This is an optimization exercise on Yosys and OpenROAD, whose aim is small area, a short achievable clock period and few clock cycles per item, not a production implementation.
At most, simulation tests tie the RTL to the original design; equivalence was not proved.
Not every run is shown, and edits may drop behaviour that the tests do not exercise.
Function not checked in runs 6 and 7: the RTL went through the layout flow alone.

--- flow/design.v: outline only ---
// module PixelSolverMultiCore: 6644 lines
// module MandelFA: 4 lines
// module MandelHA: 4 lines
module PixelSolverMultiCore (
  input               io_cmd_valid,
  output              io_cmd_ready,
  input      [27:0]   io_cmd_payload_x,
  input      [27:0]   io_cmd_payload_y,
  output              io_rsp_valid,
  input               io_rsp_ready,
  output     [5:0]    io_rsp_payload_iteration,
  input               clk,
  input               reset
);
  // ...
==> flow/flow/run.sh <==
#!/bin/bash
set -euo pipefail
MARGIN=${MARGIN:-7}
sed "s/SETUP_SLACK_MARGIN=[0-9.]*/SETUP_SLACK_MARGIN=$MARGIN/" standard.sh > standard_margin.sh
bash standard_margin.sh > standard.log 2>&1
==> flow/standard.sh <==
#!/bin/bash
# synth_recipe.tcl (not shown) runs the flow's synth.tcl, then flattens the netlist and writes it again
# the make line also repeats each setting of config.mk as NAME=value (left out here)
make -C /OpenROAD-flow-scripts/flow DESIGN_CONFIG=/design/flow/config.mk WORK_HOME=/design/flow/orfs CLKGATE_MAP_FILE= SYNTH_SCRIPT=/design/flow/synth_recipe.tcl "${@:-finish}"
==> flow/config.mk <==
export PLATFORM = sky130hd
export DESIGN_NAME = PixelSolverMultiCore
export DESIGN_NICKNAME = PixelSolverMultiCore
export VERILOG_FILES = /design/flow/design.v
export SDC_FILE = /design/flow/constraint.sdc
export NUM_CORES = 8
export LEC_CHECK = 0
export CAP_MARGIN = 20
export CORE_MARGIN = 2
export CORE_UTILIZATION = 60
export CTS_BUF_LIST = sky130_fd_sc_hd__clkbuf_4
export SETUP_SLACK_MARGIN = 5
export SLEW_MARGIN = 20
export SYNTH_HIERARCHICAL = 1
==> flow/constraint.sdc <==
create_clock -name core_clock -period 10.0 [get_ports {clk}]
set_input_delay 2.0000 -clock core_clock [delete_from_list [all_inputs] [get_ports {clk}]]
set_output_delay 2.0000 -clock core_clock [all_outputs]
set_load 0.01 [all_outputs]
**Run 1: nets reached from selected ports**

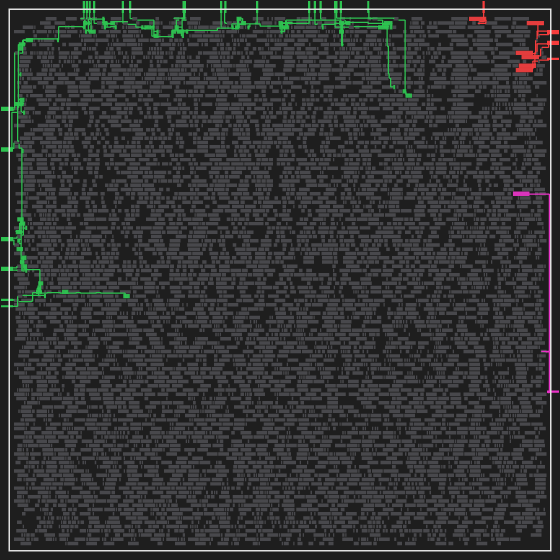
- io_cmd_payload_y: green (bits 28; direction input; edge 18 north, 10 west; end cells 95; buffers 28; wire 1,330 um)
- io_rsp_payload_iteration: red (bits 6; direction output; edge 5 east, 1 north; end cells 6; buffers 6; wire 109 um)
- io_cmd_ready: magenta (bits 1; direction output; edge east; end cells 1; buffers 1; wire 149 um)

**Run 1: placement by cell class**

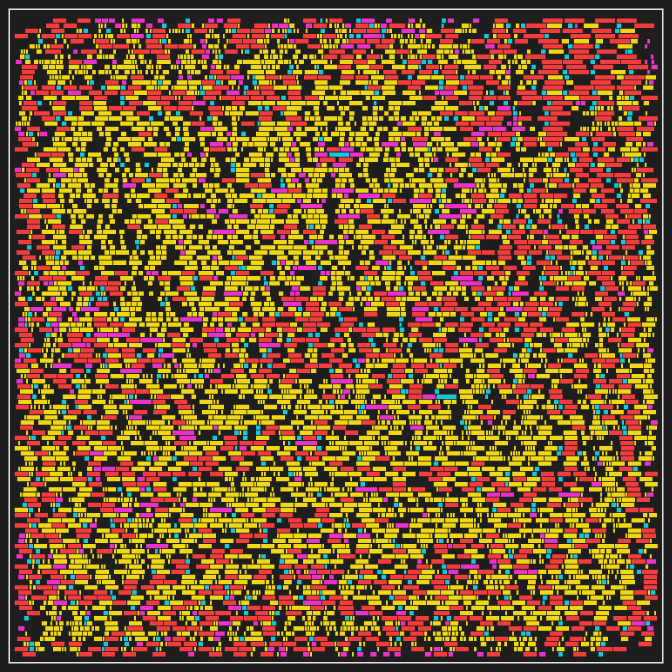
- clock drivers and dummy loads: cyan (cells 542)
- all other logic: yellow (cells 4,463)
- flip-flops: red (cells 1,221)
- other buffers and delay cells: magenta (cells 334)

**Run 1: worst path highlighted**

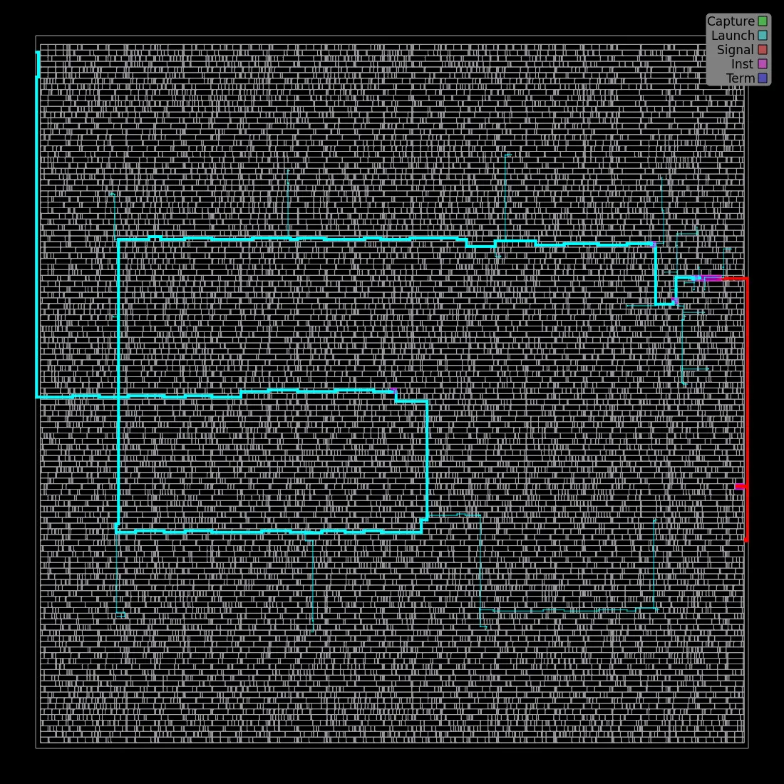
post-layout util: 0.695
final setup margin: 6060 ps
setup_tns: 0 ps
Final min period: 3940 ps
Finished Layout Cells: 8,083

==> results.toml, run 1 <==
[status]
status = "finished clean"

[route]
final_antenna_net_count = 0
viasPerCell = 5.78
wl_met2_um = 94800
routed-via-count = 46710
top_layer = "met5"
route.detailed.drc = 0
wirelength_um = 204000
wl_per_cell_um = 25.2
met3_length_um = 19900
drt_iter0_drc = 3931
dr.pass1.iters = 6
met1_length_um = 76000

[worst_hold_path]
holdPathStages = 0
worstHoldPathType = "reg2reg"

[yosys]
synth.distinct_cells = 86
syn-num-nets = 7459
synth-seq-cells = 1221
yosys.area_share.xor_xnor = 0.0673
synth_top_family_by_area = "adder cells"
async_flop_share = 0.0188
synth-main-ff-cell = "dfxtp_1"
yosys_warnings = 7
synth_top_cell_area_share = 0.330
synth_commonest_cells = "1,144 x dfxtp_1, 1,082 x fa_1, 753 x nand2_1"
synth-edff-count = 54
netlist_area_mm2 = 0.0695
post-synth-top-count-cell = "dfxtp_1"
synth_simple_gate_area_share = 0.0689
synthAdderAreaFrac = 0.353
synth_largest_area_cell = "dfxtp_1"
syn_area_per_cell_um2 = 11.4
synth_mux_area_frac = 0.0178
ys_top_cells_by_area = "dfxtp_1 33%, fa_1 31%, xnor2_1 4.8%, ha_1 4.1%, nand2_1 4.1%"
ys_seq_area_frac = 0.361
synth_compound_area_frac = 0.0736
synth_cells = 6087

[final_layout]
buffers = 334
most-common-layout-cells = "1,079 x dfxtp_1, 1,049 x fa_1, 752 x nand2_1, 641 x inv_1, 465 x clkbuf_4"
final_common_cell = "dfxtp_1"
multi_input_area_mm2 = 0.0414
largest_class = "multi-input combinational cells"
nonClkBufAreaFrac = 0.0582
multi_input_gates = 3803
multi_input_area_share = 0.520
stdcell_area_mm2 = 0.0797
diodes = 11
clock_cell_area_share = 0.0483
drive_gt1_frac = 0.173
seq_cells = 1221
nonClockInverterCount = 660
nClkBuffers = 465
num-fill-cells = 8621
seq_share = 0.318
seqCellArea_mm2 = 0.0253
final_net_count = 7734
synthToLayoutAreaGrowth_pct = 14.7

[floorplan]
boundaryPins = 68
nWellTaps = 1512
design.core.area_mm2 = 0.115
start_util = 0.606
die_w_um = 344
dieArea_mm2 = 0.119
rows = 124
die_h_um = 344

[worst_setup_path]
cp.required_ps = 8000
slowest_delay_ps = 500
critical_path_arrival_ps = 1940
cp_slowest_cell = "dfrtp_4"
reg2reg_slack_ps = 6820
critPathTopFamily = "flip-flops"
worstRegToRegCells = 8
crit_chain = "buf_6"
start_kind = "register"
critical_path_depth = 1
cp.buffers_inverters = 1
end_kind = "primary output"
path_class = "reg2out"
crit_fanout = 2

[global_routing]
busiest_layer = "met2"
grt_pass1_wl_um = 302000
grt_remaining_overflow = 0
met2_usage = 0.549
grt_max_degree = 97
use_met1 = 0.436
antenna_found_initial = 8
gr-usage-met3 = 0.0942
track_usage = 0.348
first_global_vias = 49632

[timing]
setup_viol = 0
clock_skew_ps = 105
tightest_slew_ps = 976
final_hold_viol_count = 0
rsz0062_at_grt = "yes"
max_freq_mhz = 254
holdWs_ps = 289
slew_violations = 0
post-route-period-util = 0.394
relSlewSlack = 0.343

[clock_network]
post_cts_buffers = 78
cts_resized = 379
htreeDepth = 5
cts_buffers = 342
cts_tree = "done"
hold_buffers = 0
clk_latency_ps = 1330
clockBufferDepth = 4
path_clk_slew_ps = 60
cts.sinks = 1221
cts_root_buf = "clkbuf_4"

[place]
io_buffers = 67
gp_congestion = 0.857
dp.cells = 7369
dpl_cell_area_mm2 = 0.0714
dpl_worst_slack_ps = 5930
hpwl_um = 122000

[flow_run]
drv_cap = 0
Testbench counts for the RTL of run 1, summed over its fixed seeds: cycles 262,439, pixels 8,192.
**Run 1: metal layers overlaid**

The bar under the picture is 100 um long.
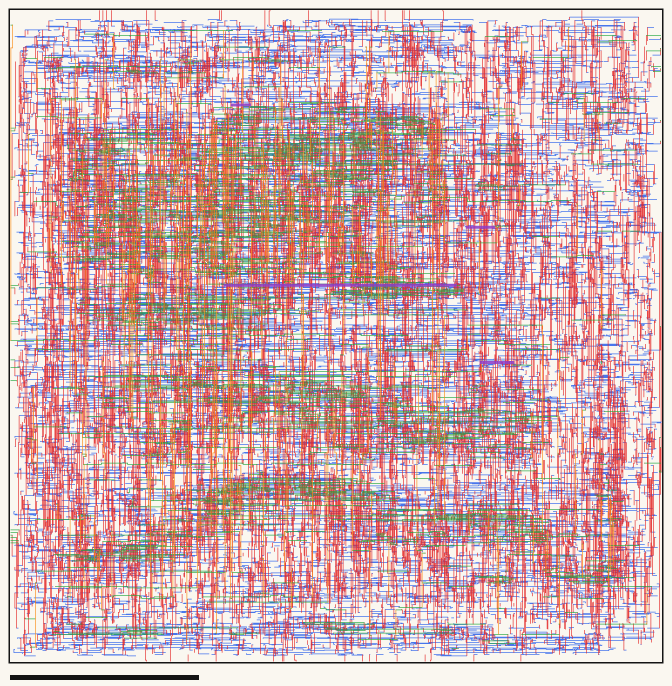

==> run 2, diff against run 1 <==
--- a/flow/config.mk
+++ b/flow/config.mk
@@ -9,5 +9,7 @@
 export CORE_MARGIN = 2
 export CORE_UTILIZATION = 60
-export CTS_BUF_LIST = sky130_fd_sc_hd__clkbuf_4
+export CTS_BUF_LIST = sky130_fd_sc_hd__clkbuf_16
+export CTS_CLUSTER_DIAMETER = 150
+export CTS_CLUSTER_SIZE = 24
 export SETUP_SLACK_MARGIN = 5
 export SLEW_MARGIN = 20
**Run 2: metal layers overlaid**

The bar under the picture is 100 um long.
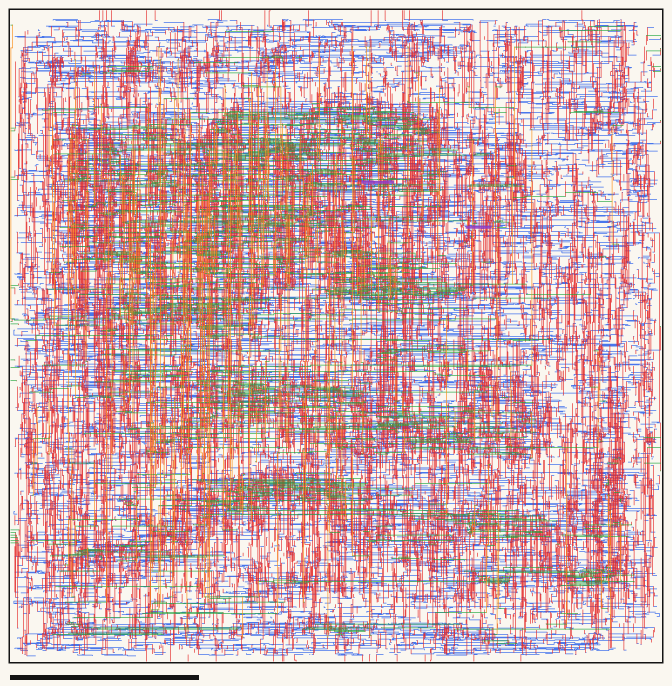
- met4: orange (wire length 12,600 um)
- met5: purple (wire length 27.6 um)
- met2: red (wire length 91.5 mm)
- met1: blue (wire length 74.9 mm)
- met3: green (wire length 18,400 um)

**Run 2: worst path highlighted**

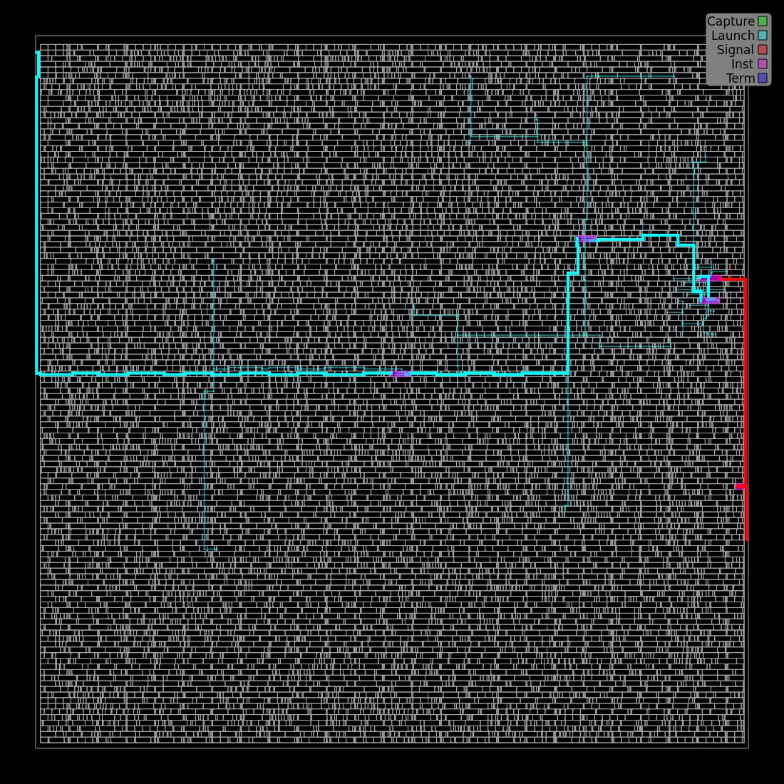
final setup margin: 6640 ps
Final min period: 3360 ps

**Run 2: routed clock nets over the placement**

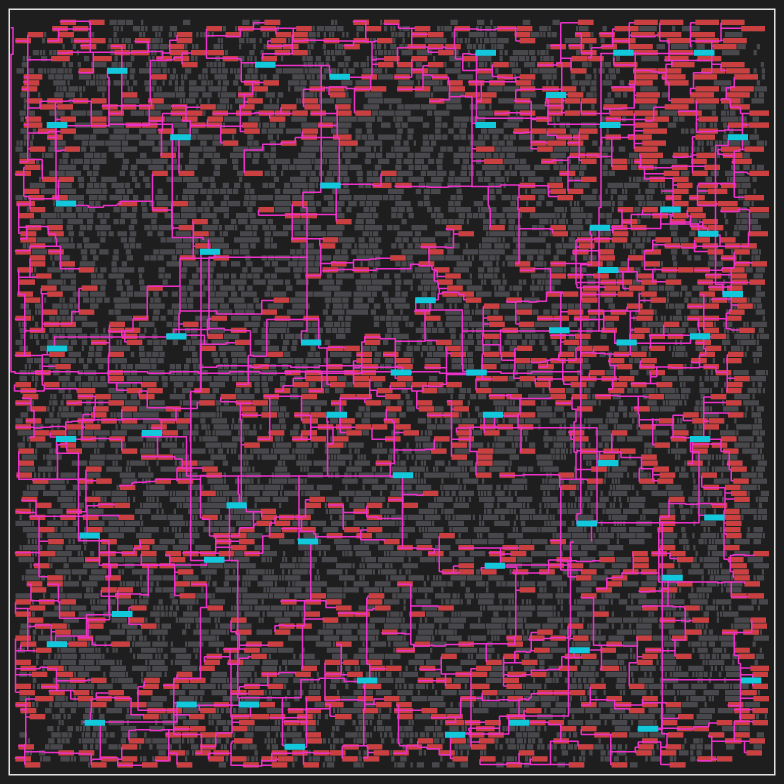
- clock wires: magenta (length 13,800 um)
- cells driving clock nets: cyan (count 56)
- flip-flops: red (count 1,221)
- flops lie: spread over the die
- routed clock nets: 57

==> results.toml, run 2 <==
[final_layout]
fin_util = 0.671
seqCellArea_mm2 = 0.0253
seq_cells = 1221
multi_input_area_share = 0.538
buffers = 310
multi_input_gates = 3803
largest_class = "multi-input combinational cells"
drive_gt1_frac = 0.114
multi_input_area_mm2 = 0.0414
most-common-layout-cells = "1,085 x dfxtp_1, 1,032 x fa_1, 752 x nand2_1, 648 x inv_1, 361 x xnor2_1"
stdcell_area_mm2 = 0.0769
final_net_count = 7424
diodes = 1
synthToLayoutAreaGrowth_pct = 10.7
seq_share = 0.329
nClkBuffers = 56
nonClockInverterCount = 660
layoutNonFillerInstCount = 7574
num-fill-cells = 8784
clock_cell_area_share = 0.0195
final_common_cell = "dfxtp_1"
nonClkBufAreaFrac = 0.0559

[yosys]
synth_commonest_cells = "1,144 x dfxtp_1, 1,082 x fa_1, 753 x nand2_1"
synth_cells = 6087
synthAdderAreaFrac = 0.353
syn-num-nets = 7459
ys_top_cells_by_area = "dfxtp_1 33%, fa_1 31%, xnor2_1 4.8%, ha_1 4.1%, nand2_1 4.1%"
synth-edff-count = 54
yosys_warnings = 7
synth_mux_area_frac = 0.0178
synth_compound_area_frac = 0.0736
synth_largest_area_cell = "dfxtp_1"
synth.distinct_cells = 86
synth_top_cell_area_share = 0.330
synth_top_family_by_area = "adder cells"
synth-seq-cells = 1221
synth-main-ff-cell = "dfxtp_1"
ys_seq_area_frac = 0.361
netlist_area_mm2 = 0.0695
post-synth-top-count-cell = "dfxtp_1"
syn_area_per_cell_um2 = 11.4
async_flop_share = 0.0188
yosys.area_share.xor_xnor = 0.0673
synth_simple_gate_area_share = 0.0689

[timing]
holdWs_ps = 322
clock_skew_ps = 36.4
setup_viol = 0
relSlewSlack = 0.255
post-route-period-util = 0.336
final_hold_viol_count = 0
tightest_slew_ps = 1110
fin_setup_tns_ps = 0
rsz0062_at_grt = "yes"
max_freq_mhz = 298

[worst_setup_path]
path_class = "reg2out"
end_kind = "primary output"
crit_fanout = 2
slowest_delay_ps = 510
worstRegToRegCells = 9
critical_path_arrival_ps = 1360
crit_chain = "buf_6"
critical_path_depth = 1
cp_slowest_cell = "dfrtp_4"
cp.buffers_inverters = 1
critPathTopFamily = "flip-flops"
reg2reg_slack_ps = 6770
cp.required_ps = 8000
start_kind = "register"

[global_routing]
antenna_found_initial = 6
grt_pass1_wl_um = 293000
grt_remaining_overflow = 0
met2_usage = 0.537
use_met1 = 0.429
busiest_layer = "met2"
track_usage = 0.337
grt_max_degree = 97
first_global_vias = 47021
gr-usage-met3 = 0.0815

[clock_network]
cts_root_buf = "clkbuf_16"
cts_buffers = 56
clockBufferDepth = 3
cts.sinks = 1221
htreeDepth = 2
clk_latency_ps = 740
hold_buffers = 0
cts_tree = "done"
path_clk_slew_ps = 100
cts_resized = 378
post_cts_buffers = 74

[floorplan]
die_h_um = 344
start_util = 0.606
boundaryPins = 68
design.core.area_mm2 = 0.115
die_w_um = 344
rows = 124
nWellTaps = 1512
dieArea_mm2 = 0.119

[worst_hold_path]
holdPathStages = 0
worstHoldPathType = "reg2reg"

[route]
met3_length_um = 18400
met1_length_um = 74900
drt_iter0_drc = 3996
top_layer = "met5"
wirelength_um = 197000
wl_met2_um = 91500
route.detailed.drc = 0
wl_per_cell_um = 26.1
dr.pass1.iters = 7
routed-via-count = 44496
viasPerCell = 5.87
final_antenna_net_count = 0

[place]
dpl_worst_slack_ps = 5930
dpl_cell_area_mm2 = 0.0714
gp_congestion = 0.857
io_buffers = 67
hpwl_um = 122000
dp.cells = 7369

[flow_run]
drv_cap = 0

[status]
status = "finished clean"
**Run 2: placement by cell class**

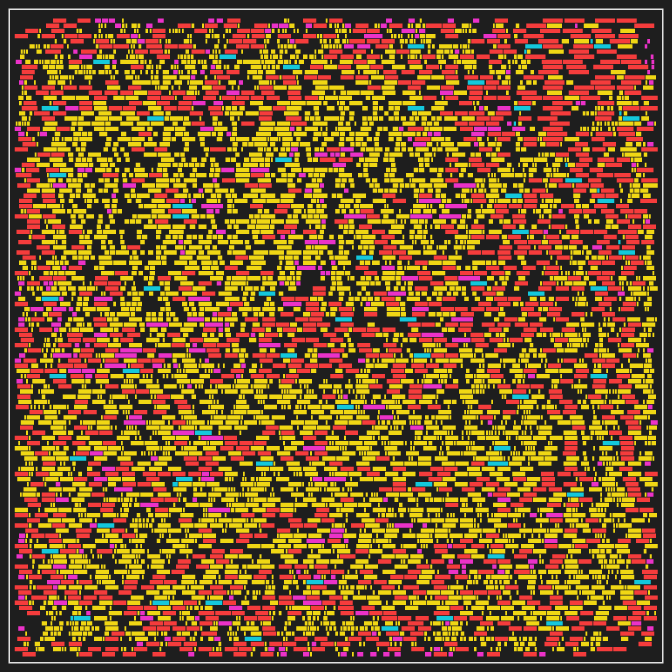

==> run 3, diff against run 2 <==
==> flow/flow/run.sh (replaced) <==
#!/bin/bash
set -euo pipefail
MARGIN=${MARGIN:-8}
sed "s/SETUP_SLACK_MARGIN=[0-9.]*/SETUP_SLACK_MARGIN=$MARGIN/" standard.sh > standard_margin.sh
bash standard_margin.sh > standard.log 2>&1
**Run 3: placement by cell class**

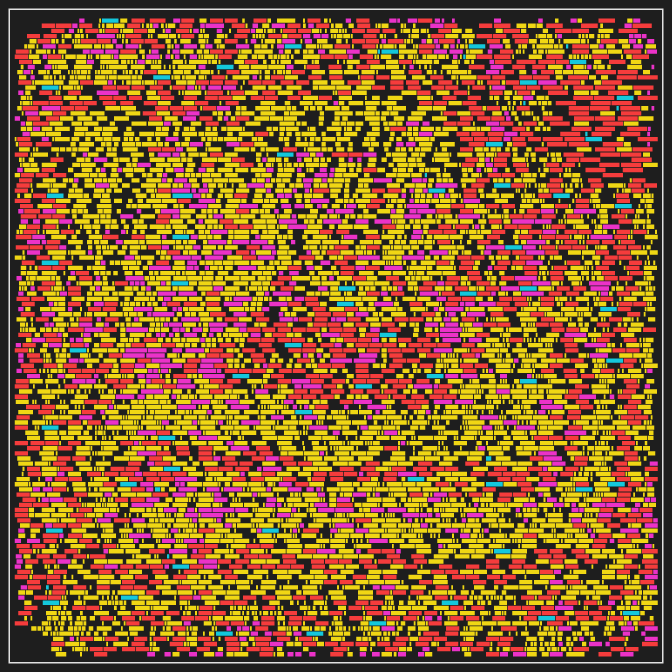
- all other logic: yellow (cells 4,464)
- other buffers and delay cells: magenta (cells 719)
- flip-flops: red (cells 1,221)
- clock drivers and dummy loads: cyan (cells 68)

**Run 3: routed clock nets over the placement**

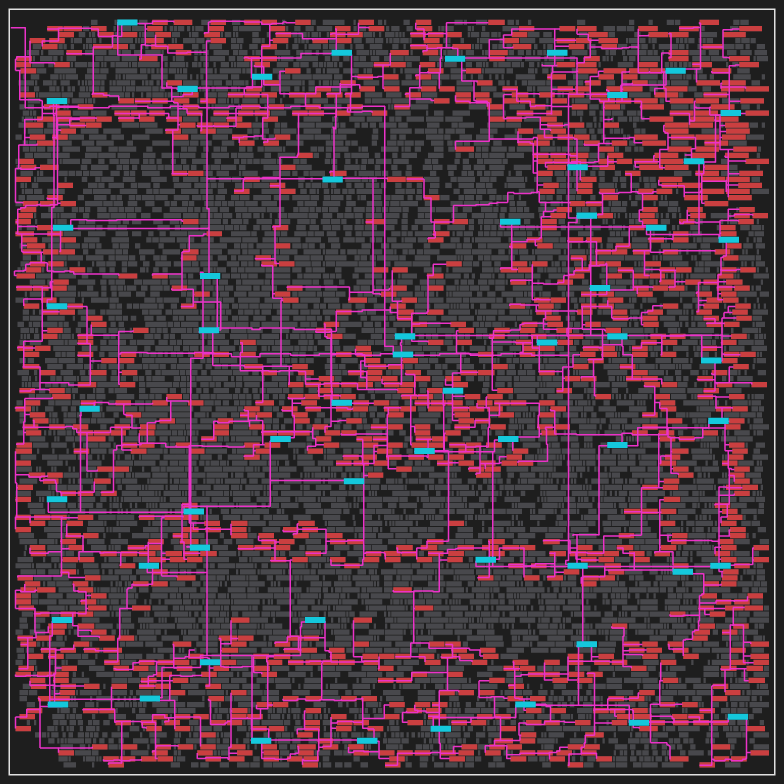
- clock wires: magenta (length 14,000 um)
- cells driving clock nets: cyan (count 56)
- flip-flops: red (count 1,221)
- routed clock nets: 57

==> results.toml, run 3 <==
[final_layout]
buffers = 719
final_net_count = 7834
multi_input_gates = 3803
drive_gt1_frac = 0.375
most-common-layout-cells = "1,015 x dfxtp_1, 605 x fa_2, 571 x nand2_1, 566 x inv_1, 477 x fa_1"
num-fill-cells = 6948
clock_cell_area_share = 0.0166
seq_cells = 1221
nClkBuffers = 56
seqCellArea_mm2 = 0.0254
synthToLayoutAreaGrowth_pct = 28.4
stdcell_area_mm2 = 0.0892
final_common_cell = "dfxtp_1"
seq_share = 0.285
nonClkBufAreaFrac = 0.122
multi_input_area_share = 0.526
diodes = 3
nonClockInverterCount = 661

[yosys]
synthAdderAreaFrac = 0.353
synth-edff-count = 54
synth_mux_area_frac = 0.0178
netlist_area_mm2 = 0.0695
ys_seq_area_frac = 0.361
yosys.area_share.xor_xnor = 0.0673
synth-main-ff-cell = "dfxtp_1"
synth_largest_area_cell = "dfxtp_1"
async_flop_share = 0.0188
post-synth-top-count-cell = "dfxtp_1"
syn-num-nets = 7459
synth_cells = 6087
ys_top_cells_by_area = "dfxtp_1 33%, fa_1 31%, xnor2_1 4.8%, ha_1 4.1%, nand2_1 4.1%"
synth_compound_area_frac = 0.0736
synth-seq-cells = 1221
synth.distinct_cells = 86
yosys_warnings = 7
syn_area_per_cell_um2 = 11.4
synth_top_family_by_area = "adder cells"

[floorplan]
design.core.area_mm2 = 0.115
rows = 124
boundaryPins = 68
dieArea_mm2 = 0.119
die_h_um = 344
start_util = 0.606
nWellTaps = 1512

[clock_network]
cts_root_buf = "clkbuf_16"
cts.sinks = 1221
htreeDepth = 2
cts_resized = 1349
path_clk_slew_ps = 120
post_cts_buffers = 307
cts_buffers = 56
clockBufferDepth = 3
clk_latency_ps = 750
hold_buffers = 0
cts_tree = "done"

[global_routing]
busiest_layer = "met2"
met2_usage = 0.584
gr-usage-met3 = 0.105
first_global_vias = 50720
use_met1 = 0.475
antenna_found_initial = 6
grt_max_degree = 60
grt_remaining_overflow = 0
track_usage = 0.378

[route]
wl_met2_um = 101000
viasPerCell = 6.02
routed-via-count = 48066
drt_iter0_drc = 4993
met1_length_um = 81500
wl_per_cell_um = 28.5
dr.pass1.iters = 8
top_layer = "met5"
met3_length_um = 26500
route.detailed.drc = 0

[timing]
setup_viol = 0
rsz0062_at_grt = "yes"
final_hold_viol_count = 0
holdWs_ps = 323
relSlewSlack = 0.487
max_freq_mhz = 299
clock_skew_ps = 36.9
fin_setup_tns_ps = 0
tightest_slew_ps = 769
post-route-period-util = 0.335

[worst_setup_path]
start_kind = "register"
end_kind = "primary output"
crit_fanout = 2
cp.buffers_inverters = 1
reg2reg_slack_ps = 6860
path_class = "reg2out"
cp.required_ps = 8000
crit_chain = "buf_6"
critical_path_arrival_ps = 1350
critPathTopFamily = "flip-flops"
worstRegToRegCells = 7

[worst_hold_path]
worstHoldPathType = "reg2reg"
holdPathStages = 0

[status]
status = "finished clean"

[place]
dpl_cell_area_mm2 = 0.0743
hpwl_um = 122000
dpl_worst_slack_ps = 5940
gp_congestion = 0.854
io_buffers = 67
dp.cells = 7361
**Run 3: worst path highlighted**

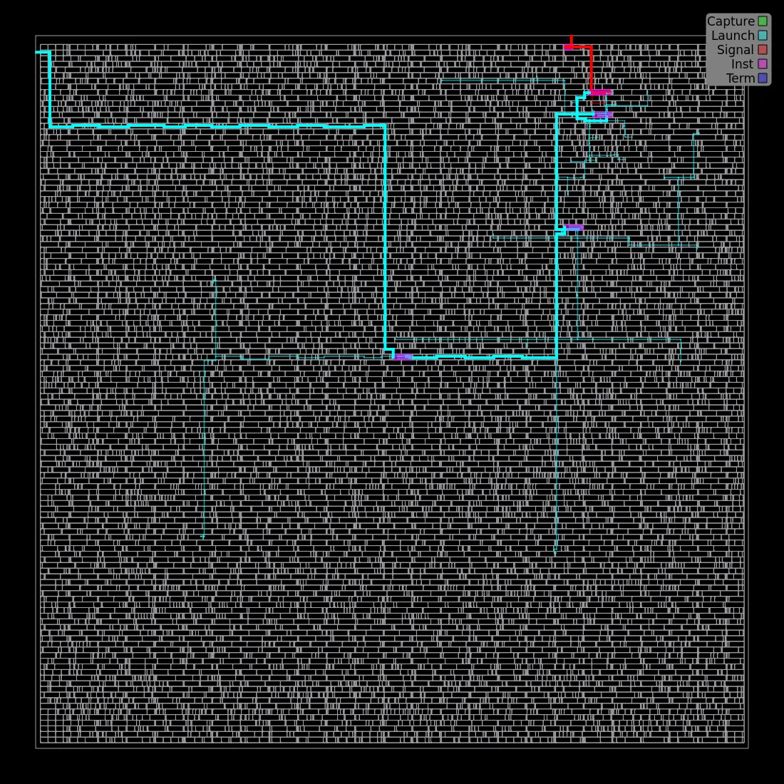
Finished Layout Cells: 7,987
final setup margin: 6650 ps
Final min period: 3350 ps
post-layout util: 0.778

**Run 3: nets reached from selected ports**

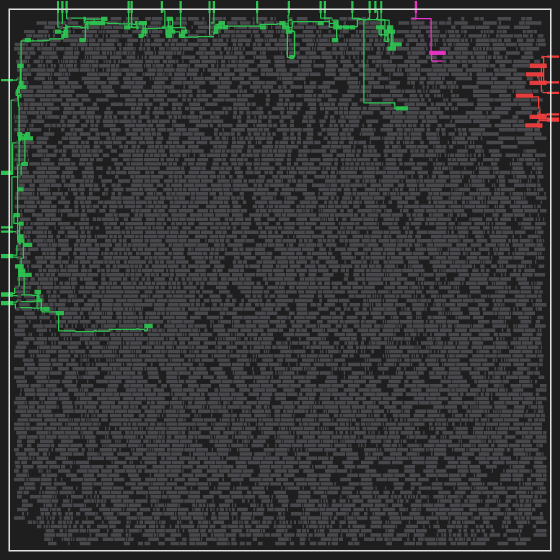

==> run 4, diff against run 3 <==
==> flow/flow/run.sh (replaced) <==
#!/bin/bash
set -euo pipefail
MARGIN=${MARGIN:-7}
sed "s/SETUP_SLACK_MARGIN=[0-9.]*/SETUP_SLACK_MARGIN=$MARGIN/" standard.sh > standard_margin.sh
bash standard_margin.sh > standard.log 2>&1
--- a/flow/config.mk
+++ b/flow/config.mk
@@ -8,5 +8,5 @@
 export CAP_MARGIN = 20
 export CORE_MARGIN = 2
-export CORE_UTILIZATION = 60
+export CORE_UTILIZATION = 70
 export CTS_BUF_LIST = sky130_fd_sc_hd__clkbuf_16
 export CTS_CLUSTER_DIAMETER = 150
**Run 4: nets reached from selected ports**

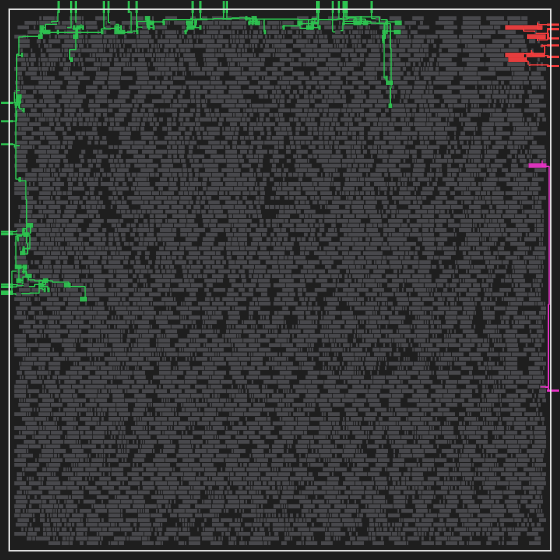
- io_cmd_payload_y: green (bits 28; direction input; edge 19 north, 9 west; end cells 95; buffers 28; wire 1,270 um)
- io_cmd_ready: magenta (bits 1; direction output; edge east; end cells 1; buffers 1; wire 147 um)
- io_rsp_payload_iteration: red (bits 6; direction output; edge east; end cells 6; buffers 6; wire 97.8 um)

**Run 4: routed clock nets over the placement**

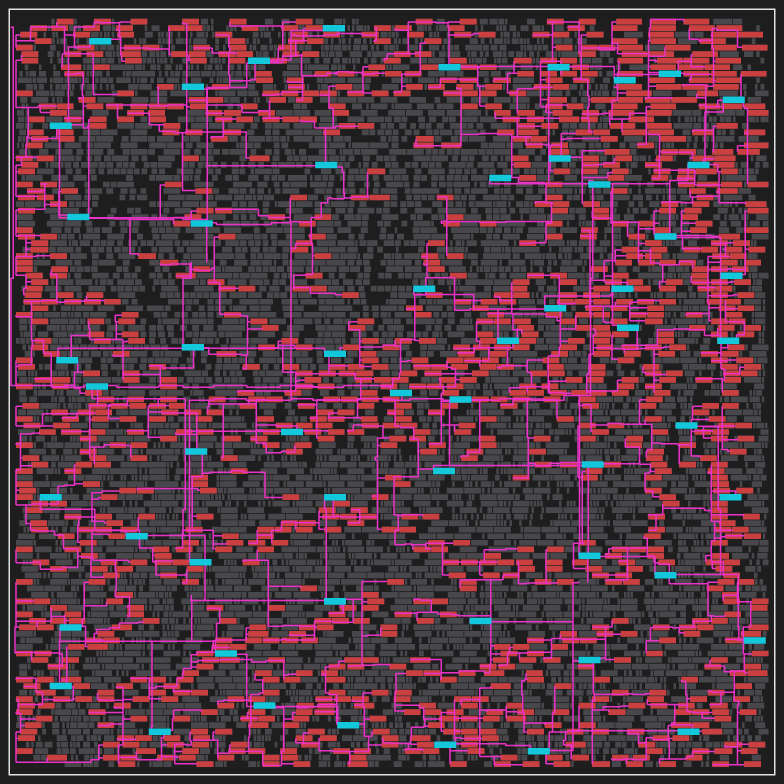
- cells driving clock nets: cyan (count 56)
- clock wires: magenta (length 13,100 um)
- flip-flops: red (count 1,221)
- flops lie: spread over the die
- routed clock nets: 57

==> results.toml, run 4 <==
[status]
status = "finished clean"

[worst_hold_path]
holdPathStages = 0
worstHoldPathType = "reg2reg"

[route]
viasPerCell = 6.22
top_layer = "met5"
met1_length_um = 69000
dr.pass1.iters = 6
wl_per_cell_um = 26.7
routed-via-count = 45968
met3_length_um = 22900
drt_iter0_drc = 5053
wirelength_um = 197000
route.detailed.drc = 0
wl_met2_um = 89100
final_antenna_net_count = 0

[yosys]
synth.distinct_cells = 86
synth_compound_area_frac = 0.0736
synth-seq-cells = 1221
synth_cells = 6087
netlist_area_mm2 = 0.0695
yosys.area_share.xor_xnor = 0.0673
synth-edff-count = 54
post-synth-top-count-cell = "dfxtp_1"
syn-num-nets = 7459
async_flop_share = 0.0188
ys_seq_area_frac = 0.361
ys_top_cells_by_area = "dfxtp_1 33%, fa_1 31%, xnor2_1 4.8%, ha_1 4.1%, nand2_1 4.1%"
synth_top_family_by_area = "adder cells"
synthAdderAreaFrac = 0.353
synth_largest_area_cell = "dfxtp_1"
synth_commonest_cells = "1,144 x dfxtp_1, 1,082 x fa_1, 753 x nand2_1"
synth_top_cell_area_share = 0.330
syn_area_per_cell_um2 = 11.4
synth_simple_gate_area_share = 0.0689
synth_mux_area_frac = 0.0178
synth-main-ff-cell = "dfxtp_1"
yosys_warnings = 7

[global_routing]
first_global_vias = 49126
busiest_layer = "met2"
use_met1 = 0.476
grt_max_degree = 149
gr-usage-met3 = 0.112
grt_remaining_overflow = 0
antenna_found_initial = 2
met2_usage = 0.602
track_usage = 0.388
grt_pass1_wl_um = 293000

[worst_setup_path]
cp.required_ps = 8000
end_kind = "primary output"
crit_chain = "buf_6"
critical_path_arrival_ps = 1380
reg2reg_slack_ps = 6850
worstRegToRegCells = 8
crit_fanout = 2
path_class = "reg2out"
start_kind = "register"
slowest_delay_ps = 520
cp_slowest_cell = "dfrtp_4"
critical_path_depth = 1
critPathTopFamily = "flip-flops"
cp.buffers_inverters = 1

[clock_network]
cts_resized = 396
path_clk_slew_ps = 90
cts_tree = "done"
cts_root_buf = "clkbuf_16"
post_cts_buffers = 98
clockBufferDepth = 3
cts.sinks = 1221
cts_buffers = 56
htreeDepth = 2
clk_latency_ps = 740
hold_buffers = 0

[final_layout]
seqCellArea_mm2 = 0.0253
stdcell_area_mm2 = 0.0774
multi_input_area_mm2 = 0.0415
num-fill-cells = 6179
most-common-layout-cells = "1,084 x dfxtp_1, 1,044 x fa_1, 749 x nand2_1, 649 x inv_1, 364 x xnor2_1"
nonClkBufAreaFrac = 0.0641
final_common_cell = "dfxtp_1"
diodes = 2
buffers = 347
seq_share = 0.327
synthToLayoutAreaGrowth_pct = 11.4
drive_gt1_frac = 0.120
multi_input_gates = 3803
final_net_count = 7461
nonClockInverterCount = 660
clock_cell_area_share = 0.0194
seq_cells = 1221
nClkBuffers = 56
multi_input_area_share = 0.536
largest_class = "multi-input combinational cells"

[floorplan]
boundaryPins = 68
dieArea_mm2 = 0.102
design.core.area_mm2 = 0.0984
nWellTaps = 1287
rows = 115
start_util = 0.706
die_h_um = 319
die_w_um = 319

[timing]
holdWs_ps = 330
post-route-period-util = 0.338
fin_setup_tns_ps = 0
min_period_ps = 3380
rsz0062_at_grt = "yes"
final_hold_viol_count = 0
max_freq_mhz = 296
slew_violations = 0
tightest_slew_ps = 903
setup_viol = 0
relSlewSlack = 0.392
setup_ws_ps = 6620
clock_skew_ps = 25.5

[place]
dpl_cell_area_mm2 = 0.0711
dpl_worst_slack_ps = 5950
gp_congestion = 0.901
hpwl_um = 117000
dp.cells = 7139
io_buffers = 67

[flow_run]
drv_cap = 0
**Run 4: worst path highlighted**

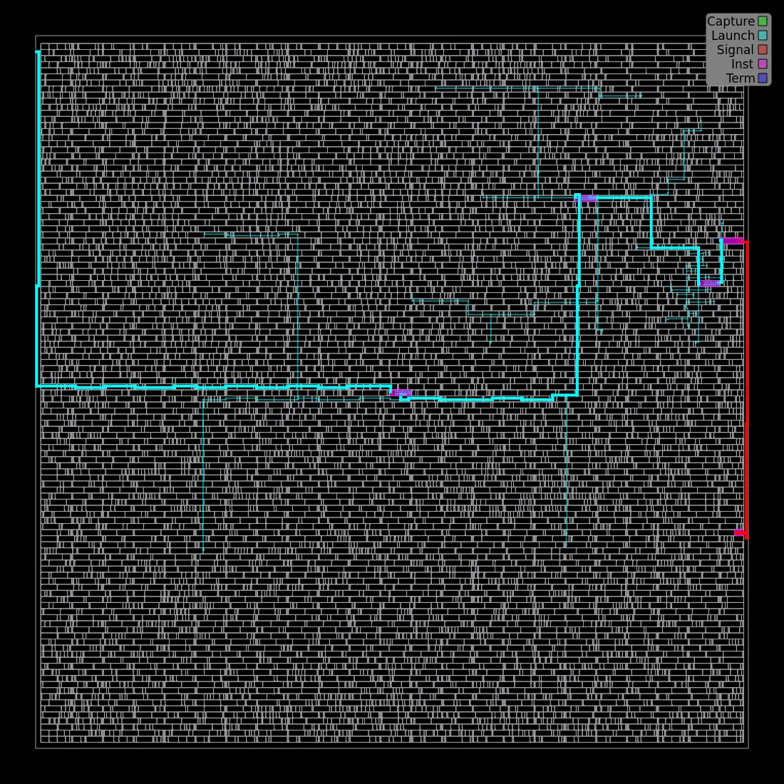
post-layout util: 0.786
Finished Layout Cells: 7,388

**Run 4: metal layers overlaid**

The bar under the picture is 100 um long.
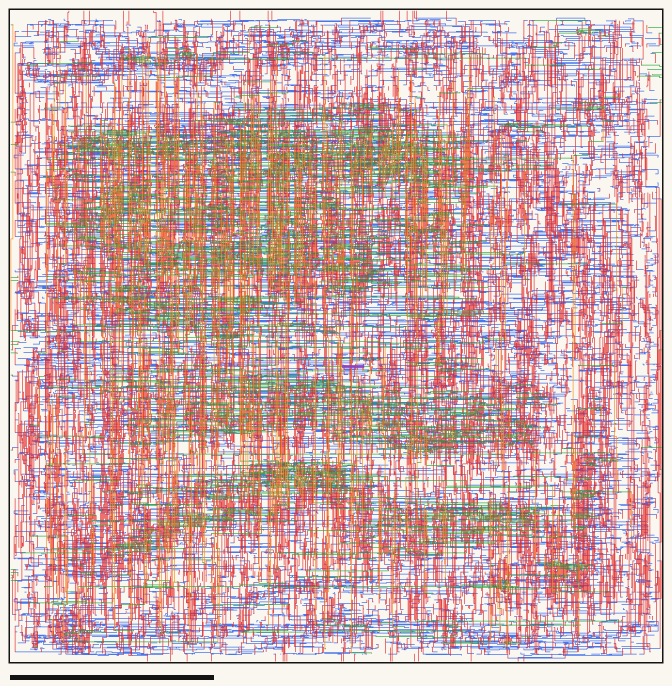

==> run 5, diff against run 4 <==
--- a/flow/config.mk
+++ b/flow/config.mk
@@ -8,8 +8,6 @@
 export CAP_MARGIN = 20
 export CORE_MARGIN = 2
-export CORE_UTILIZATION = 70
-export CTS_BUF_LIST = sky130_fd_sc_hd__clkbuf_16
-export CTS_CLUSTER_DIAMETER = 150
-export CTS_CLUSTER_SIZE = 24
+export CORE_UTILIZATION = 60
+export CTS_BUF_LIST = sky130_fd_sc_hd__clkbuf_8
 export SETUP_SLACK_MARGIN = 5
 export SLEW_MARGIN = 20
**Run 5: metal layers overlaid**

The bar under the picture is 100 um long.
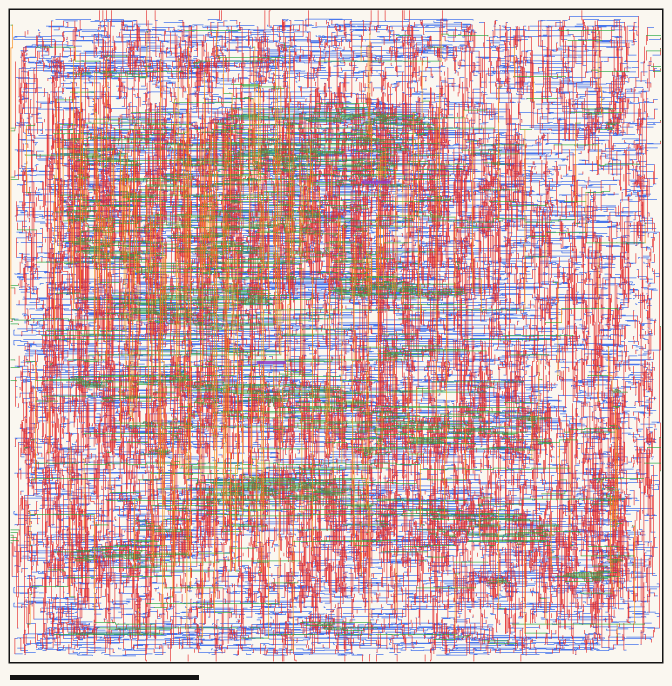
- met3: green (wire length 19,400 um)
- met2: red (wire length 93.9 mm)
- met1: blue (wire length 75.9 mm)
- met4: orange (wire length 13,100 um)
- met5: purple (wire length 27.6 um)

**Run 5: placement by cell class**

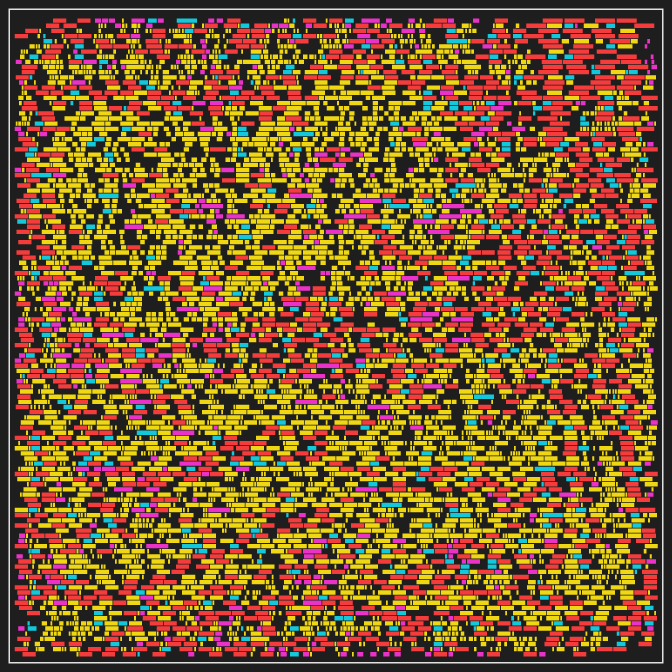
- clock drivers and dummy loads: cyan (cells 374)
- other buffers and delay cells: magenta (cells 328)
- all other logic: yellow (cells 4,463)
- flip-flops: red (cells 1,221)

==> results.toml, run 5 <==
[place]
dpl_cell_area_mm2 = 0.0714
dpl_worst_slack_ps = 5930

[final_layout]
seq_share = 0.314
seq_cells = 1221
nonClkBufAreaFrac = 0.0567
final_common_cell = "dfxtp_1"
final_net_count = 7589
buffers = 328
nClkBuffers = 267
clock_cell_area_share = 0.0586
multi_input_area_mm2 = 0.0415
layoutNonFillerInstCount = 7902
multi_input_area_share = 0.515

[timing]
slew_violations = 0
holdWs_ps = 295
setup_viol = 0
rsz0062_at_grt = "yes"
final_hold_viol_count = 0
min_period_ps = 3590
clock_skew_ps = 42.5

[clock_network]
cts_tree = "done"
clockBufferDepth = 3
cts_resized = 378
cts.sinks = 1221
post_cts_buffers = 76
path_clk_slew_ps = 60

[floorplan]
die_h_um = 344
dieArea_mm2 = 0.119

[worst_setup_path]
cp.required_ps = 8000
critPathTopFamily = "flip-flops"
critical_path_arrival_ps = 1590
start_kind = "register"
cp_slowest_cell = "dfrtp_4"
critical_path_depth = 1
end_kind = "primary output"
worstRegToRegCells = 7
crit_fanout = 2

[global_routing]
track_usage = 0.348
gr-usage-met3 = 0.0922
grt_remaining_overflow = 0
use_met1 = 0.436
grt_pass1_wl_um = 301000
met2_usage = 0.550

[yosys]
synth_commonest_cells = "1,144 x dfxtp_1, 1,082 x fa_1, 753 x nand2_1"
synth-main-ff-cell = "dfxtp_1"
syn_area_per_cell_um2 = 11.4
synth_mux_area_frac = 0.0178
synth-edff-count = 54
synth-seq-cells = 1221
ys_top_cells_by_area = "dfxtp_1 33%, fa_1 31%, xnor2_1 4.8%, ha_1 4.1%, nand2_1 4.1%"
yosys.area_share.xor_xnor = 0.0673
synth_cells = 6087
synth_top_cell_area_share = 0.330

[route]
viasPerCell = 5.81
route.detailed.drc = 0
wirelength_um = 202000
dr.pass1.iters = 6
drt_iter0_drc = 4042

[status]
status = "finished clean"

[flow_run]
drv_cap = 0

[worst_hold_path]
worstHoldPathType = "reg2reg"
**Run 5: routed clock nets over the placement**

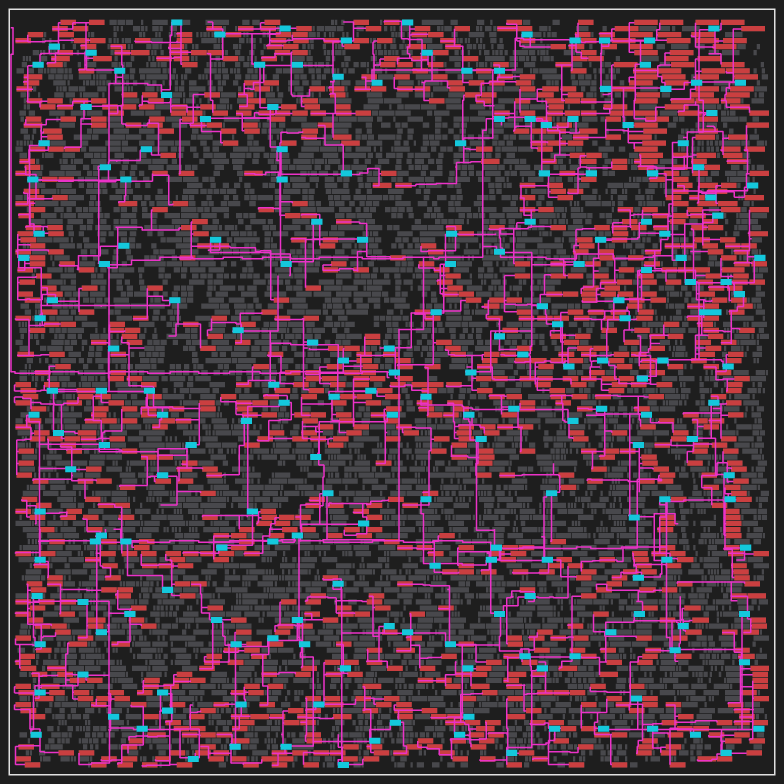
- cells driving clock nets: cyan (count 203)
- flip-flops: red (count 1,221)
- clock wires: magenta (length 16,700 um)
- routed clock nets: 204
- flops lie: spread over the die

**Run 5: nets reached from selected ports**

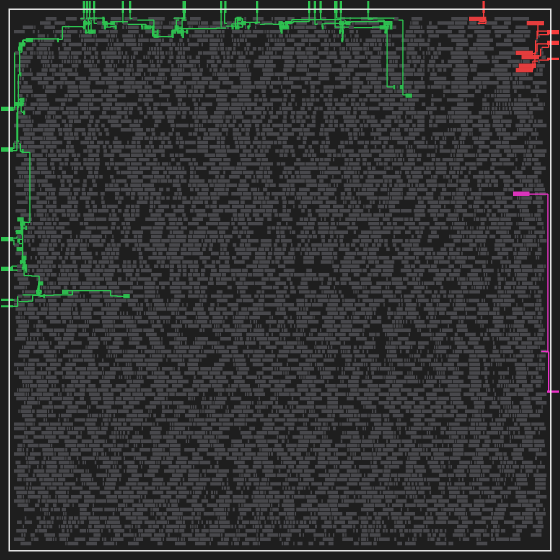

==> run 6, diff against run 5 <==
--- a/flow/design.v
+++ b/flow/design.v
@@ -12,6 +12,5 @@
   reg  [27:0] r0_x, r0_y, r0_x0, r0_y0;
   reg  [5:0]  r0_it;       
-  reg         r0_esc;      
-  reg         r0_cyc;      
+  reg         r0_lesc;     
   reg  [2:0] r0_seq;
   reg         r0_act;      
@@ -20,4 +19,7 @@
   reg  [13:0] r0_bo, r0_bt;  
   reg         tk;          
+  reg         wb_v;        
+  reg  [2:0] wb_seq;      
+  reg  [5:0]  wb_res;      
   reg  [5:0]  rob_d [0:7];
   reg  [7:0] rob_v;
@@ -30,11 +32,22 @@
   assign io_rsp_valid = o_v;
   assign io_rsp_payload_iteration = o_it;
-  wire        fin0 = r0_act & (r0_esc | r0_cyc | (r0_it == 6'd62));
-  wire [5:0]  res0 = r0_cyc ? 6'd63 : r0_it + {5'd0, ~r0_esc};
-  wire [5:0]  itc = r0_it + 6'd1;    
-  wire        cyce = (itc > 6'd4) & ({r0_x, r0_y} == r0_snap);
+  wire [5:0]  itc = r0_it + 6'd1;
+  wire        inx = (r0_x[27:22] == 6'd0) | (r0_x[27:22] == 6'h3f);
+  wire        iny = (r0_y[27:22] == 6'd0) | (r0_y[27:22] == 6'h3f);
+  wire [3:0]  qx = r0_x[21:18] ^ {4{r0_x[27]}};
+  wire [3:0]  qy = r0_y[21:18] ^ {4{r0_y[27]}};
+  wire [8:0]  q2 = qx * qx + qy * qy;
+  wire        big = inx & iny & (q2 >= 9'd64);
+  wire        cyc = (itc > 6'd4) & ({r0_x, r0_y} == r0_snap);
   wire [55:0] snape = (itc[1:0] == 0) ? {r0_x, r0_y} : r0_snap;
+  wire        live = r0_act & ~r0_lesc;
+  wire        fe0 = live & (big | cyc | (itc == 6'd62));    
+  wire        f620 = ~big & ~cyc;                           
+  wire        fl0 = r0_act & r0_lesc;                       
   wire        ld = ~o_v | io_rsp_ready;
   wire        pop = ld & rob_v[head];
+  wire        wr = wb_v | fl0;
+  wire [2:0] wr_seq = wb_v ? wb_seq : r0_seq;
+  wire [5:0]  wr_res = wb_v ? wb_res : r0_it;
   wire pp1;
   wire pp2;
@@ -3297,10 +3310,14 @@
   reg [2:0] p1_seq;
   reg [2:0] p2_seq;
-  reg [0:0] p1_fin;
-  reg [0:0] p2_fin;
+  reg [0:0] p1_fe;
+  reg [0:0] p2_fe;
+  reg [0:0] p1_f62;
+  reg [0:0] p2_f62;
+  reg [0:0] p1_bg;
+  reg [0:0] p2_bg;
+  reg [0:0] p1_fl;
+  reg [0:0] p2_fl;
   reg [55:0] p1_snap;
   reg [55:0] p2_snap;
-  reg [0:0] p1_cyc;
-  reg [0:0] p2_cyc;
   reg q1_r0_y0_0;
   reg q2_q1_r0_y0_0;
@@ -5859,8 +5876,10 @@
   wire [5:0] it_l = p2_it;
   wire esc_l = esc3646;
-  wire fin_l = p2_fin;
-  wire cyc_l = p2_cyc;
-  wire cont_l = act[2] & ~fin_l;
-  wire free_n = ~act[1] | p1_fin;
+  wire fe_l = p2_fe;
+  wire f62_l = p2_f62;
+  wire bg_l = p2_bg;
+  wire fl_l = p2_fl;
+  wire cont_l = act[2] & ~fe_l & ~fl_l;
+  wire free_n = ~act[1] | p1_fe | p1_fl;
   wire room = ({1'b0, used} + {4'd0, tk}) < 5'd8;
   function [27:0] booth;   
@@ -6588,35 +6607,39 @@
     p1_seq <= r0_seq;
     p2_seq <= p1_seq;
-    p1_fin <= fin0;
-    p2_fin <= p1_fin;
+    p1_fe <= fe0;
+    p2_fe <= p1_fe;
+    p1_f62 <= f620;
+    p2_f62 <= p1_f62;
+    p1_bg <= big;
+    p2_bg <= p1_bg;
+    p1_fl <= fl0;
+    p2_fl <= p1_fl;
     p1_snap <= snape;
     p2_snap <= p1_snap;
-    p1_cyc <= cyce;
-    p2_cyc <= p1_cyc;
     q1_r0_y0_0 <= r0_y0[0];
     q2_q1_r0_y0_0 <= q1_r0_y0_0;
     if (tk) begin
       r0_x <= io_cmd_payload_x;
-      {r0_bt, r0_bo} <= bn_c;
       r0_y <= io_cmd_payload_y;
+      {r0_bt, r0_bo} <= bn_c;
       r0_x0 <= io_cmd_payload_x;
       r0_y0 <= io_cmd_payload_y;
       r0_it <= 6'd0;
-      r0_esc <= 1'b0;
-      r0_cyc <= 1'b0;
+      r0_lesc <= 1'b0;
       r0_seq <= alloc;
     end else begin
       r0_x <= {sum3530[28], sum3530[27], sum3530[26], sum3530[25], sum3530[24], sum3530[23], sum3530[22], sum3530[21], sum3530[20], sum3530[19], sum3530[18], sum3530[17], sum3530[16], sum3530[15], sum3530[14], sum3530[13], sum3530[12], sum3530[11], sum3530[10], sum3530[9], sum3530[8], sum3530[7], sum3530[6], sum3530[5], sum3530[4], sum3530[3], sum3530[2], sum3530[1]};
-      {r0_bt, r0_bo} <= bn_l;
       r0_y <= {sum3531[27], sum3531[26], sum3531[25], sum3531[24], sum3531[23], sum3531[22], sum3531[21], sum3531[20], sum3531[19], sum3531[18], sum3531[17], sum3531[16], sum3531[15], sum3531[14], sum3531[13], sum3531[12], sum3531[11], sum3531[10], sum3531[9], sum3531[8], sum3531[7], sum3531[6], sum3531[5], sum3531[4], sum3531[3], sum3531[2], sum3531[1], q2_q1_r0_y0_0};
+      {r0_bt, r0_bo} <= bn_l;
       r0_x0 <= p2_x0;
       r0_y0 <= p2_y0;
       r0_it <= it_l;
-      r0_esc <= esc_l;
-      r0_cyc <= cyc_l;
+      r0_lesc <= esc_l;
       r0_seq <= p2_seq;
     end
     r0_snap <= p2_snap;
-    if (fin0) rob_d[r0_seq] <= res0;
+    wb_seq <= p2_seq;
+    wb_res <= (bg_l | (f62_l & esc_l)) ? it_l : 6'd63;
+    if (wr) rob_d[wr_seq] <= wr_res;
     if (ld) o_it <= rob_d[head];
   end
@@ -6626,4 +6649,5 @@
       r0_act <= 1'b0;
       act <= 2'd0;
+      wb_v <= 1'b0;
       rob_v <= 8'd0;
       head <= 3'd0;
@@ -6635,9 +6659,10 @@
       r0_act <= acc | cont_l;
       act <= {act[1:1], r0_act};
+      wb_v <= act[2] & fe_l;
       if (acc) alloc <= alloc + 1'b1;
       used <= used + {3'd0, acc} - {3'd0, pop};
       if (pop) head <= head + 1'b1;
       if (ld) o_v <= rob_v[head];
-      rob_v <= (rob_v & ~({7'd0, pop} << head)) | ({7'd0, fin0} << r0_seq);
+      rob_v <= (rob_v & ~({7'd0, pop} << head)) | ({7'd0, wr} << wr_seq);
     end
   end
--- a/flow/config.mk
+++ b/flow/config.mk
@@ -9,5 +9,7 @@
 export CORE_MARGIN = 2
 export CORE_UTILIZATION = 60
-export CTS_BUF_LIST = sky130_fd_sc_hd__clkbuf_8
+export CTS_BUF_LIST = sky130_fd_sc_hd__clkbuf_16
+export CTS_CLUSTER_DIAMETER = 150
+export CTS_CLUSTER_SIZE = 24
 export SETUP_SLACK_MARGIN = 5
 export SLEW_MARGIN = 20
**Run 6: nets reached from selected ports**

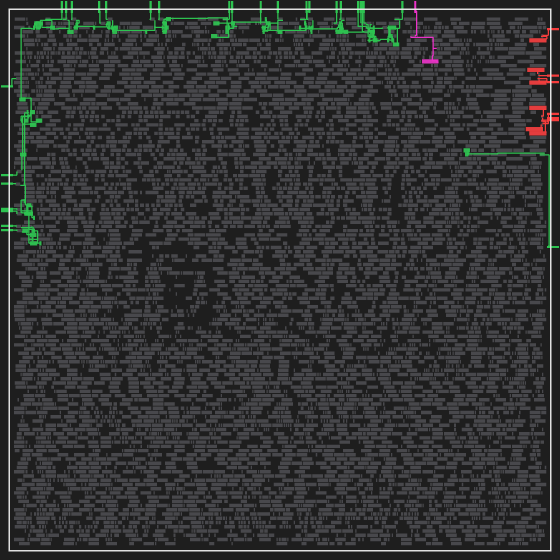
- io_cmd_payload_y: green (bits 28; direction input; edge 20 north, 7 west, 1 east; end cells 94; buffers 28; wire 1,240 um)
- io_cmd_ready: magenta (bits 1; direction output; edge north; end cells 1; buffers 1; wire 55.5 um)
- io_rsp_payload_iteration: red (bits 6; direction output; edge east; end cells 6; buffers 6; wire 87.1 um)

**Run 6: metal layers overlaid**

The bar under the picture is 100 um long.
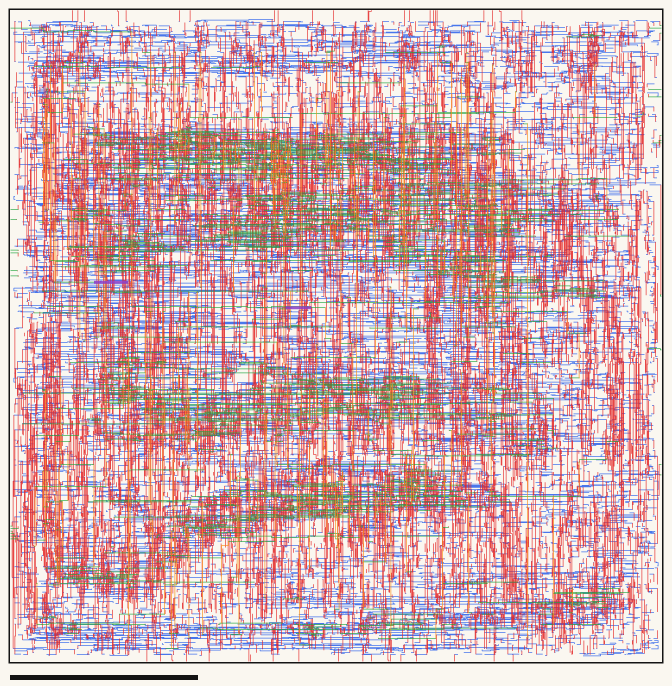
- met1: blue (wire length 74.1 mm)
- met3: green (wire length 17,100 um)
- met5: purple (wire length 28.5 um)
- met4: orange (wire length 10,200 um)
- met2: red (wire length 92.7 mm)

==> results.toml, run 6 <==
[clock_network]
clk_latency_ps = 760
post_cts_buffers = 64
htreeDepth = 2
cts_resized = 323
hold_buffers = 0
cts_root_buf = "clkbuf_16"
cts_buffers = 57
clockBufferDepth = 3
cts.sinks = 1234
path_clk_slew_ps = 100
cts_tree = "done"

[final_layout]
seqCellArea_mm2 = 0.0255
seq_share = 0.327
nonClkBufAreaFrac = 0.0504
final_common_cell = "dfxtp_1"
layoutNonFillerInstCount = 7729
diodes = 0
fin_util = 0.670
multi_input_gates = 3899
num-fill-cells = 8899
nClkBuffers = 57
synthToLayoutAreaGrowth_pct = 10.5
nonClockInverterCount = 687
seq_cells = 1234
buffers = 315
largest_class = "multi-input combinational cells"
stdcell_area_mm2 = 0.0781
most-common-layout-cells = "1,103 x dfxtp_1, 978 x fa_1, 750 x nand2_1, 675 x inv_1, 365 x xnor2_1"
drive_gt1_frac = 0.124
multi_input_area_share = 0.545
clock_cell_area_share = 0.0201
multi_input_area_mm2 = 0.0425
final_net_count = 7592

[worst_setup_path]
critPathTopFamily = "adder cells"
start_kind = "register"
path_class = "reg2reg"
crit_chain = "buf_12 > ha_4 > nand2_4 > fa_1 > fa_1 > inv_1 > fa_1 > inv_1 > fa_1 > inv_1 > ha_2 > inv_2 > fa_2 > nor2b_2 > o21ai_2 > and4_1 > o21ai_2 > a21oi_2 > nor3_4 > a21oi_2 > buf_4"
end_kind = "register"
cp.buffers_inverters = 6
reg2reg_slack_ps = 5510
critical_path_depth = 21
critical_path_arrival_ps = 5110
cp.required_ps = 10620
worstRegToRegCells = 21
slowest_delay_ps = 490
crit_fanout = 3
path_common_cell = "fa_1"
cp_slowest_cell = "fa_1"

[global_routing]
first_global_vias = 47846
antenna_found_initial = 6
grt_remaining_overflow = 0
gr-usage-met3 = 0.0714
grt_pass1_wl_um = 290000
use_met1 = 0.410
busiest_layer = "met2"
track_usage = 0.322
met2_usage = 0.530
grt_max_degree = 83

[yosys]
netlist_area_mm2 = 0.0707
synth_compound_area_frac = 0.0767
synth_top_cell_area_share = 0.327
synth_cells = 6231
synth_top_family_by_area = "adder cells"
synth_commonest_cells = "1,156 x dfxtp_1, 1,093 x fa_1, 766 x nand2_1"
synth_simple_gate_area_share = 0.0689
ys_seq_area_frac = 0.359
synth_largest_area_cell = "dfxtp_1"
yosys.area_share.xor_xnor = 0.0654
synth-main-ff-cell = "dfxtp_1"
synth_mux_area_frac = 0.0189
syn_area_per_cell_um2 = 11.3
synthAdderAreaFrac = 0.353
synth.distinct_cells = 72
synth-edff-count = 54
ys_top_cells_by_area = "dfxtp_1 33%, fa_1 31%, xnor2_1 4.7%, ha_1 4.3%, nand2_1 4.1%"
post-synth-top-count-cell = "dfxtp_1"
synth-seq-cells = 1234
yosys_warnings = 7
async_flop_share = 0.0194
syn-num-nets = 7629

[route]
dr.pass1.iters = 7
met1_length_um = 74100
routed-via-count = 45332
wl_per_cell_um = 25.1
wirelength_um = 194000
drt_iter0_drc = 3835
final_antenna_net_count = 0
met3_length_um = 17100
wl_met2_um = 92700
route.detailed.drc = 0
top_layer = "met5"
viasPerCell = 5.87

[flow_run]
drv_cap = 0

[floorplan]
design.core.area_mm2 = 0.117
boundaryPins = 68
die_h_um = 347
start_util = 0.607
nWellTaps = 1524
dieArea_mm2 = 0.121
rows = 125
die_w_um = 347

[place]
dpl_cell_area_mm2 = 0.0727
hpwl_um = 126000
gp_congestion = 0.862
io_buffers = 67
dp.cells = 7515
dpl_worst_slack_ps = 4770

[timing]
setup_viol = 0
tightest_slew_ps = 934
slew_violations = 0
fin_setup_tns_ps = 0
min_period_ps = 4490
max_freq_mhz = 223
clock_skew_ps = 51.5
post-route-period-util = 0.449
final_hold_viol_count = 0
holdWs_ps = 292
setup_ws_ps = 5510
relSlewSlack = 0.377
rsz0062_at_grt = "yes"

[worst_hold_path]
holdPathStages = 0
worstHoldPathType = "reg2reg"

[status]
status = "finished clean"
**Run 6: routed clock nets over the placement**

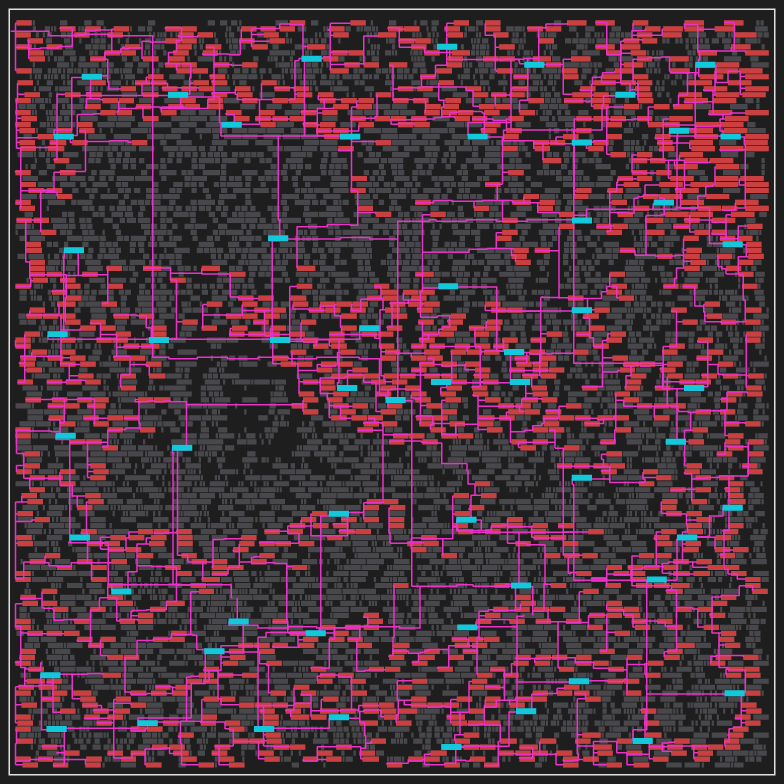
- clock wires: magenta (length 13,600 um)
- cells driving clock nets: cyan (count 57)
- flip-flops: red (count 1,234)
- routed clock nets: 58

**Run 6: placement by cell class**

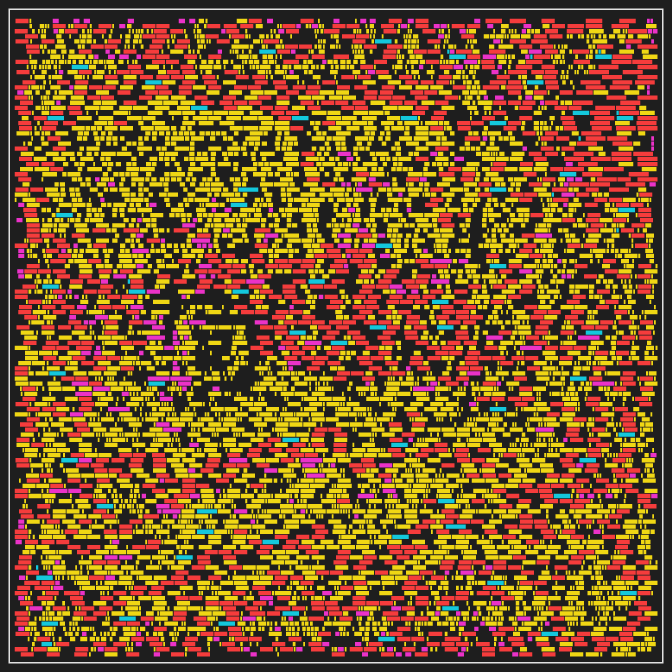

==> run 7, diff against run 6 <==
==> flow/flow/run.sh (replaced) <==
#!/bin/bash
set -euo pipefail
MARGIN=${MARGIN:-6.5}
sed "s/SETUP_SLACK_MARGIN=[0-9.]*/SETUP_SLACK_MARGIN=$MARGIN/" standard.sh > standard_margin.sh
bash standard_margin.sh > standard.log 2>&1
**Run 7: placement by cell class**

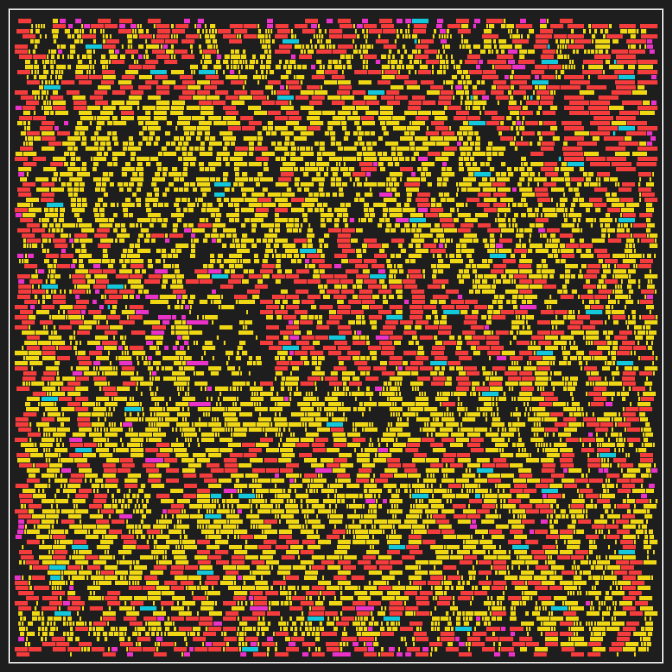
- other buffers and delay cells: magenta (cells 206)
- all other logic: yellow (cells 4,586)
- flip-flops: red (cells 1,234)
- clock drivers and dummy loads: cyan (cells 69)

**Run 7: routed clock nets over the placement**

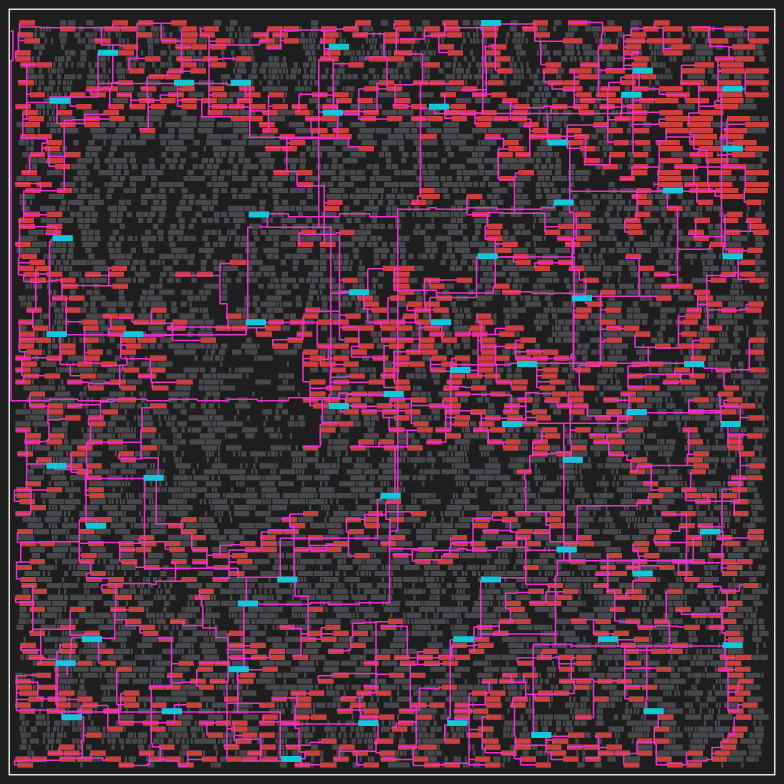
- flip-flops: red (count 1,234)
- cells driving clock nets: cyan (count 57)
- clock wires: magenta (length 13,700 um)
- routed clock nets: 58
- flops lie: spread over the die

**Run 7: worst path highlighted**

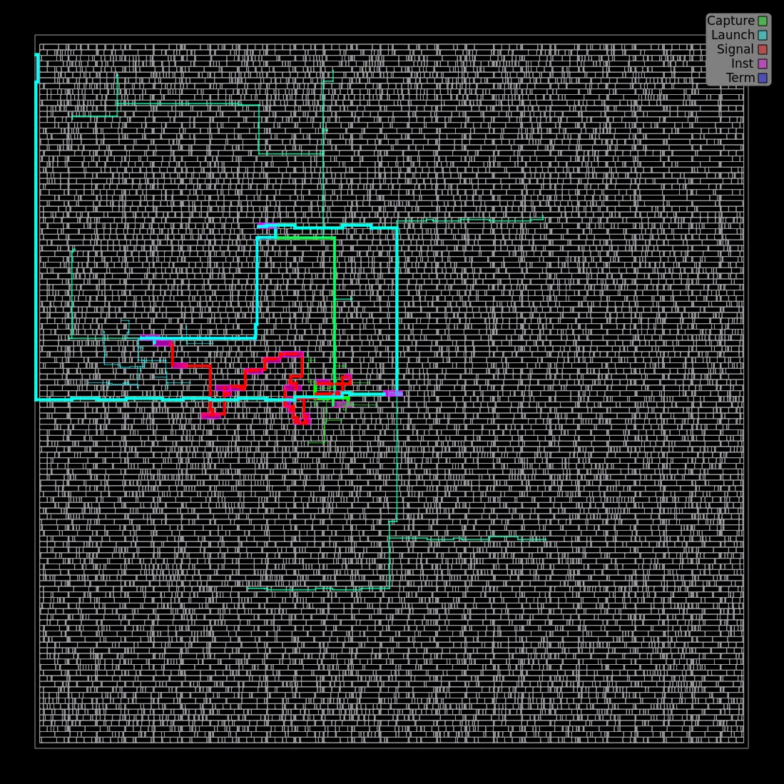
post-layout util: 0.645
final setup margin: 5500 ps
Final min period: 4500 ps
Finished Layout Cells: 7,620

==> results.toml, run 7 <==
[global_routing]
antenna_found_initial = 2
first_global_vias = 47342
grt_max_degree = 81
grt_remaining_overflow = 0
gr-usage-met3 = 0.0625
met2_usage = 0.512
track_usage = 0.314
busiest_layer = "met2"
grt_pass1_wl_um = 284000
use_met1 = 0.411

[worst_setup_path]
worstRegToRegCells = 21
path_class = "reg2reg"
start_kind = "register"
cp.buffers_inverters = 5
slowest_delay_ps = 490
crit_fanout = 4
path_common_cell = "fa_1"
end_kind = "register"
cp.required_ps = 10630
reg2reg_slack_ps = 5500
cp_slowest_cell = "fa_1"
critical_path_depth = 21
critPathTopFamily = "adder cells"
crit_chain = "buf_12 > ha_4 > nand2_4 > fa_1 > fa_1 > inv_1 > fa_1 > inv_1 > fa_1 > inv_2 > ha_4 > inv_2 > fa_2 > nor2b_2 > o21ai_2 > and4_1 > o21ai_2 > a21oi_2 > nor3_2 > a21oi_2 > a21oi_2"
critical_path_arrival_ps = 5140

[worst_hold_path]
holdPathStages = 0
worstHoldPathType = "reg2reg"

[timing]
rsz0062_at_grt = "yes"
final_hold_viol_count = 0
max_freq_mhz = 222
slew_violations = 0
setup_viol = 0
holdWs_ps = 313
fin_setup_tns_ps = 0
clock_skew_ps = 41.6
relSlewSlack = 0.322
post-route-period-util = 0.450
tightest_slew_ps = 1020

[clock_network]
path_clk_slew_ps = 100
post_cts_buffers = 17
htreeDepth = 2
cts_tree = "done"
cts_resized = 90
cts.sinks = 1234
hold_buffers = 0
clk_latency_ps = 730
clockBufferDepth = 3
cts_buffers = 57

[yosys]
synth-edff-count = 54
synth_top_cell_area_share = 0.327
synth_commonest_cells = "1,156 x dfxtp_1, 1,093 x fa_1, 766 x nand2_1"
synth-main-ff-cell = "dfxtp_1"
synth_mux_area_frac = 0.0189
synth_largest_area_cell = "dfxtp_1"
yosys.area_share.xor_xnor = 0.0654
synth_compound_area_frac = 0.0767
async_flop_share = 0.0194
post-synth-top-count-cell = "dfxtp_1"
synth-seq-cells = 1234
synthAdderAreaFrac = 0.353
netlist_area_mm2 = 0.0707
synth.distinct_cells = 72
syn-num-nets = 7629
yosys_warnings = 7
ys_seq_area_frac = 0.359
syn_area_per_cell_um2 = 11.3
synth_top_family_by_area = "adder cells"
synth_simple_gate_area_share = 0.0689
ys_top_cells_by_area = "dfxtp_1 33%, fa_1 31%, xnor2_1 4.7%, ha_1 4.3%, nand2_1 4.1%"
synth_cells = 6231

[final_layout]
multi_input_area_mm2 = 0.0414
seq_share = 0.339
nonClkBufAreaFrac = 0.0296
largest_class = "multi-input combinational cells"
nClkBuffers = 57
multi_input_gates = 3899
seqCellArea_mm2 = 0.0255
buffers = 206
final_net_count = 7483
nonClockInverterCount = 687
clock_cell_area_share = 0.0201
num-fill-cells = 9293
drive_gt1_frac = 0.0664
final_common_cell = "dfxtp_1"
stdcell_area_mm2 = 0.0751
most-common-layout-cells = "1,110 x dfxtp_1, 1,092 x fa_1, 763 x nand2_1, 683 x inv_1, 379 x xnor2_1"
synthToLayoutAreaGrowth_pct = 6.31
multi_input_area_share = 0.551
diodes = 1

[status]
status = "finished clean"

[route]
met1_length_um = 73700
met3_length_um = 15300
top_layer = "met4"
dr.pass1.iters = 6
wl_per_cell_um = 24.5
route.detailed.drc = 0
final_antenna_net_count = 0
viasPerCell = 5.83
routed-via-count = 44420
drt_iter0_drc = 3546
wl_met2_um = 88300
wirelength_um = 186000

[floorplan]
rows = 125
start_util = 0.607
design.core.area_mm2 = 0.117
die_w_um = 347
die_h_um = 347
nWellTaps = 1524
dieArea_mm2 = 0.121
boundaryPins = 68

[place]
dp.cells = 7518
dpl_worst_slack_ps = 4990
hpwl_um = 127000
gp_congestion = 0.871
io_buffers = 67
dpl_cell_area_mm2 = 0.0727
**Run 7: metal layers overlaid**

The bar under the picture is 100 um long.
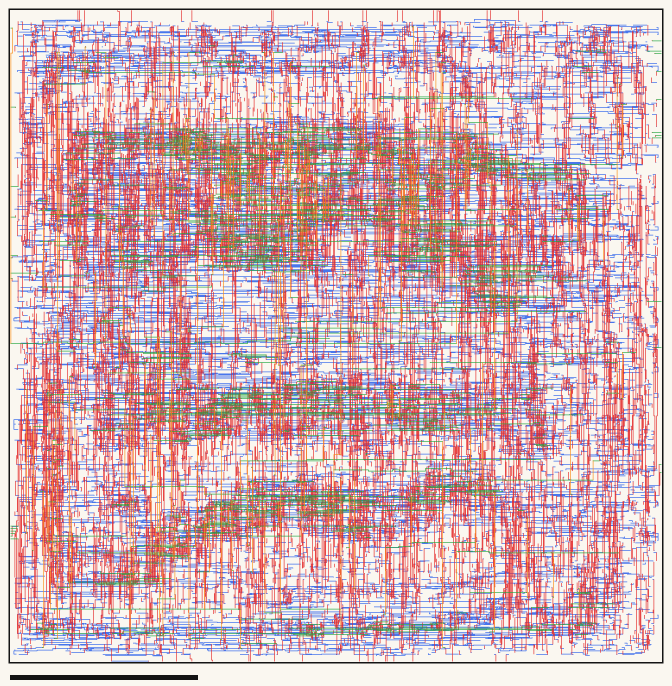

==> run 8, diff against run 7 <==
--- a/flow/design.v
+++ b/flow/design.v
@@ -37,6 +37,5 @@
   wire [3:0]  qx = r0_x[21:18] ^ {4{r0_x[27]}};
   wire [3:0]  qy = r0_y[21:18] ^ {4{r0_y[27]}};
-  wire [8:0]  q2 = qx * qx + qy * qy;
-  wire        big = inx & iny & (q2 >= 9'd64);
+  wire        big = inx & iny & (qx[3] | qy[3] | (qx[2] & qy[2] & ((~qx[1] & qy[1] & qy[0]) | (qx[1] & ~qx[0] & qy[1]) | (qx[1] & qx[0]))));
   wire        cyc = (itc > 6'd4) & ({r0_x, r0_y} == r0_snap);
   wire [55:0] snape = (itc[1:0] == 0) ? {r0_x, r0_y} : r0_snap;
@@ -6643,8 +6642,9 @@
     if (wr) rob_d[wr_seq] <= wr_res;
     if (ld) o_it <= rob_d[head];
+    tk <= free_n & room;
+    o_v <= ~reset & (ld ? rob_v[head] : o_v);
   end
   always @(posedge clk or posedge reset) begin
     if (reset) begin
-      tk <= 1'b0;
       r0_act <= 1'b0;
       act <= 2'd0;
@@ -6654,7 +6654,5 @@
       alloc <= 3'd0;
       used <= 4'd0;
-      o_v <= 1'b0;
     end else begin
-      tk <= free_n & room;
       r0_act <= acc | cont_l;
       act <= {act[1:1], r0_act};
@@ -6663,5 +6661,4 @@
       used <= used + {3'd0, acc} - {3'd0, pop};
       if (pop) head <= head + 1'b1;
-      if (ld) o_v <= rob_v[head];
       rob_v <= (rob_v & ~({7'd0, pop} << head)) | ({7'd0, wr} << wr_seq);
     end
==> flow/flow/run.sh (replaced) <==
#!/bin/bash
set -euo pipefail
MARGIN=${MARGIN:-7}
sed "s/SETUP_SLACK_MARGIN=[0-9.]*/SETUP_SLACK_MARGIN=$MARGIN/" standard.sh > standard_margin.sh
bash standard_margin.sh > standard.log 2>&1
**Run 8: metal layers overlaid**

The bar under the picture is 100 um long.
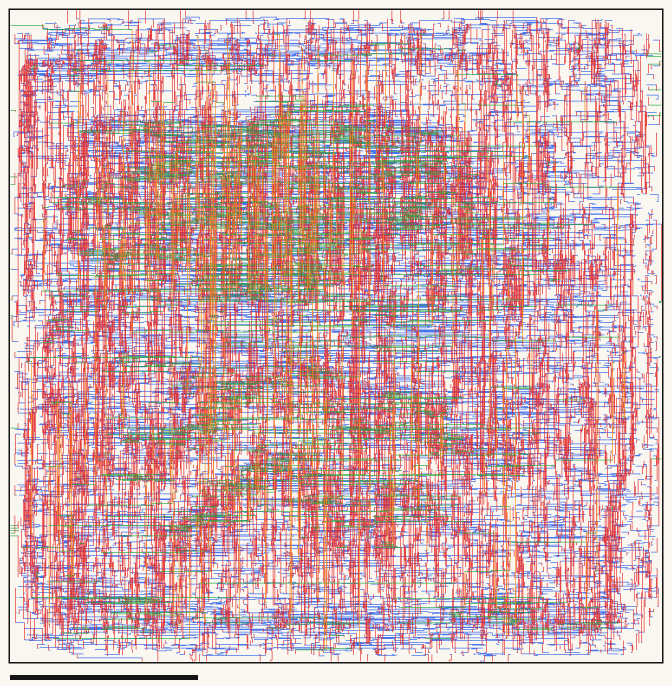
- met1: blue (wire length 76.8 mm)
- met4: orange (wire length 12,300 um)
- met3: green (wire length 18,500 um)
- met2: red (wire length 94.8 mm)

**Run 8: placement by cell class**

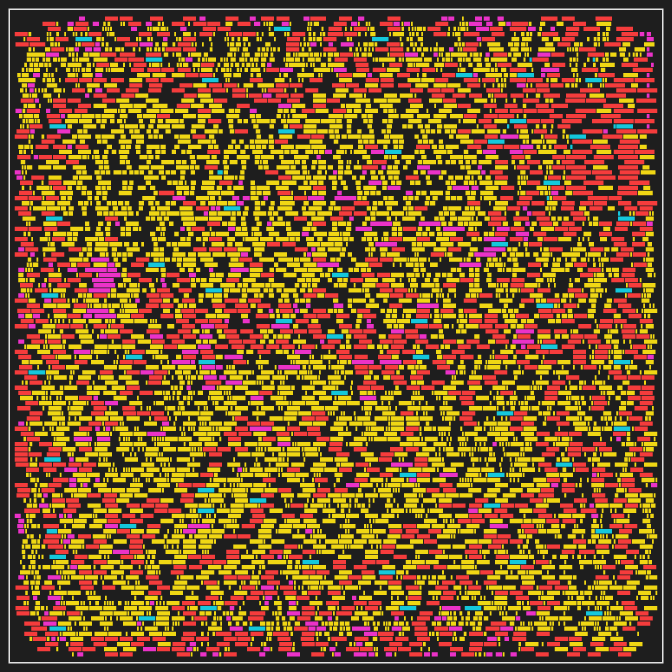
- all other logic: yellow (cells 4,535)
- other buffers and delay cells: magenta (cells 319)
- flip-flops: red (cells 1,234)
- clock drivers and dummy loads: cyan (cells 68)

==> results.toml, run 8 <==
[place]
dpl_cell_area_mm2 = 0.0722
io_buffers = 67
gp_congestion = 0.853
dp.cells = 7475

[timing]
post-route-period-util = 0.342
setup_viol = 0
relSlewSlack = 0.191
max_freq_mhz = 292
tightest_slew_ps = 1200
rsz0062_at_grt = "yes"
fin_setup_tns_ps = 0
clock_skew_ps = 43.4

[floorplan]
start_util = 0.605
die_h_um = 346
nWellTaps = 1524
die_w_um = 346
dieArea_mm2 = 0.120
design.core.area_mm2 = 0.116

[worst_setup_path]
reg2reg_slack_ps = 6580
crit_fanout = 6
end_kind = "register"
critical_path_depth = 13
critical_path_arrival_ps = 4020
cp.buffers_inverters = 3
cp_slowest_cell = "a2111oi_4"
path_common_cell = "a21o_1"
start_kind = "register"
path_class = "reg2reg"

[global_routing]
met2_usage = 0.549
grt_pass1_wl_um = 300000
busiest_layer = "met2"
antenna_found_initial = 3
gr-usage-met3 = 0.0662

[clock_network]
cts.sinks = 1234
post_cts_buffers = 71
hold_buffers = 0
cts_resized = 346
clockBufferDepth = 3

[final_layout]
synthToLayoutAreaGrowth_pct = 11.0
stdcell_area_mm2 = 0.0779
layoutNonFillerInstCount = 7681
multi_input_gates = 3859
drive_gt1_frac = 0.109
diodes = 1
multi_input_area_share = 0.537
clock_cell_area_share = 0.0196
final_common_cell = "dfxtp_1"
buffers = 319
fin_util = 0.671
nonClkBufAreaFrac = 0.0579
seq_share = 0.328

[route]
routed-via-count = 45448
met1_length_um = 76800
met3_length_um = 18500
wirelength_um = 202000
wl_per_cell_um = 26.4
drt_iter0_drc = 4188
wl_met2_um = 94800
final_antenna_net_count = 0
viasPerCell = 5.92

[yosys]
async_flop_share = 0.0178
ys_seq_area_frac = 0.361
synth_compound_area_frac = 0.0780
yosys.area_share.xor_xnor = 0.0663
synthAdderAreaFrac = 0.350
synth_top_family_by_area = "adder cells"
yosys_warnings = 7
synth-edff-count = 54
synth_commonest_cells = "1,158 x dfxtp_1, 1,082 x fa_1, 753 x nand2_1"
syn_area_per_cell_um2 = 11.3
ys_top_cells_by_area = "dfxtp_1 33%, fa_1 31%, xnor2_1 5.0%, ha_1 4.1%, nand2_1 4.0%"
synth-seq-cells = 1234
netlist_area_mm2 = 0.0702
synth.distinct_cells = 73
synth_simple_gate_area_share = 0.0681

[worst_hold_path]
holdPathStages = 0
worstHoldPathType = "reg2reg"

[status]
status = "finished clean"
Testbench counts for the RTL of run 8, summed over its fixed seeds: cycles 255,610, pixels 8,192.
**Run 8: routed clock nets over the placement**

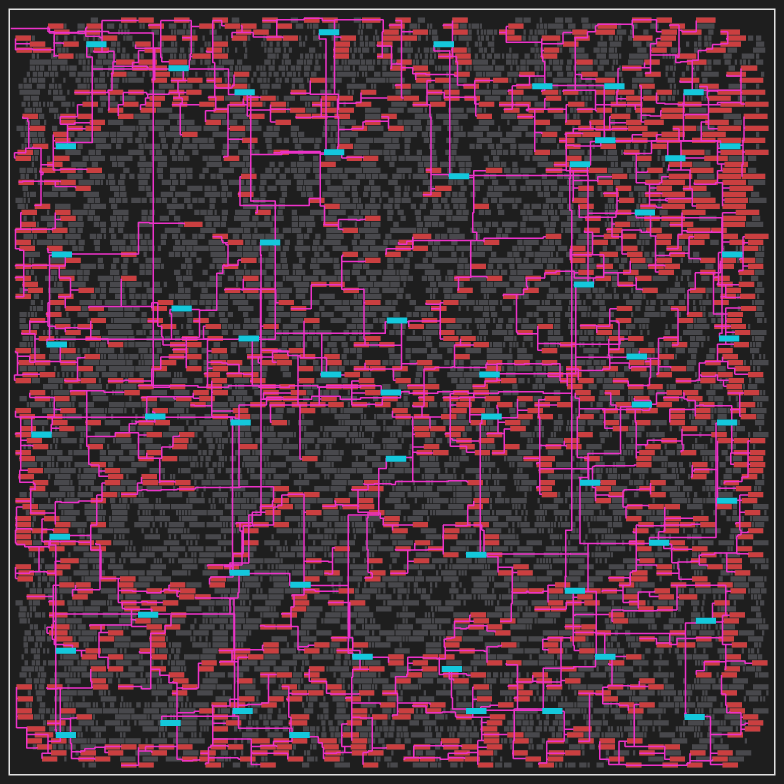
- flip-flops: red (count 1,234)
- cells driving clock nets: cyan (count 57)
- clock wires: magenta (length 13,900 um)
- routed clock nets: 58
- flops lie: spread over the die

**Run 8: nets reached from selected ports**

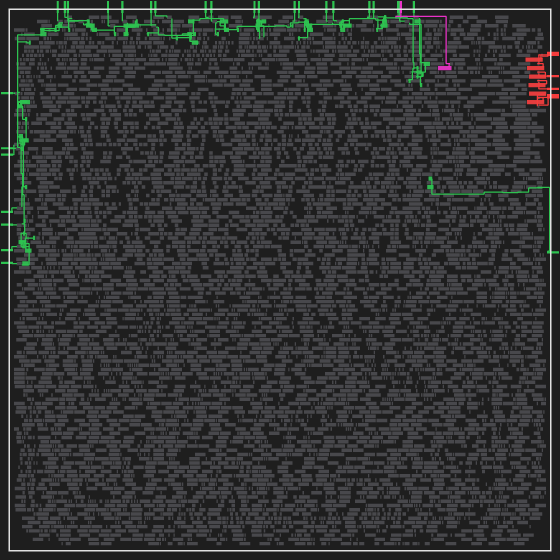

==> run 9, diff against run 8 <==
==> flow/flow/run.sh (replaced) <==
#!/bin/bash
set -euo pipefail
MARGIN=${MARGIN:-6}
sed "s/SETUP_SLACK_MARGIN=[0-9.]*/SETUP_SLACK_MARGIN=$MARGIN/" standard.sh > standard_margin.sh
bash standard_margin.sh > standard.log 2>&1
**Run 9: nets reached from selected ports**

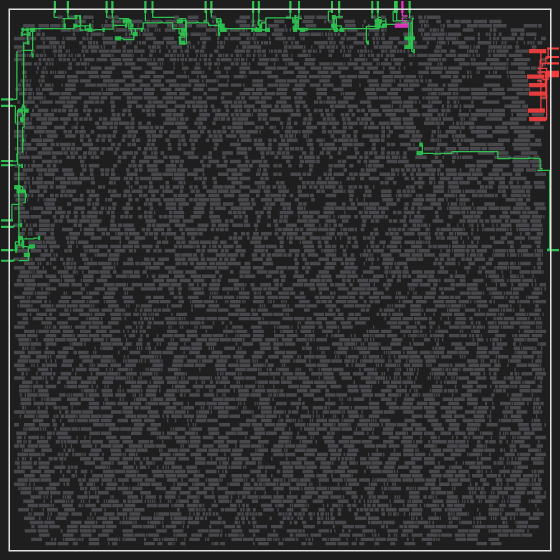
- io_rsp_payload_iteration: red (bits 6; direction output; edge east; end cells 6; buffers 6; wire 153 um)
- io_cmd_ready: magenta (bits 1; direction output; edge north; end cells 1; buffers 1; wire 13.8 um)
- io_cmd_payload_y: green (bits 28; direction input; edge 19 north, 8 west, 1 east; end cells 96; buffers 28; wire 1,390 um)

**Run 9: worst path highlighted**

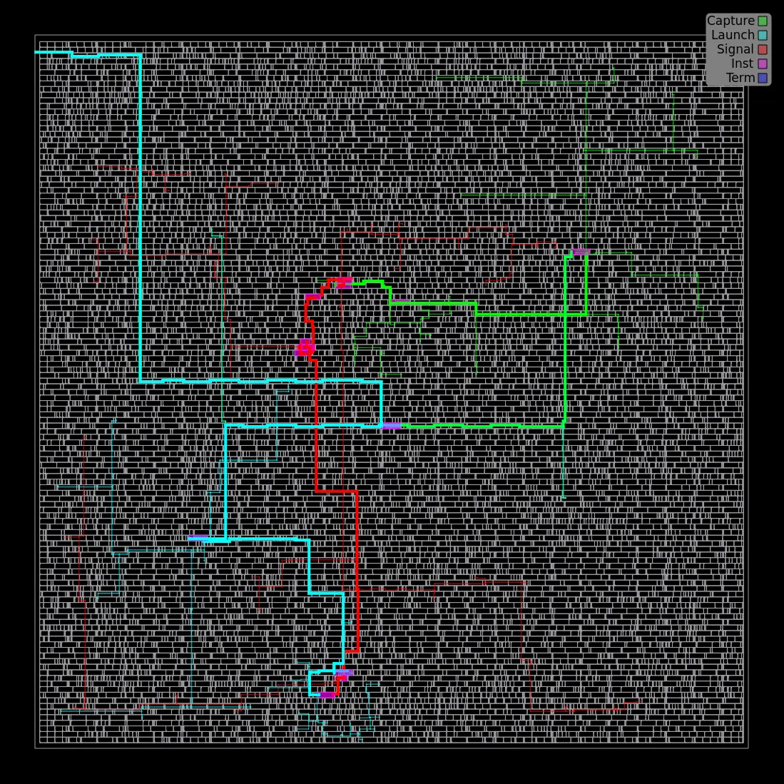
Final min period: 3960 ps
Finished Layout Cells: 7,537
post-layout util: 0.634
final setup margin: 6040 ps

**Run 9: metal layers overlaid**

The bar under the picture is 100 um long.
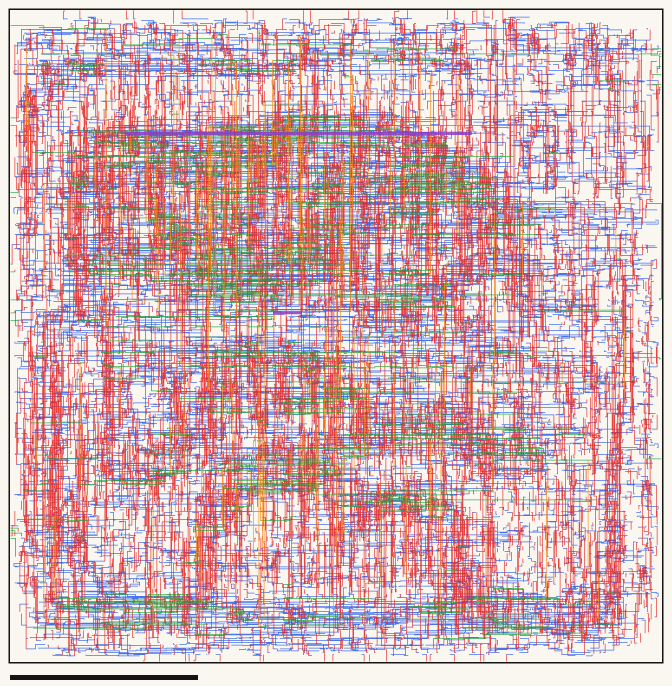
- met4: orange (wire length 9,240 um)
- met1: blue (wire length 71.5 mm)
- met3: green (wire length 15,900 um)
- met5: purple (wire length 196 um)
- met2: red (wire length 86.8 mm)

==> results.toml, run 9 <==
[status]
status = "finished clean"

[timing]
clock_skew_ps = 38.6
post-route-period-util = 0.396
max_freq_mhz = 253
rsz0062_at_grt = "no"
relSlewSlack = 0.267
tightest_slew_ps = 1100
setup_viol = 0
fin_setup_tns_ps = 0

[route]
viasPerCell = 5.84
routed-via-count = 44049
route.detailed.drc = 0
met1_length_um = 71500
final_antenna_net_count = 0
wl_per_cell_um = 24.4
met3_length_um = 15900
wl_met2_um = 86800
wirelength_um = 184000
drt_iter0_drc = 3792

[worst_setup_path]
cp_slowest_cell = "dfxtp_2"
path_common_cell = "fa_1"
cp.buffers_inverters = 2
path_class = "reg2reg"
start_kind = "register"
end_kind = "register"
reg2reg_slack_ps = 6040
critical_path_arrival_ps = 4560
crit_fanout = 35
critical_path_depth = 8

[global_routing]
gr-usage-met3 = 0.0568
grt_pass1_wl_um = 283000
first_global_vias = 47359
met2_usage = 0.513
busiest_layer = "met2"
use_met1 = 0.411
antenna_found_initial = 3

[floorplan]
die_h_um = 346
dieArea_mm2 = 0.120
nWellTaps = 1524
start_util = 0.605
design.core.area_mm2 = 0.116
die_w_um = 346

[final_layout]
multi_input_gates = 3859
synthToLayoutAreaGrowth_pct = 4.88
clock_cell_area_share = 0.0205
buffers = 175
multi_input_area_share = 0.553
diodes = 1
stdcell_area_mm2 = 0.0736
final_common_cell = "dfxtp_1"
seq_share = 0.345
drive_gt1_frac = 0.0546
nonClkBufAreaFrac = 0.0205

[yosys]
synth_top_family_by_area = "adder cells"
async_flop_share = 0.0178
yosys.area_share.xor_xnor = 0.0663
synth-seq-cells = 1234
synth.distinct_cells = 73
syn-num-nets = 7559
synth_compound_area_frac = 0.0780
synth_commonest_cells = "1,158 x dfxtp_1, 1,082 x fa_1, 753 x nand2_1"
synth_simple_gate_area_share = 0.0681
synth-main-ff-cell = "dfxtp_1"
yosys_warnings = 7
post-synth-top-count-cell = "dfxtp_1"
netlist_area_mm2 = 0.0702
syn_area_per_cell_um2 = 11.3
synthAdderAreaFrac = 0.350
ys_seq_area_frac = 0.361
ys_top_cells_by_area = "dfxtp_1 33%, fa_1 31%, xnor2_1 5.0%, ha_1 4.1%, nand2_1 4.0%"
synth-edff-count = 54

[place]
io_buffers = 67
gp_congestion = 0.845
dpl_cell_area_mm2 = 0.0720
dp.cells = 7467

[worst_hold_path]
worstHoldPathType = "reg2reg"
holdPathStages = 0

[clock_network]
post_cts_buffers = 0
clockBufferDepth = 3
cts.sinks = 1234
hold_buffers = 0
cts_resized = 0
path_clk_slew_ps = 120
**Run 9: placement by cell class**

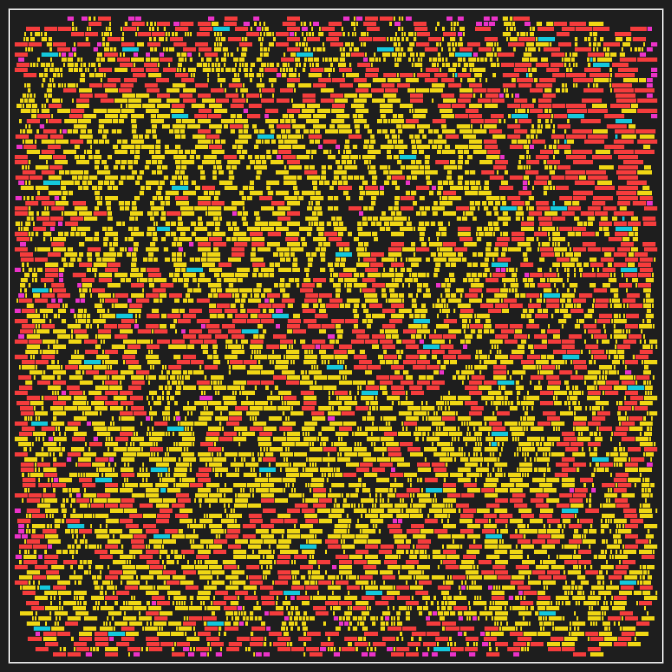

==> run 10, diff against run 9 <==
==> flow/flow/run.sh (replaced) <==
#!/bin/bash
set -euo pipefail
MARGIN=${MARGIN:-6.75}
sed "s/SETUP_SLACK_MARGIN=[0-9.]*/SETUP_SLACK_MARGIN=$MARGIN/" standard.sh > standard_margin.sh
bash standard_margin.sh > standard.log 2>&1
**Run 10: placement by cell class**

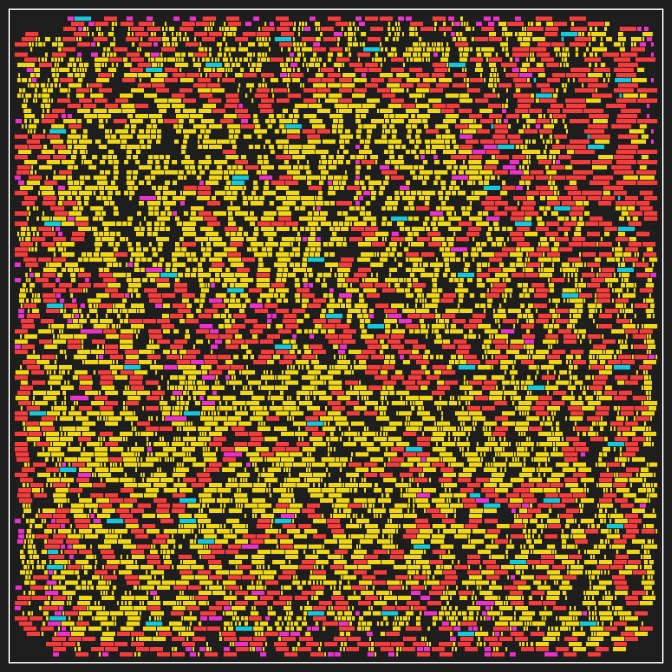
- flip-flops: red (cells 1,234)
- other buffers and delay cells: magenta (cells 237)
- clock drivers and dummy loads: cyan (cells 67)
- all other logic: yellow (cells 4,535)

**Run 10: worst path highlighted**

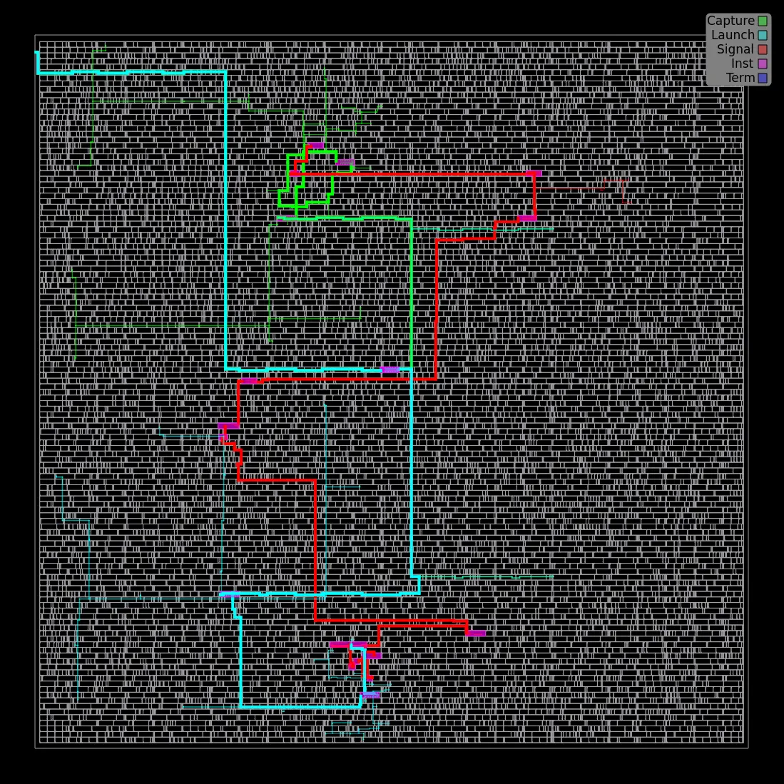
final setup margin: 6570 ps
post-layout util: 0.649
Final min period: 3430 ps
Finished Layout Cells: 7,597

==> results.toml, run 10 <==
[status]
status = "finished clean"

[final_layout]
nClkBuffers = 58
seqCellArea_mm2 = 0.0255
multi_input_area_mm2 = 0.0411
num-fill-cells = 9279
stdcell_area_mm2 = 0.0753
synthToLayoutAreaGrowth_pct = 7.26
final_common_cell = "dfxtp_1"
clock_cell_area_share = 0.0203
nonClkBufAreaFrac = 0.0359
multi_input_gates = 3859
nonClockInverterCount = 676
multi_input_area_share = 0.546
final_net_count = 7439
seq_share = 0.338
buffers = 237
diodes = 0
drive_gt1_frac = 0.0749

[yosys]
netlist_area_mm2 = 0.0702
yosys.area_share.xor_xnor = 0.0663
synth-seq-cells = 1234
synth_mux_area_frac = 0.0176
yosys_warnings = 7
synth_simple_gate_area_share = 0.0681
post-synth-top-count-cell = "dfxtp_1"
synth_largest_area_cell = "dfxtp_1"
synth_top_family_by_area = "adder cells"
synth_top_cell_area_share = 0.330
ys_top_cells_by_area = "dfxtp_1 33%, fa_1 31%, xnor2_1 5.0%, ha_1 4.1%, nand2_1 4.0%"
synth-main-ff-cell = "dfxtp_1"
ys_seq_area_frac = 0.361
syn-num-nets = 7559
async_flop_share = 0.0178
synthAdderAreaFrac = 0.350
syn_area_per_cell_um2 = 11.3
synth_commonest_cells = "1,158 x dfxtp_1, 1,082 x fa_1, 753 x nand2_1"
synth_compound_area_frac = 0.0780
synth-edff-count = 54
synth_cells = 6185
synth.distinct_cells = 73

[timing]
setup_viol = 0
relSlewSlack = 0.284
tightest_slew_ps = 1060
post-route-period-util = 0.343
final_hold_viol_count = 0
rsz0062_at_grt = "yes"
clock_skew_ps = 37.9
max_freq_mhz = 291
fin_setup_tns_ps = 0
slew_violations = 0

[global_routing]
use_met1 = 0.420
gr-usage-met3 = 0.0636
antenna_found_initial = 3
met2_usage = 0.527
busiest_layer = "met2"
track_usage = 0.321
grt_remaining_overflow = 0
grt_pass1_wl_um = 289000
first_global_vias = 47776
grt_max_degree = 101

[clock_network]
clockBufferDepth = 3
cts.sinks = 1234
post_cts_buffers = 26
cts_resized = 160
cts_buffers = 57
cts_root_buf = "clkbuf_16"
path_clk_slew_ps = 100
hold_buffers = 0
clk_latency_ps = 740
htreeDepth = 2
cts_tree = "done"

[worst_hold_path]
worstHoldPathType = "reg2reg"
holdPathStages = 0

[worst_setup_path]
reg2reg_slack_ps = 6570
crit_fanout = 6
critical_path_depth = 13
critical_path_arrival_ps = 4080
slowest_delay_ps = 520
worstRegToRegCells = 13
cp.buffers_inverters = 4
path_class = "reg2reg"
end_kind = "register"
cp_slowest_cell = "a2111oi_4"
critPathTopFamily = "compound AO/OA/AOI/OAI gates"
start_kind = "register"

[route]
route.detailed.drc = 0
routed-via-count = 44481
drt_iter0_drc = 3670
dr.pass1.iters = 6
viasPerCell = 5.86
wl_per_cell_um = 25.0
final_antenna_net_count = 0
met3_length_um = 16400
wirelength_um = 190000
wl_met2_um = 90500
met1_length_um = 74400

[place]
dp.cells = 7466
dpl_worst_slack_ps = 5900
dpl_cell_area_mm2 = 0.0721
gp_congestion = 0.870
io_buffers = 67
hpwl_um = 123000

[floorplan]
dieArea_mm2 = 0.120
die_h_um = 346
boundaryPins = 68
die_w_um = 346
start_util = 0.605
design.core.area_mm2 = 0.116
nWellTaps = 1524
**Run 10: routed clock nets over the placement**

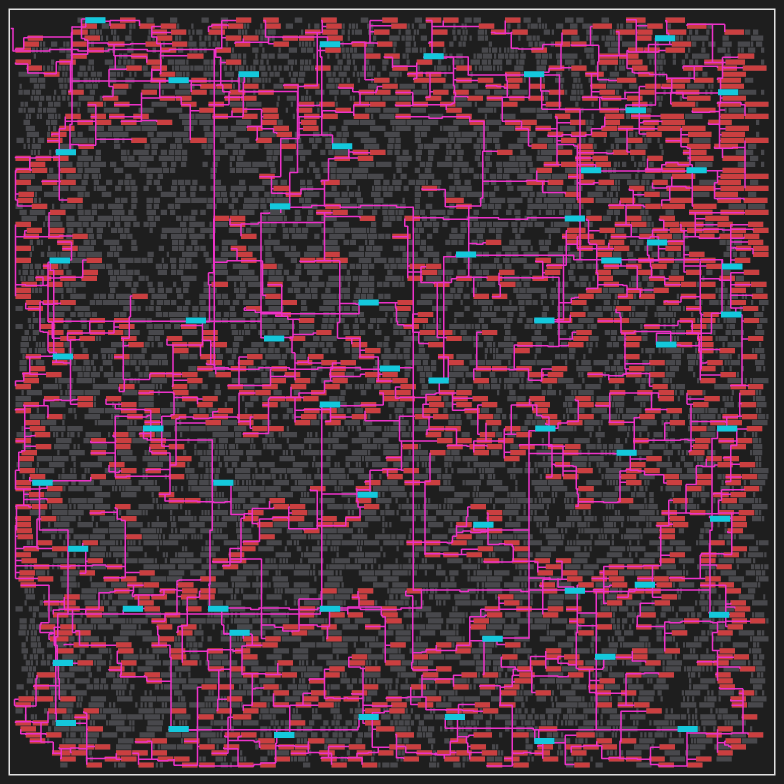
- flip-flops: red (count 1,234)
- clock wires: magenta (length 13,800 um)
- cells driving clock nets: cyan (count 57)
- flops lie: spread over the die

**Run 10: metal layers overlaid**

The bar under the picture is 100 um long.
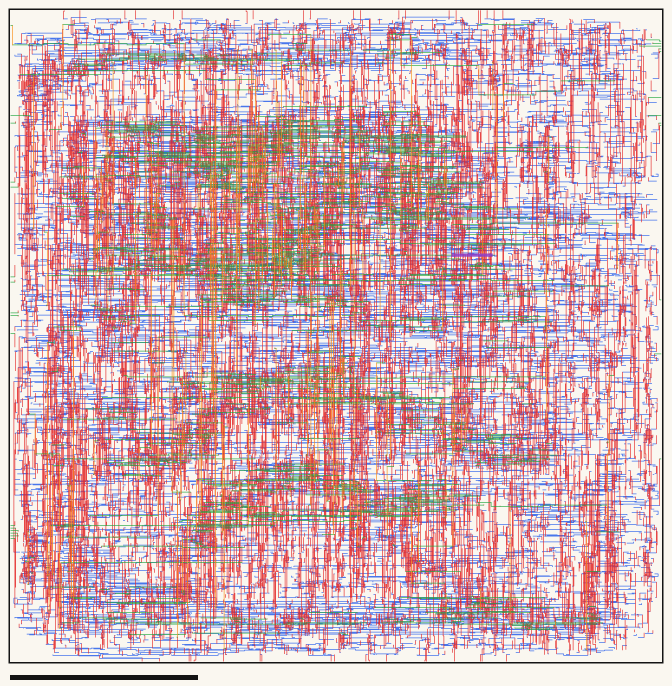

==> run 11, diff against run 10 <==
==> flow/flow/run.sh (replaced) <==
#!/bin/bash
set -euo pipefail
MARGIN=${MARGIN:-6.5}
sed "s/SETUP_SLACK_MARGIN=[0-9.]*/SETUP_SLACK_MARGIN=$MARGIN/" standard.sh > standard_margin.sh
bash standard_margin.sh > standard.log 2>&1
--- a/flow/config.mk
+++ b/flow/config.mk
@@ -12,4 +12,5 @@
 export CTS_CLUSTER_DIAMETER = 150
 export CTS_CLUSTER_SIZE = 24
+export PLACE_DENSITY = 0.72
 export SETUP_SLACK_MARGIN = 5
 export SLEW_MARGIN = 20
**Run 11: metal layers overlaid**

The bar under the picture is 100 um long.
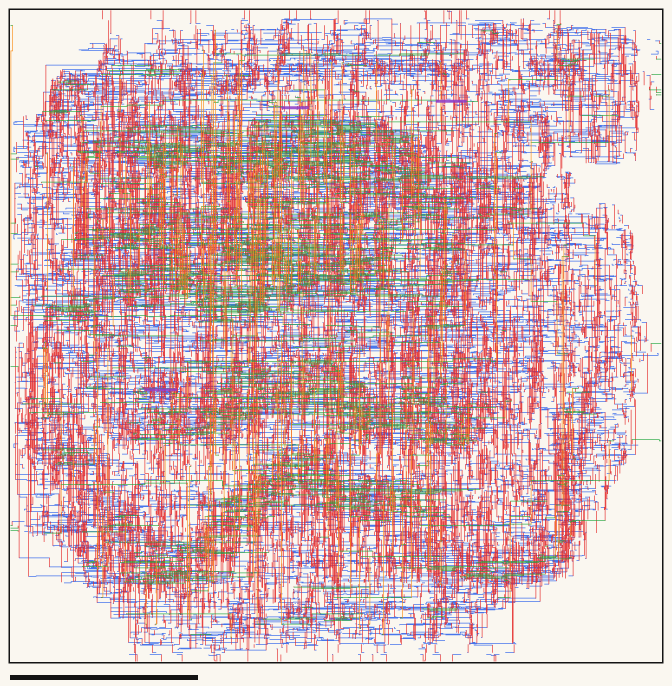
- met4: orange (wire length 11,300 um)
- met2: red (wire length 86.4 mm)
- met1: blue (wire length 66.9 mm)
- met5: purple (wire length 43.2 um)
- met3: green (wire length 17,800 um)

**Run 11: nets reached from selected ports**

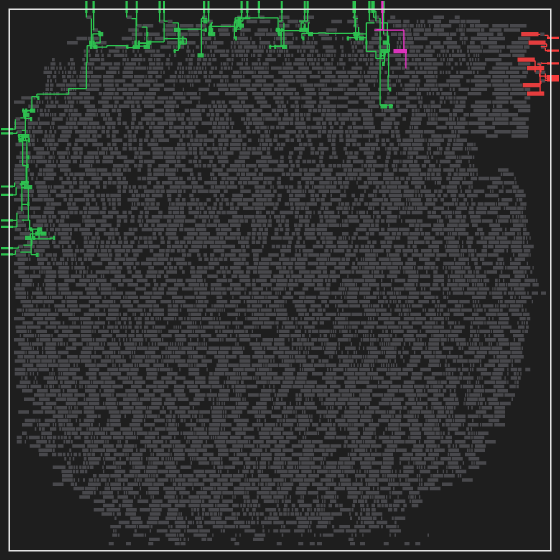
- io_cmd_payload_y: green (bits 28; direction input; edge 20 north, 8 west; end cells 96; buffers 28; wire 1,330 um)
- io_cmd_ready: magenta (bits 1; direction output; edge north; end cells 1; buffers 1; wire 58.2 um)
- io_rsp_payload_iteration: red (bits 6; direction output; edge east; end cells 6; buffers 6; wire 73.5 um)

**Run 11: worst path highlighted**

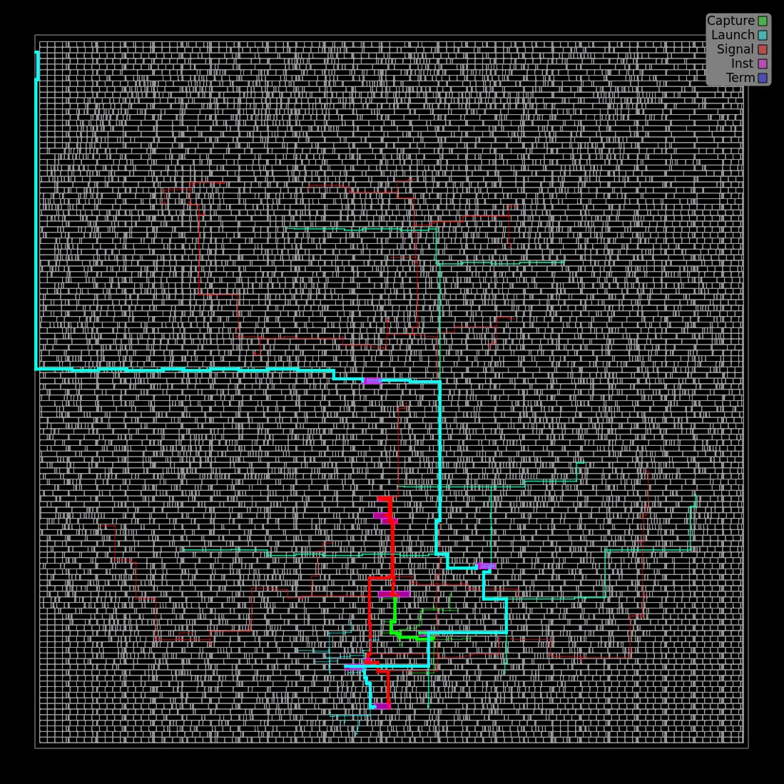
Final min period: 3510 ps
final setup margin: 6490 ps
post-layout util: 0.638
Finished Layout Cells: 7,548

==> results.toml, run 11 <==
[timing]
fin_setup_tns_ps = 0
max_freq_mhz = 285
final_hold_viol_count = 0
tightest_slew_ps = 1130

[floorplan]
start_util = 0.605
design.core.area_mm2 = 0.116
boundaryPins = 68
dieArea_mm2 = 0.120

[worst_setup_path]
end_kind = "register"
critical_path_depth = 5
crit_fanout = 30
start_kind = "register"
path_class = "reg2reg"
worstRegToRegCells = 5
critical_path_arrival_ps = 4170
critPathTopFamily = "adder cells"
cp_slowest_cell = "dfxtp_2"

[final_layout]
multi_input_gates = 3859
seqCellArea_mm2 = 0.0254
nClkBuffers = 57
clock_cell_area_share = 0.0207
final_net_count = 7388
synthToLayoutAreaGrowth_pct = 5.59
buffers = 186
multi_input_area_mm2 = 0.0408
drive_gt1_frac = 0.0580
multi_input_area_share = 0.551
nonClkBufAreaFrac = 0.0247
num-fill-cells = 8984

[route]
viasPerCell = 5.95
dr.pass1.iters = 9
routed-via-count = 44947
met3_length_um = 17800
final_antenna_net_count = 0
drt_iter0_drc = 4403
wl_per_cell_um = 24.2

[yosys]
async_flop_share = 0.0178
synth.distinct_cells = 73
synth_cells = 6185
synth-main-ff-cell = "dfxtp_1"
synth_largest_area_cell = "dfxtp_1"
yosys_warnings = 7
synth_top_cell_area_share = 0.330
synthAdderAreaFrac = 0.350
synth_simple_gate_area_share = 0.0681
synth_compound_area_frac = 0.0780
post-synth-top-count-cell = "dfxtp_1"
syn-num-nets = 7559

[status]
status = "finished clean"

[place]
dpl_cell_area_mm2 = 0.0720
dp.cells = 7460
gp_congestion = 0.899
io_buffers = 67

[global_routing]
busiest_layer = "met2"
grt_pass1_wl_um = 281000
track_usage = 0.309
grt_max_degree = 93
grt_remaining_overflow = 0
use_met1 = 0.384

[worst_hold_path]
worstHoldPathType = "reg2reg"

[clock_network]
clk_latency_ps = 750
cts.sinks = 1234
cts_tree = "done"
path_clk_slew_ps = 100
hold_buffers = 0
**Run 11: placement by cell class**

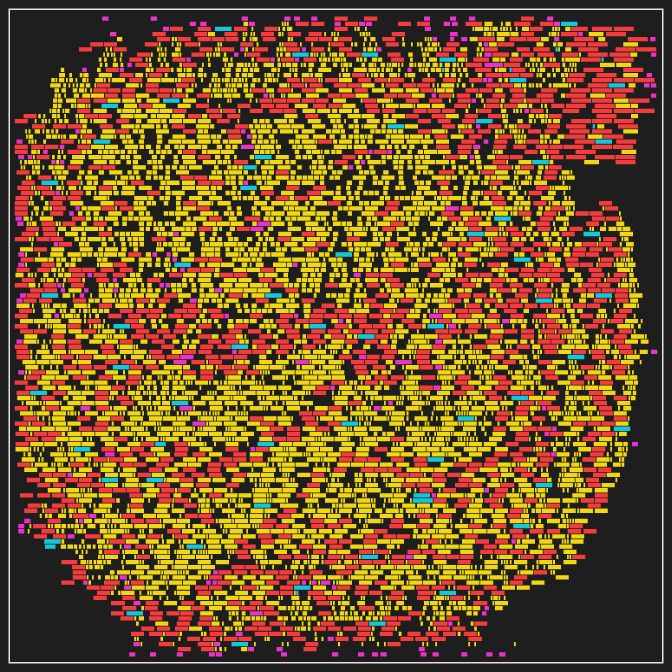

==> run 12, diff against run 11 <==
--- a/flow/config.mk
+++ b/flow/config.mk
@@ -12,5 +12,4 @@
 export CTS_CLUSTER_DIAMETER = 150
 export CTS_CLUSTER_SIZE = 24
-export PLACE_DENSITY = 0.72
 export SETUP_SLACK_MARGIN = 5
 export SLEW_MARGIN = 20
**Run 12: placement by cell class**

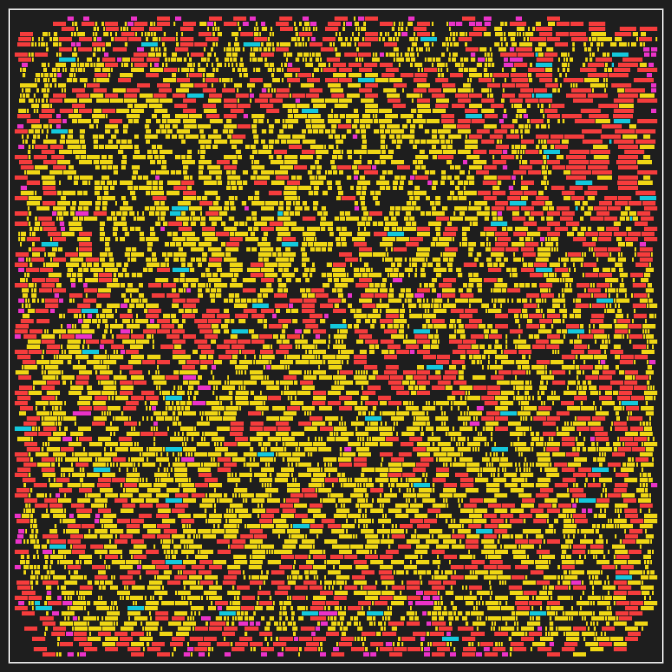
- other buffers and delay cells: magenta (cells 192)
- all other logic: yellow (cells 4,535)
- flip-flops: red (cells 1,234)
- clock drivers and dummy loads: cyan (cells 68)

**Run 12: worst path highlighted**

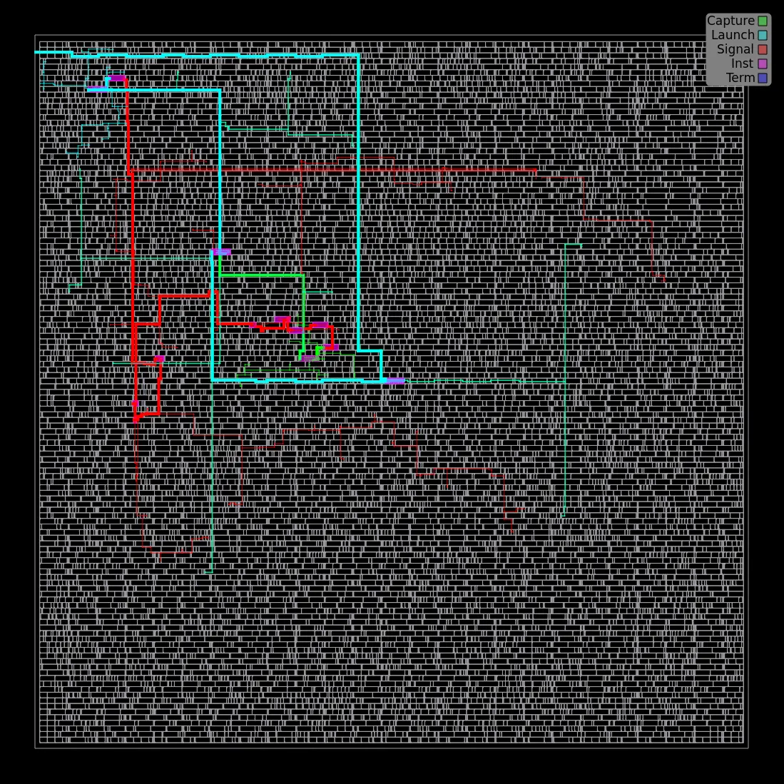
final setup margin: 6500 ps
Final min period: 3500 ps
Finished Layout Cells: 7,558

**Run 12: nets reached from selected ports**

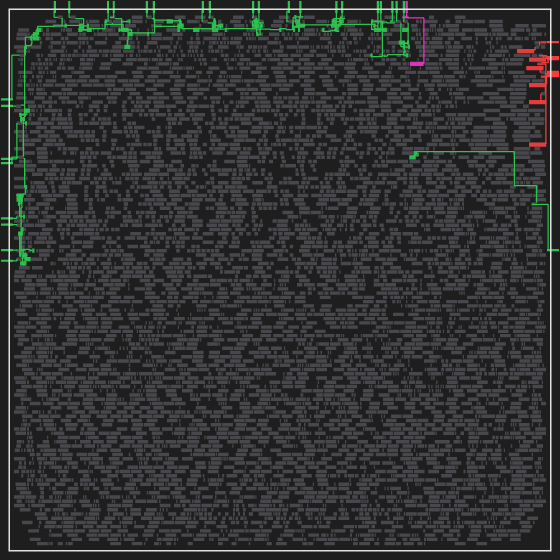
- io_cmd_payload_y: green (bits 28; direction input; edge 19 north, 8 west, 1 east; end cells 96; buffers 28; wire 1,310 um)
- io_cmd_ready: magenta (bits 1; direction output; edge north; end cells 1; buffers 1; wire 49.1 um)
- io_rsp_payload_iteration: red (bits 6; direction output; edge east; end cells 6; buffers 6; wire 128 um)

==> results.toml, run 12 <==
[status]
status = "finished clean"

[worst_setup_path]
cp_slowest_cell = "dfxtp_2"
critical_path_depth = 7
end_kind = "register"
crit_fanout = 26
slowest_delay_ps = 700
critPathTopFamily = "adder cells"
start_kind = "register"
critical_path_arrival_ps = 4090
worstRegToRegCells = 7

[global_routing]
use_met1 = 0.415
grt_max_degree = 97
track_usage = 0.317
first_global_vias = 47243
busiest_layer = "met2"
grt_pass1_wl_um = 285000

[final_layout]
final_net_count = 7394
buffers = 192
clock_cell_area_share = 0.0204
multi_input_area_share = 0.551
synthToLayoutAreaGrowth_pct = 5.66
drive_gt1_frac = 0.0599
multi_input_area_mm2 = 0.0408
num-fill-cells = 9282
final_common_cell = "dfxtp_1"
seqCellArea_mm2 = 0.0254
fin_util = 0.639
nClkBuffers = 58
multi_input_gates = 3859
largest_class = "multi-input combinational cells"
nonClkBufAreaFrac = 0.0254

[timing]
final_hold_viol_count = 0
max_freq_mhz = 285
tightest_slew_ps = 1110
relSlewSlack = 0.254
fin_setup_tns_ps = 0

[yosys]
synthAdderAreaFrac = 0.350
synth_cells = 6185
synth_simple_gate_area_share = 0.0681
syn-num-nets = 7559
post-synth-top-count-cell = "dfxtp_1"
synth_compound_area_frac = 0.0780
synth-seq-cells = 1234
synth_largest_area_cell = "dfxtp_1"
yosys_warnings = 7
synth_top_cell_area_share = 0.330
synth-main-ff-cell = "dfxtp_1"
async_flop_share = 0.0178
synth.distinct_cells = 73

[route]
dr.pass1.iters = 6
wl_per_cell_um = 24.6
viasPerCell = 5.83
routed-via-count = 44036
drt_iter0_drc = 3315
met3_length_um = 15000
final_antenna_net_count = 0

[floorplan]
design.core.area_mm2 = 0.116
start_util = 0.605
dieArea_mm2 = 0.120
boundaryPins = 68

[clock_network]
clk_latency_ps = 730
hold_buffers = 0
path_clk_slew_ps = 110
cts_tree = "done"
cts.sinks = 1234

[worst_hold_path]
holdPathStages = 0
worstHoldPathType = "reg2reg"

[place]
dp.cells = 7470
gp_congestion = 0.861
dpl_cell_area_mm2 = 0.0721
io_buffers = 67

==> gallery <==
Routed clock nets over the placement.
panel A
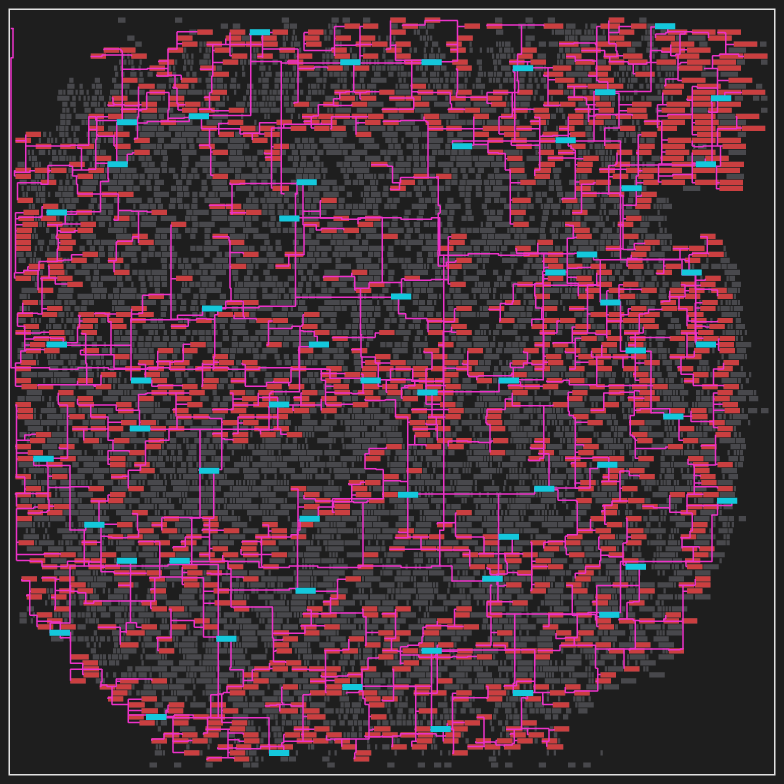
panel B
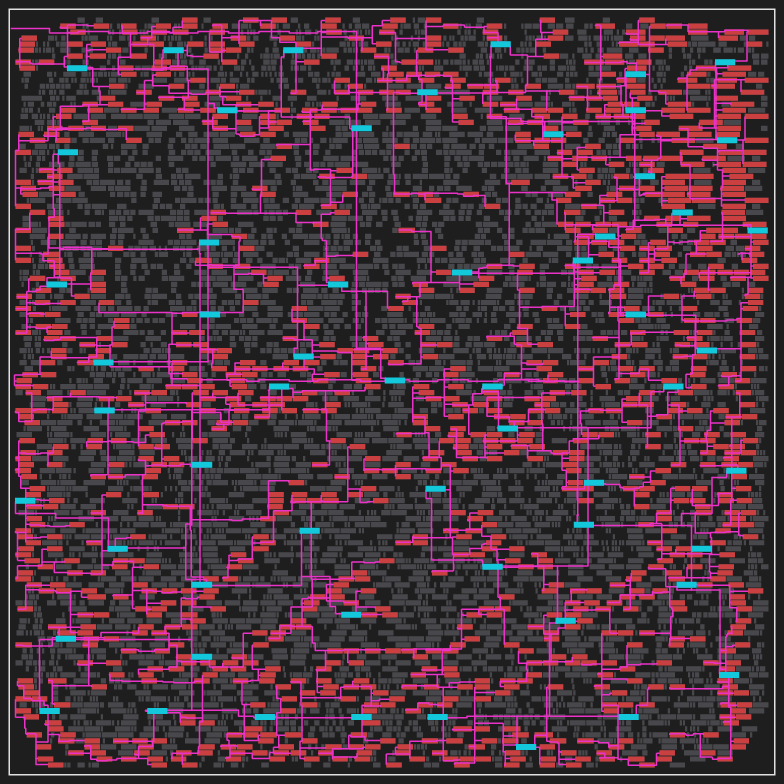
panel C
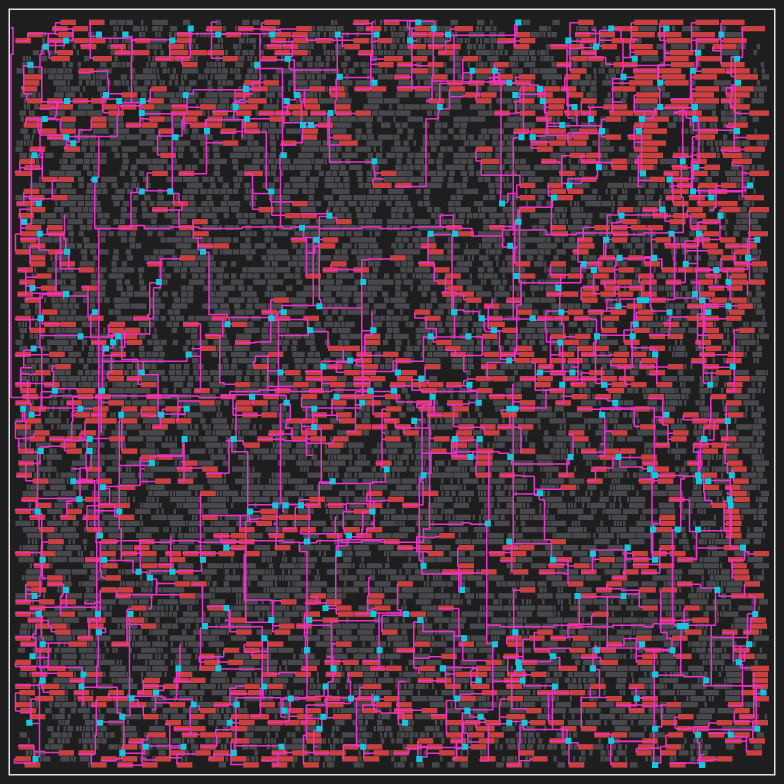
| picture | from |
|---|---|
| panel B | run 12 |
| panel C | run 1 |
| panel A | run 11 |

## re-timing with driven ports
The flow's constraints put no driver on any port. The routed layouts listed below were extracted and timed again, unchanged, in two steps.
Step 1: set_driving_cell puts a clkbuf_16 on clk and a buf_2 on each other input, an assumption about the parent block.
Step 2 also shifts input and output timing later by t, the mid clock arrival at the registers, as if the neighbouring blocks saw the same clock.
Three values: ideal, step 1, step 2; two values: the first two.
| run | t, ns | slack for setup (ns) | pins driven straight from the clock port |
|---|---|---|---|
| run 1 | 1.341 | 6.059 / 5.989 / 5.954 | 1 |
| run 2 | 0.793 | 6.640 / 6.567 / 6.267 | 1 |
| run 3 | 0.810 | 6.654 / 6.573 / 6.552 | 1 |
| run 4 | 0.803 | 6.621 / 6.548 / 6.375 | 1 |
| run 5 | 1.016 | 6.413 / 6.342 / 6.187 | 1 |
| run 6 | 0.813 | 5.508 / 5.508 / 5.508 | 1 |
| run 7 | 0.779 | 5.495 / 5.495 / 5.495 | 1 |
| run 8 | 0.800 | 6.579 / 6.579 / 6.351 | 1 |
| run 9 | 0.804 | 6.040 / 6.040 / 5.683 | 1 |
| run 10 | 0.805 | 6.569 / 6.569 / 6.136 | 1 |
| run 11 | 0.798 | 6.487 / 6.487 / 5.990 | 1 |
| run 12 | 0.784 | 6.496 / 6.496 / 5.919 | 1 |
After both steps every run listed still meets setup and hold. The setup slack of run 12, which loses most, moves by 0.000 ns with the drivers and by -0.577 ns with both steps.
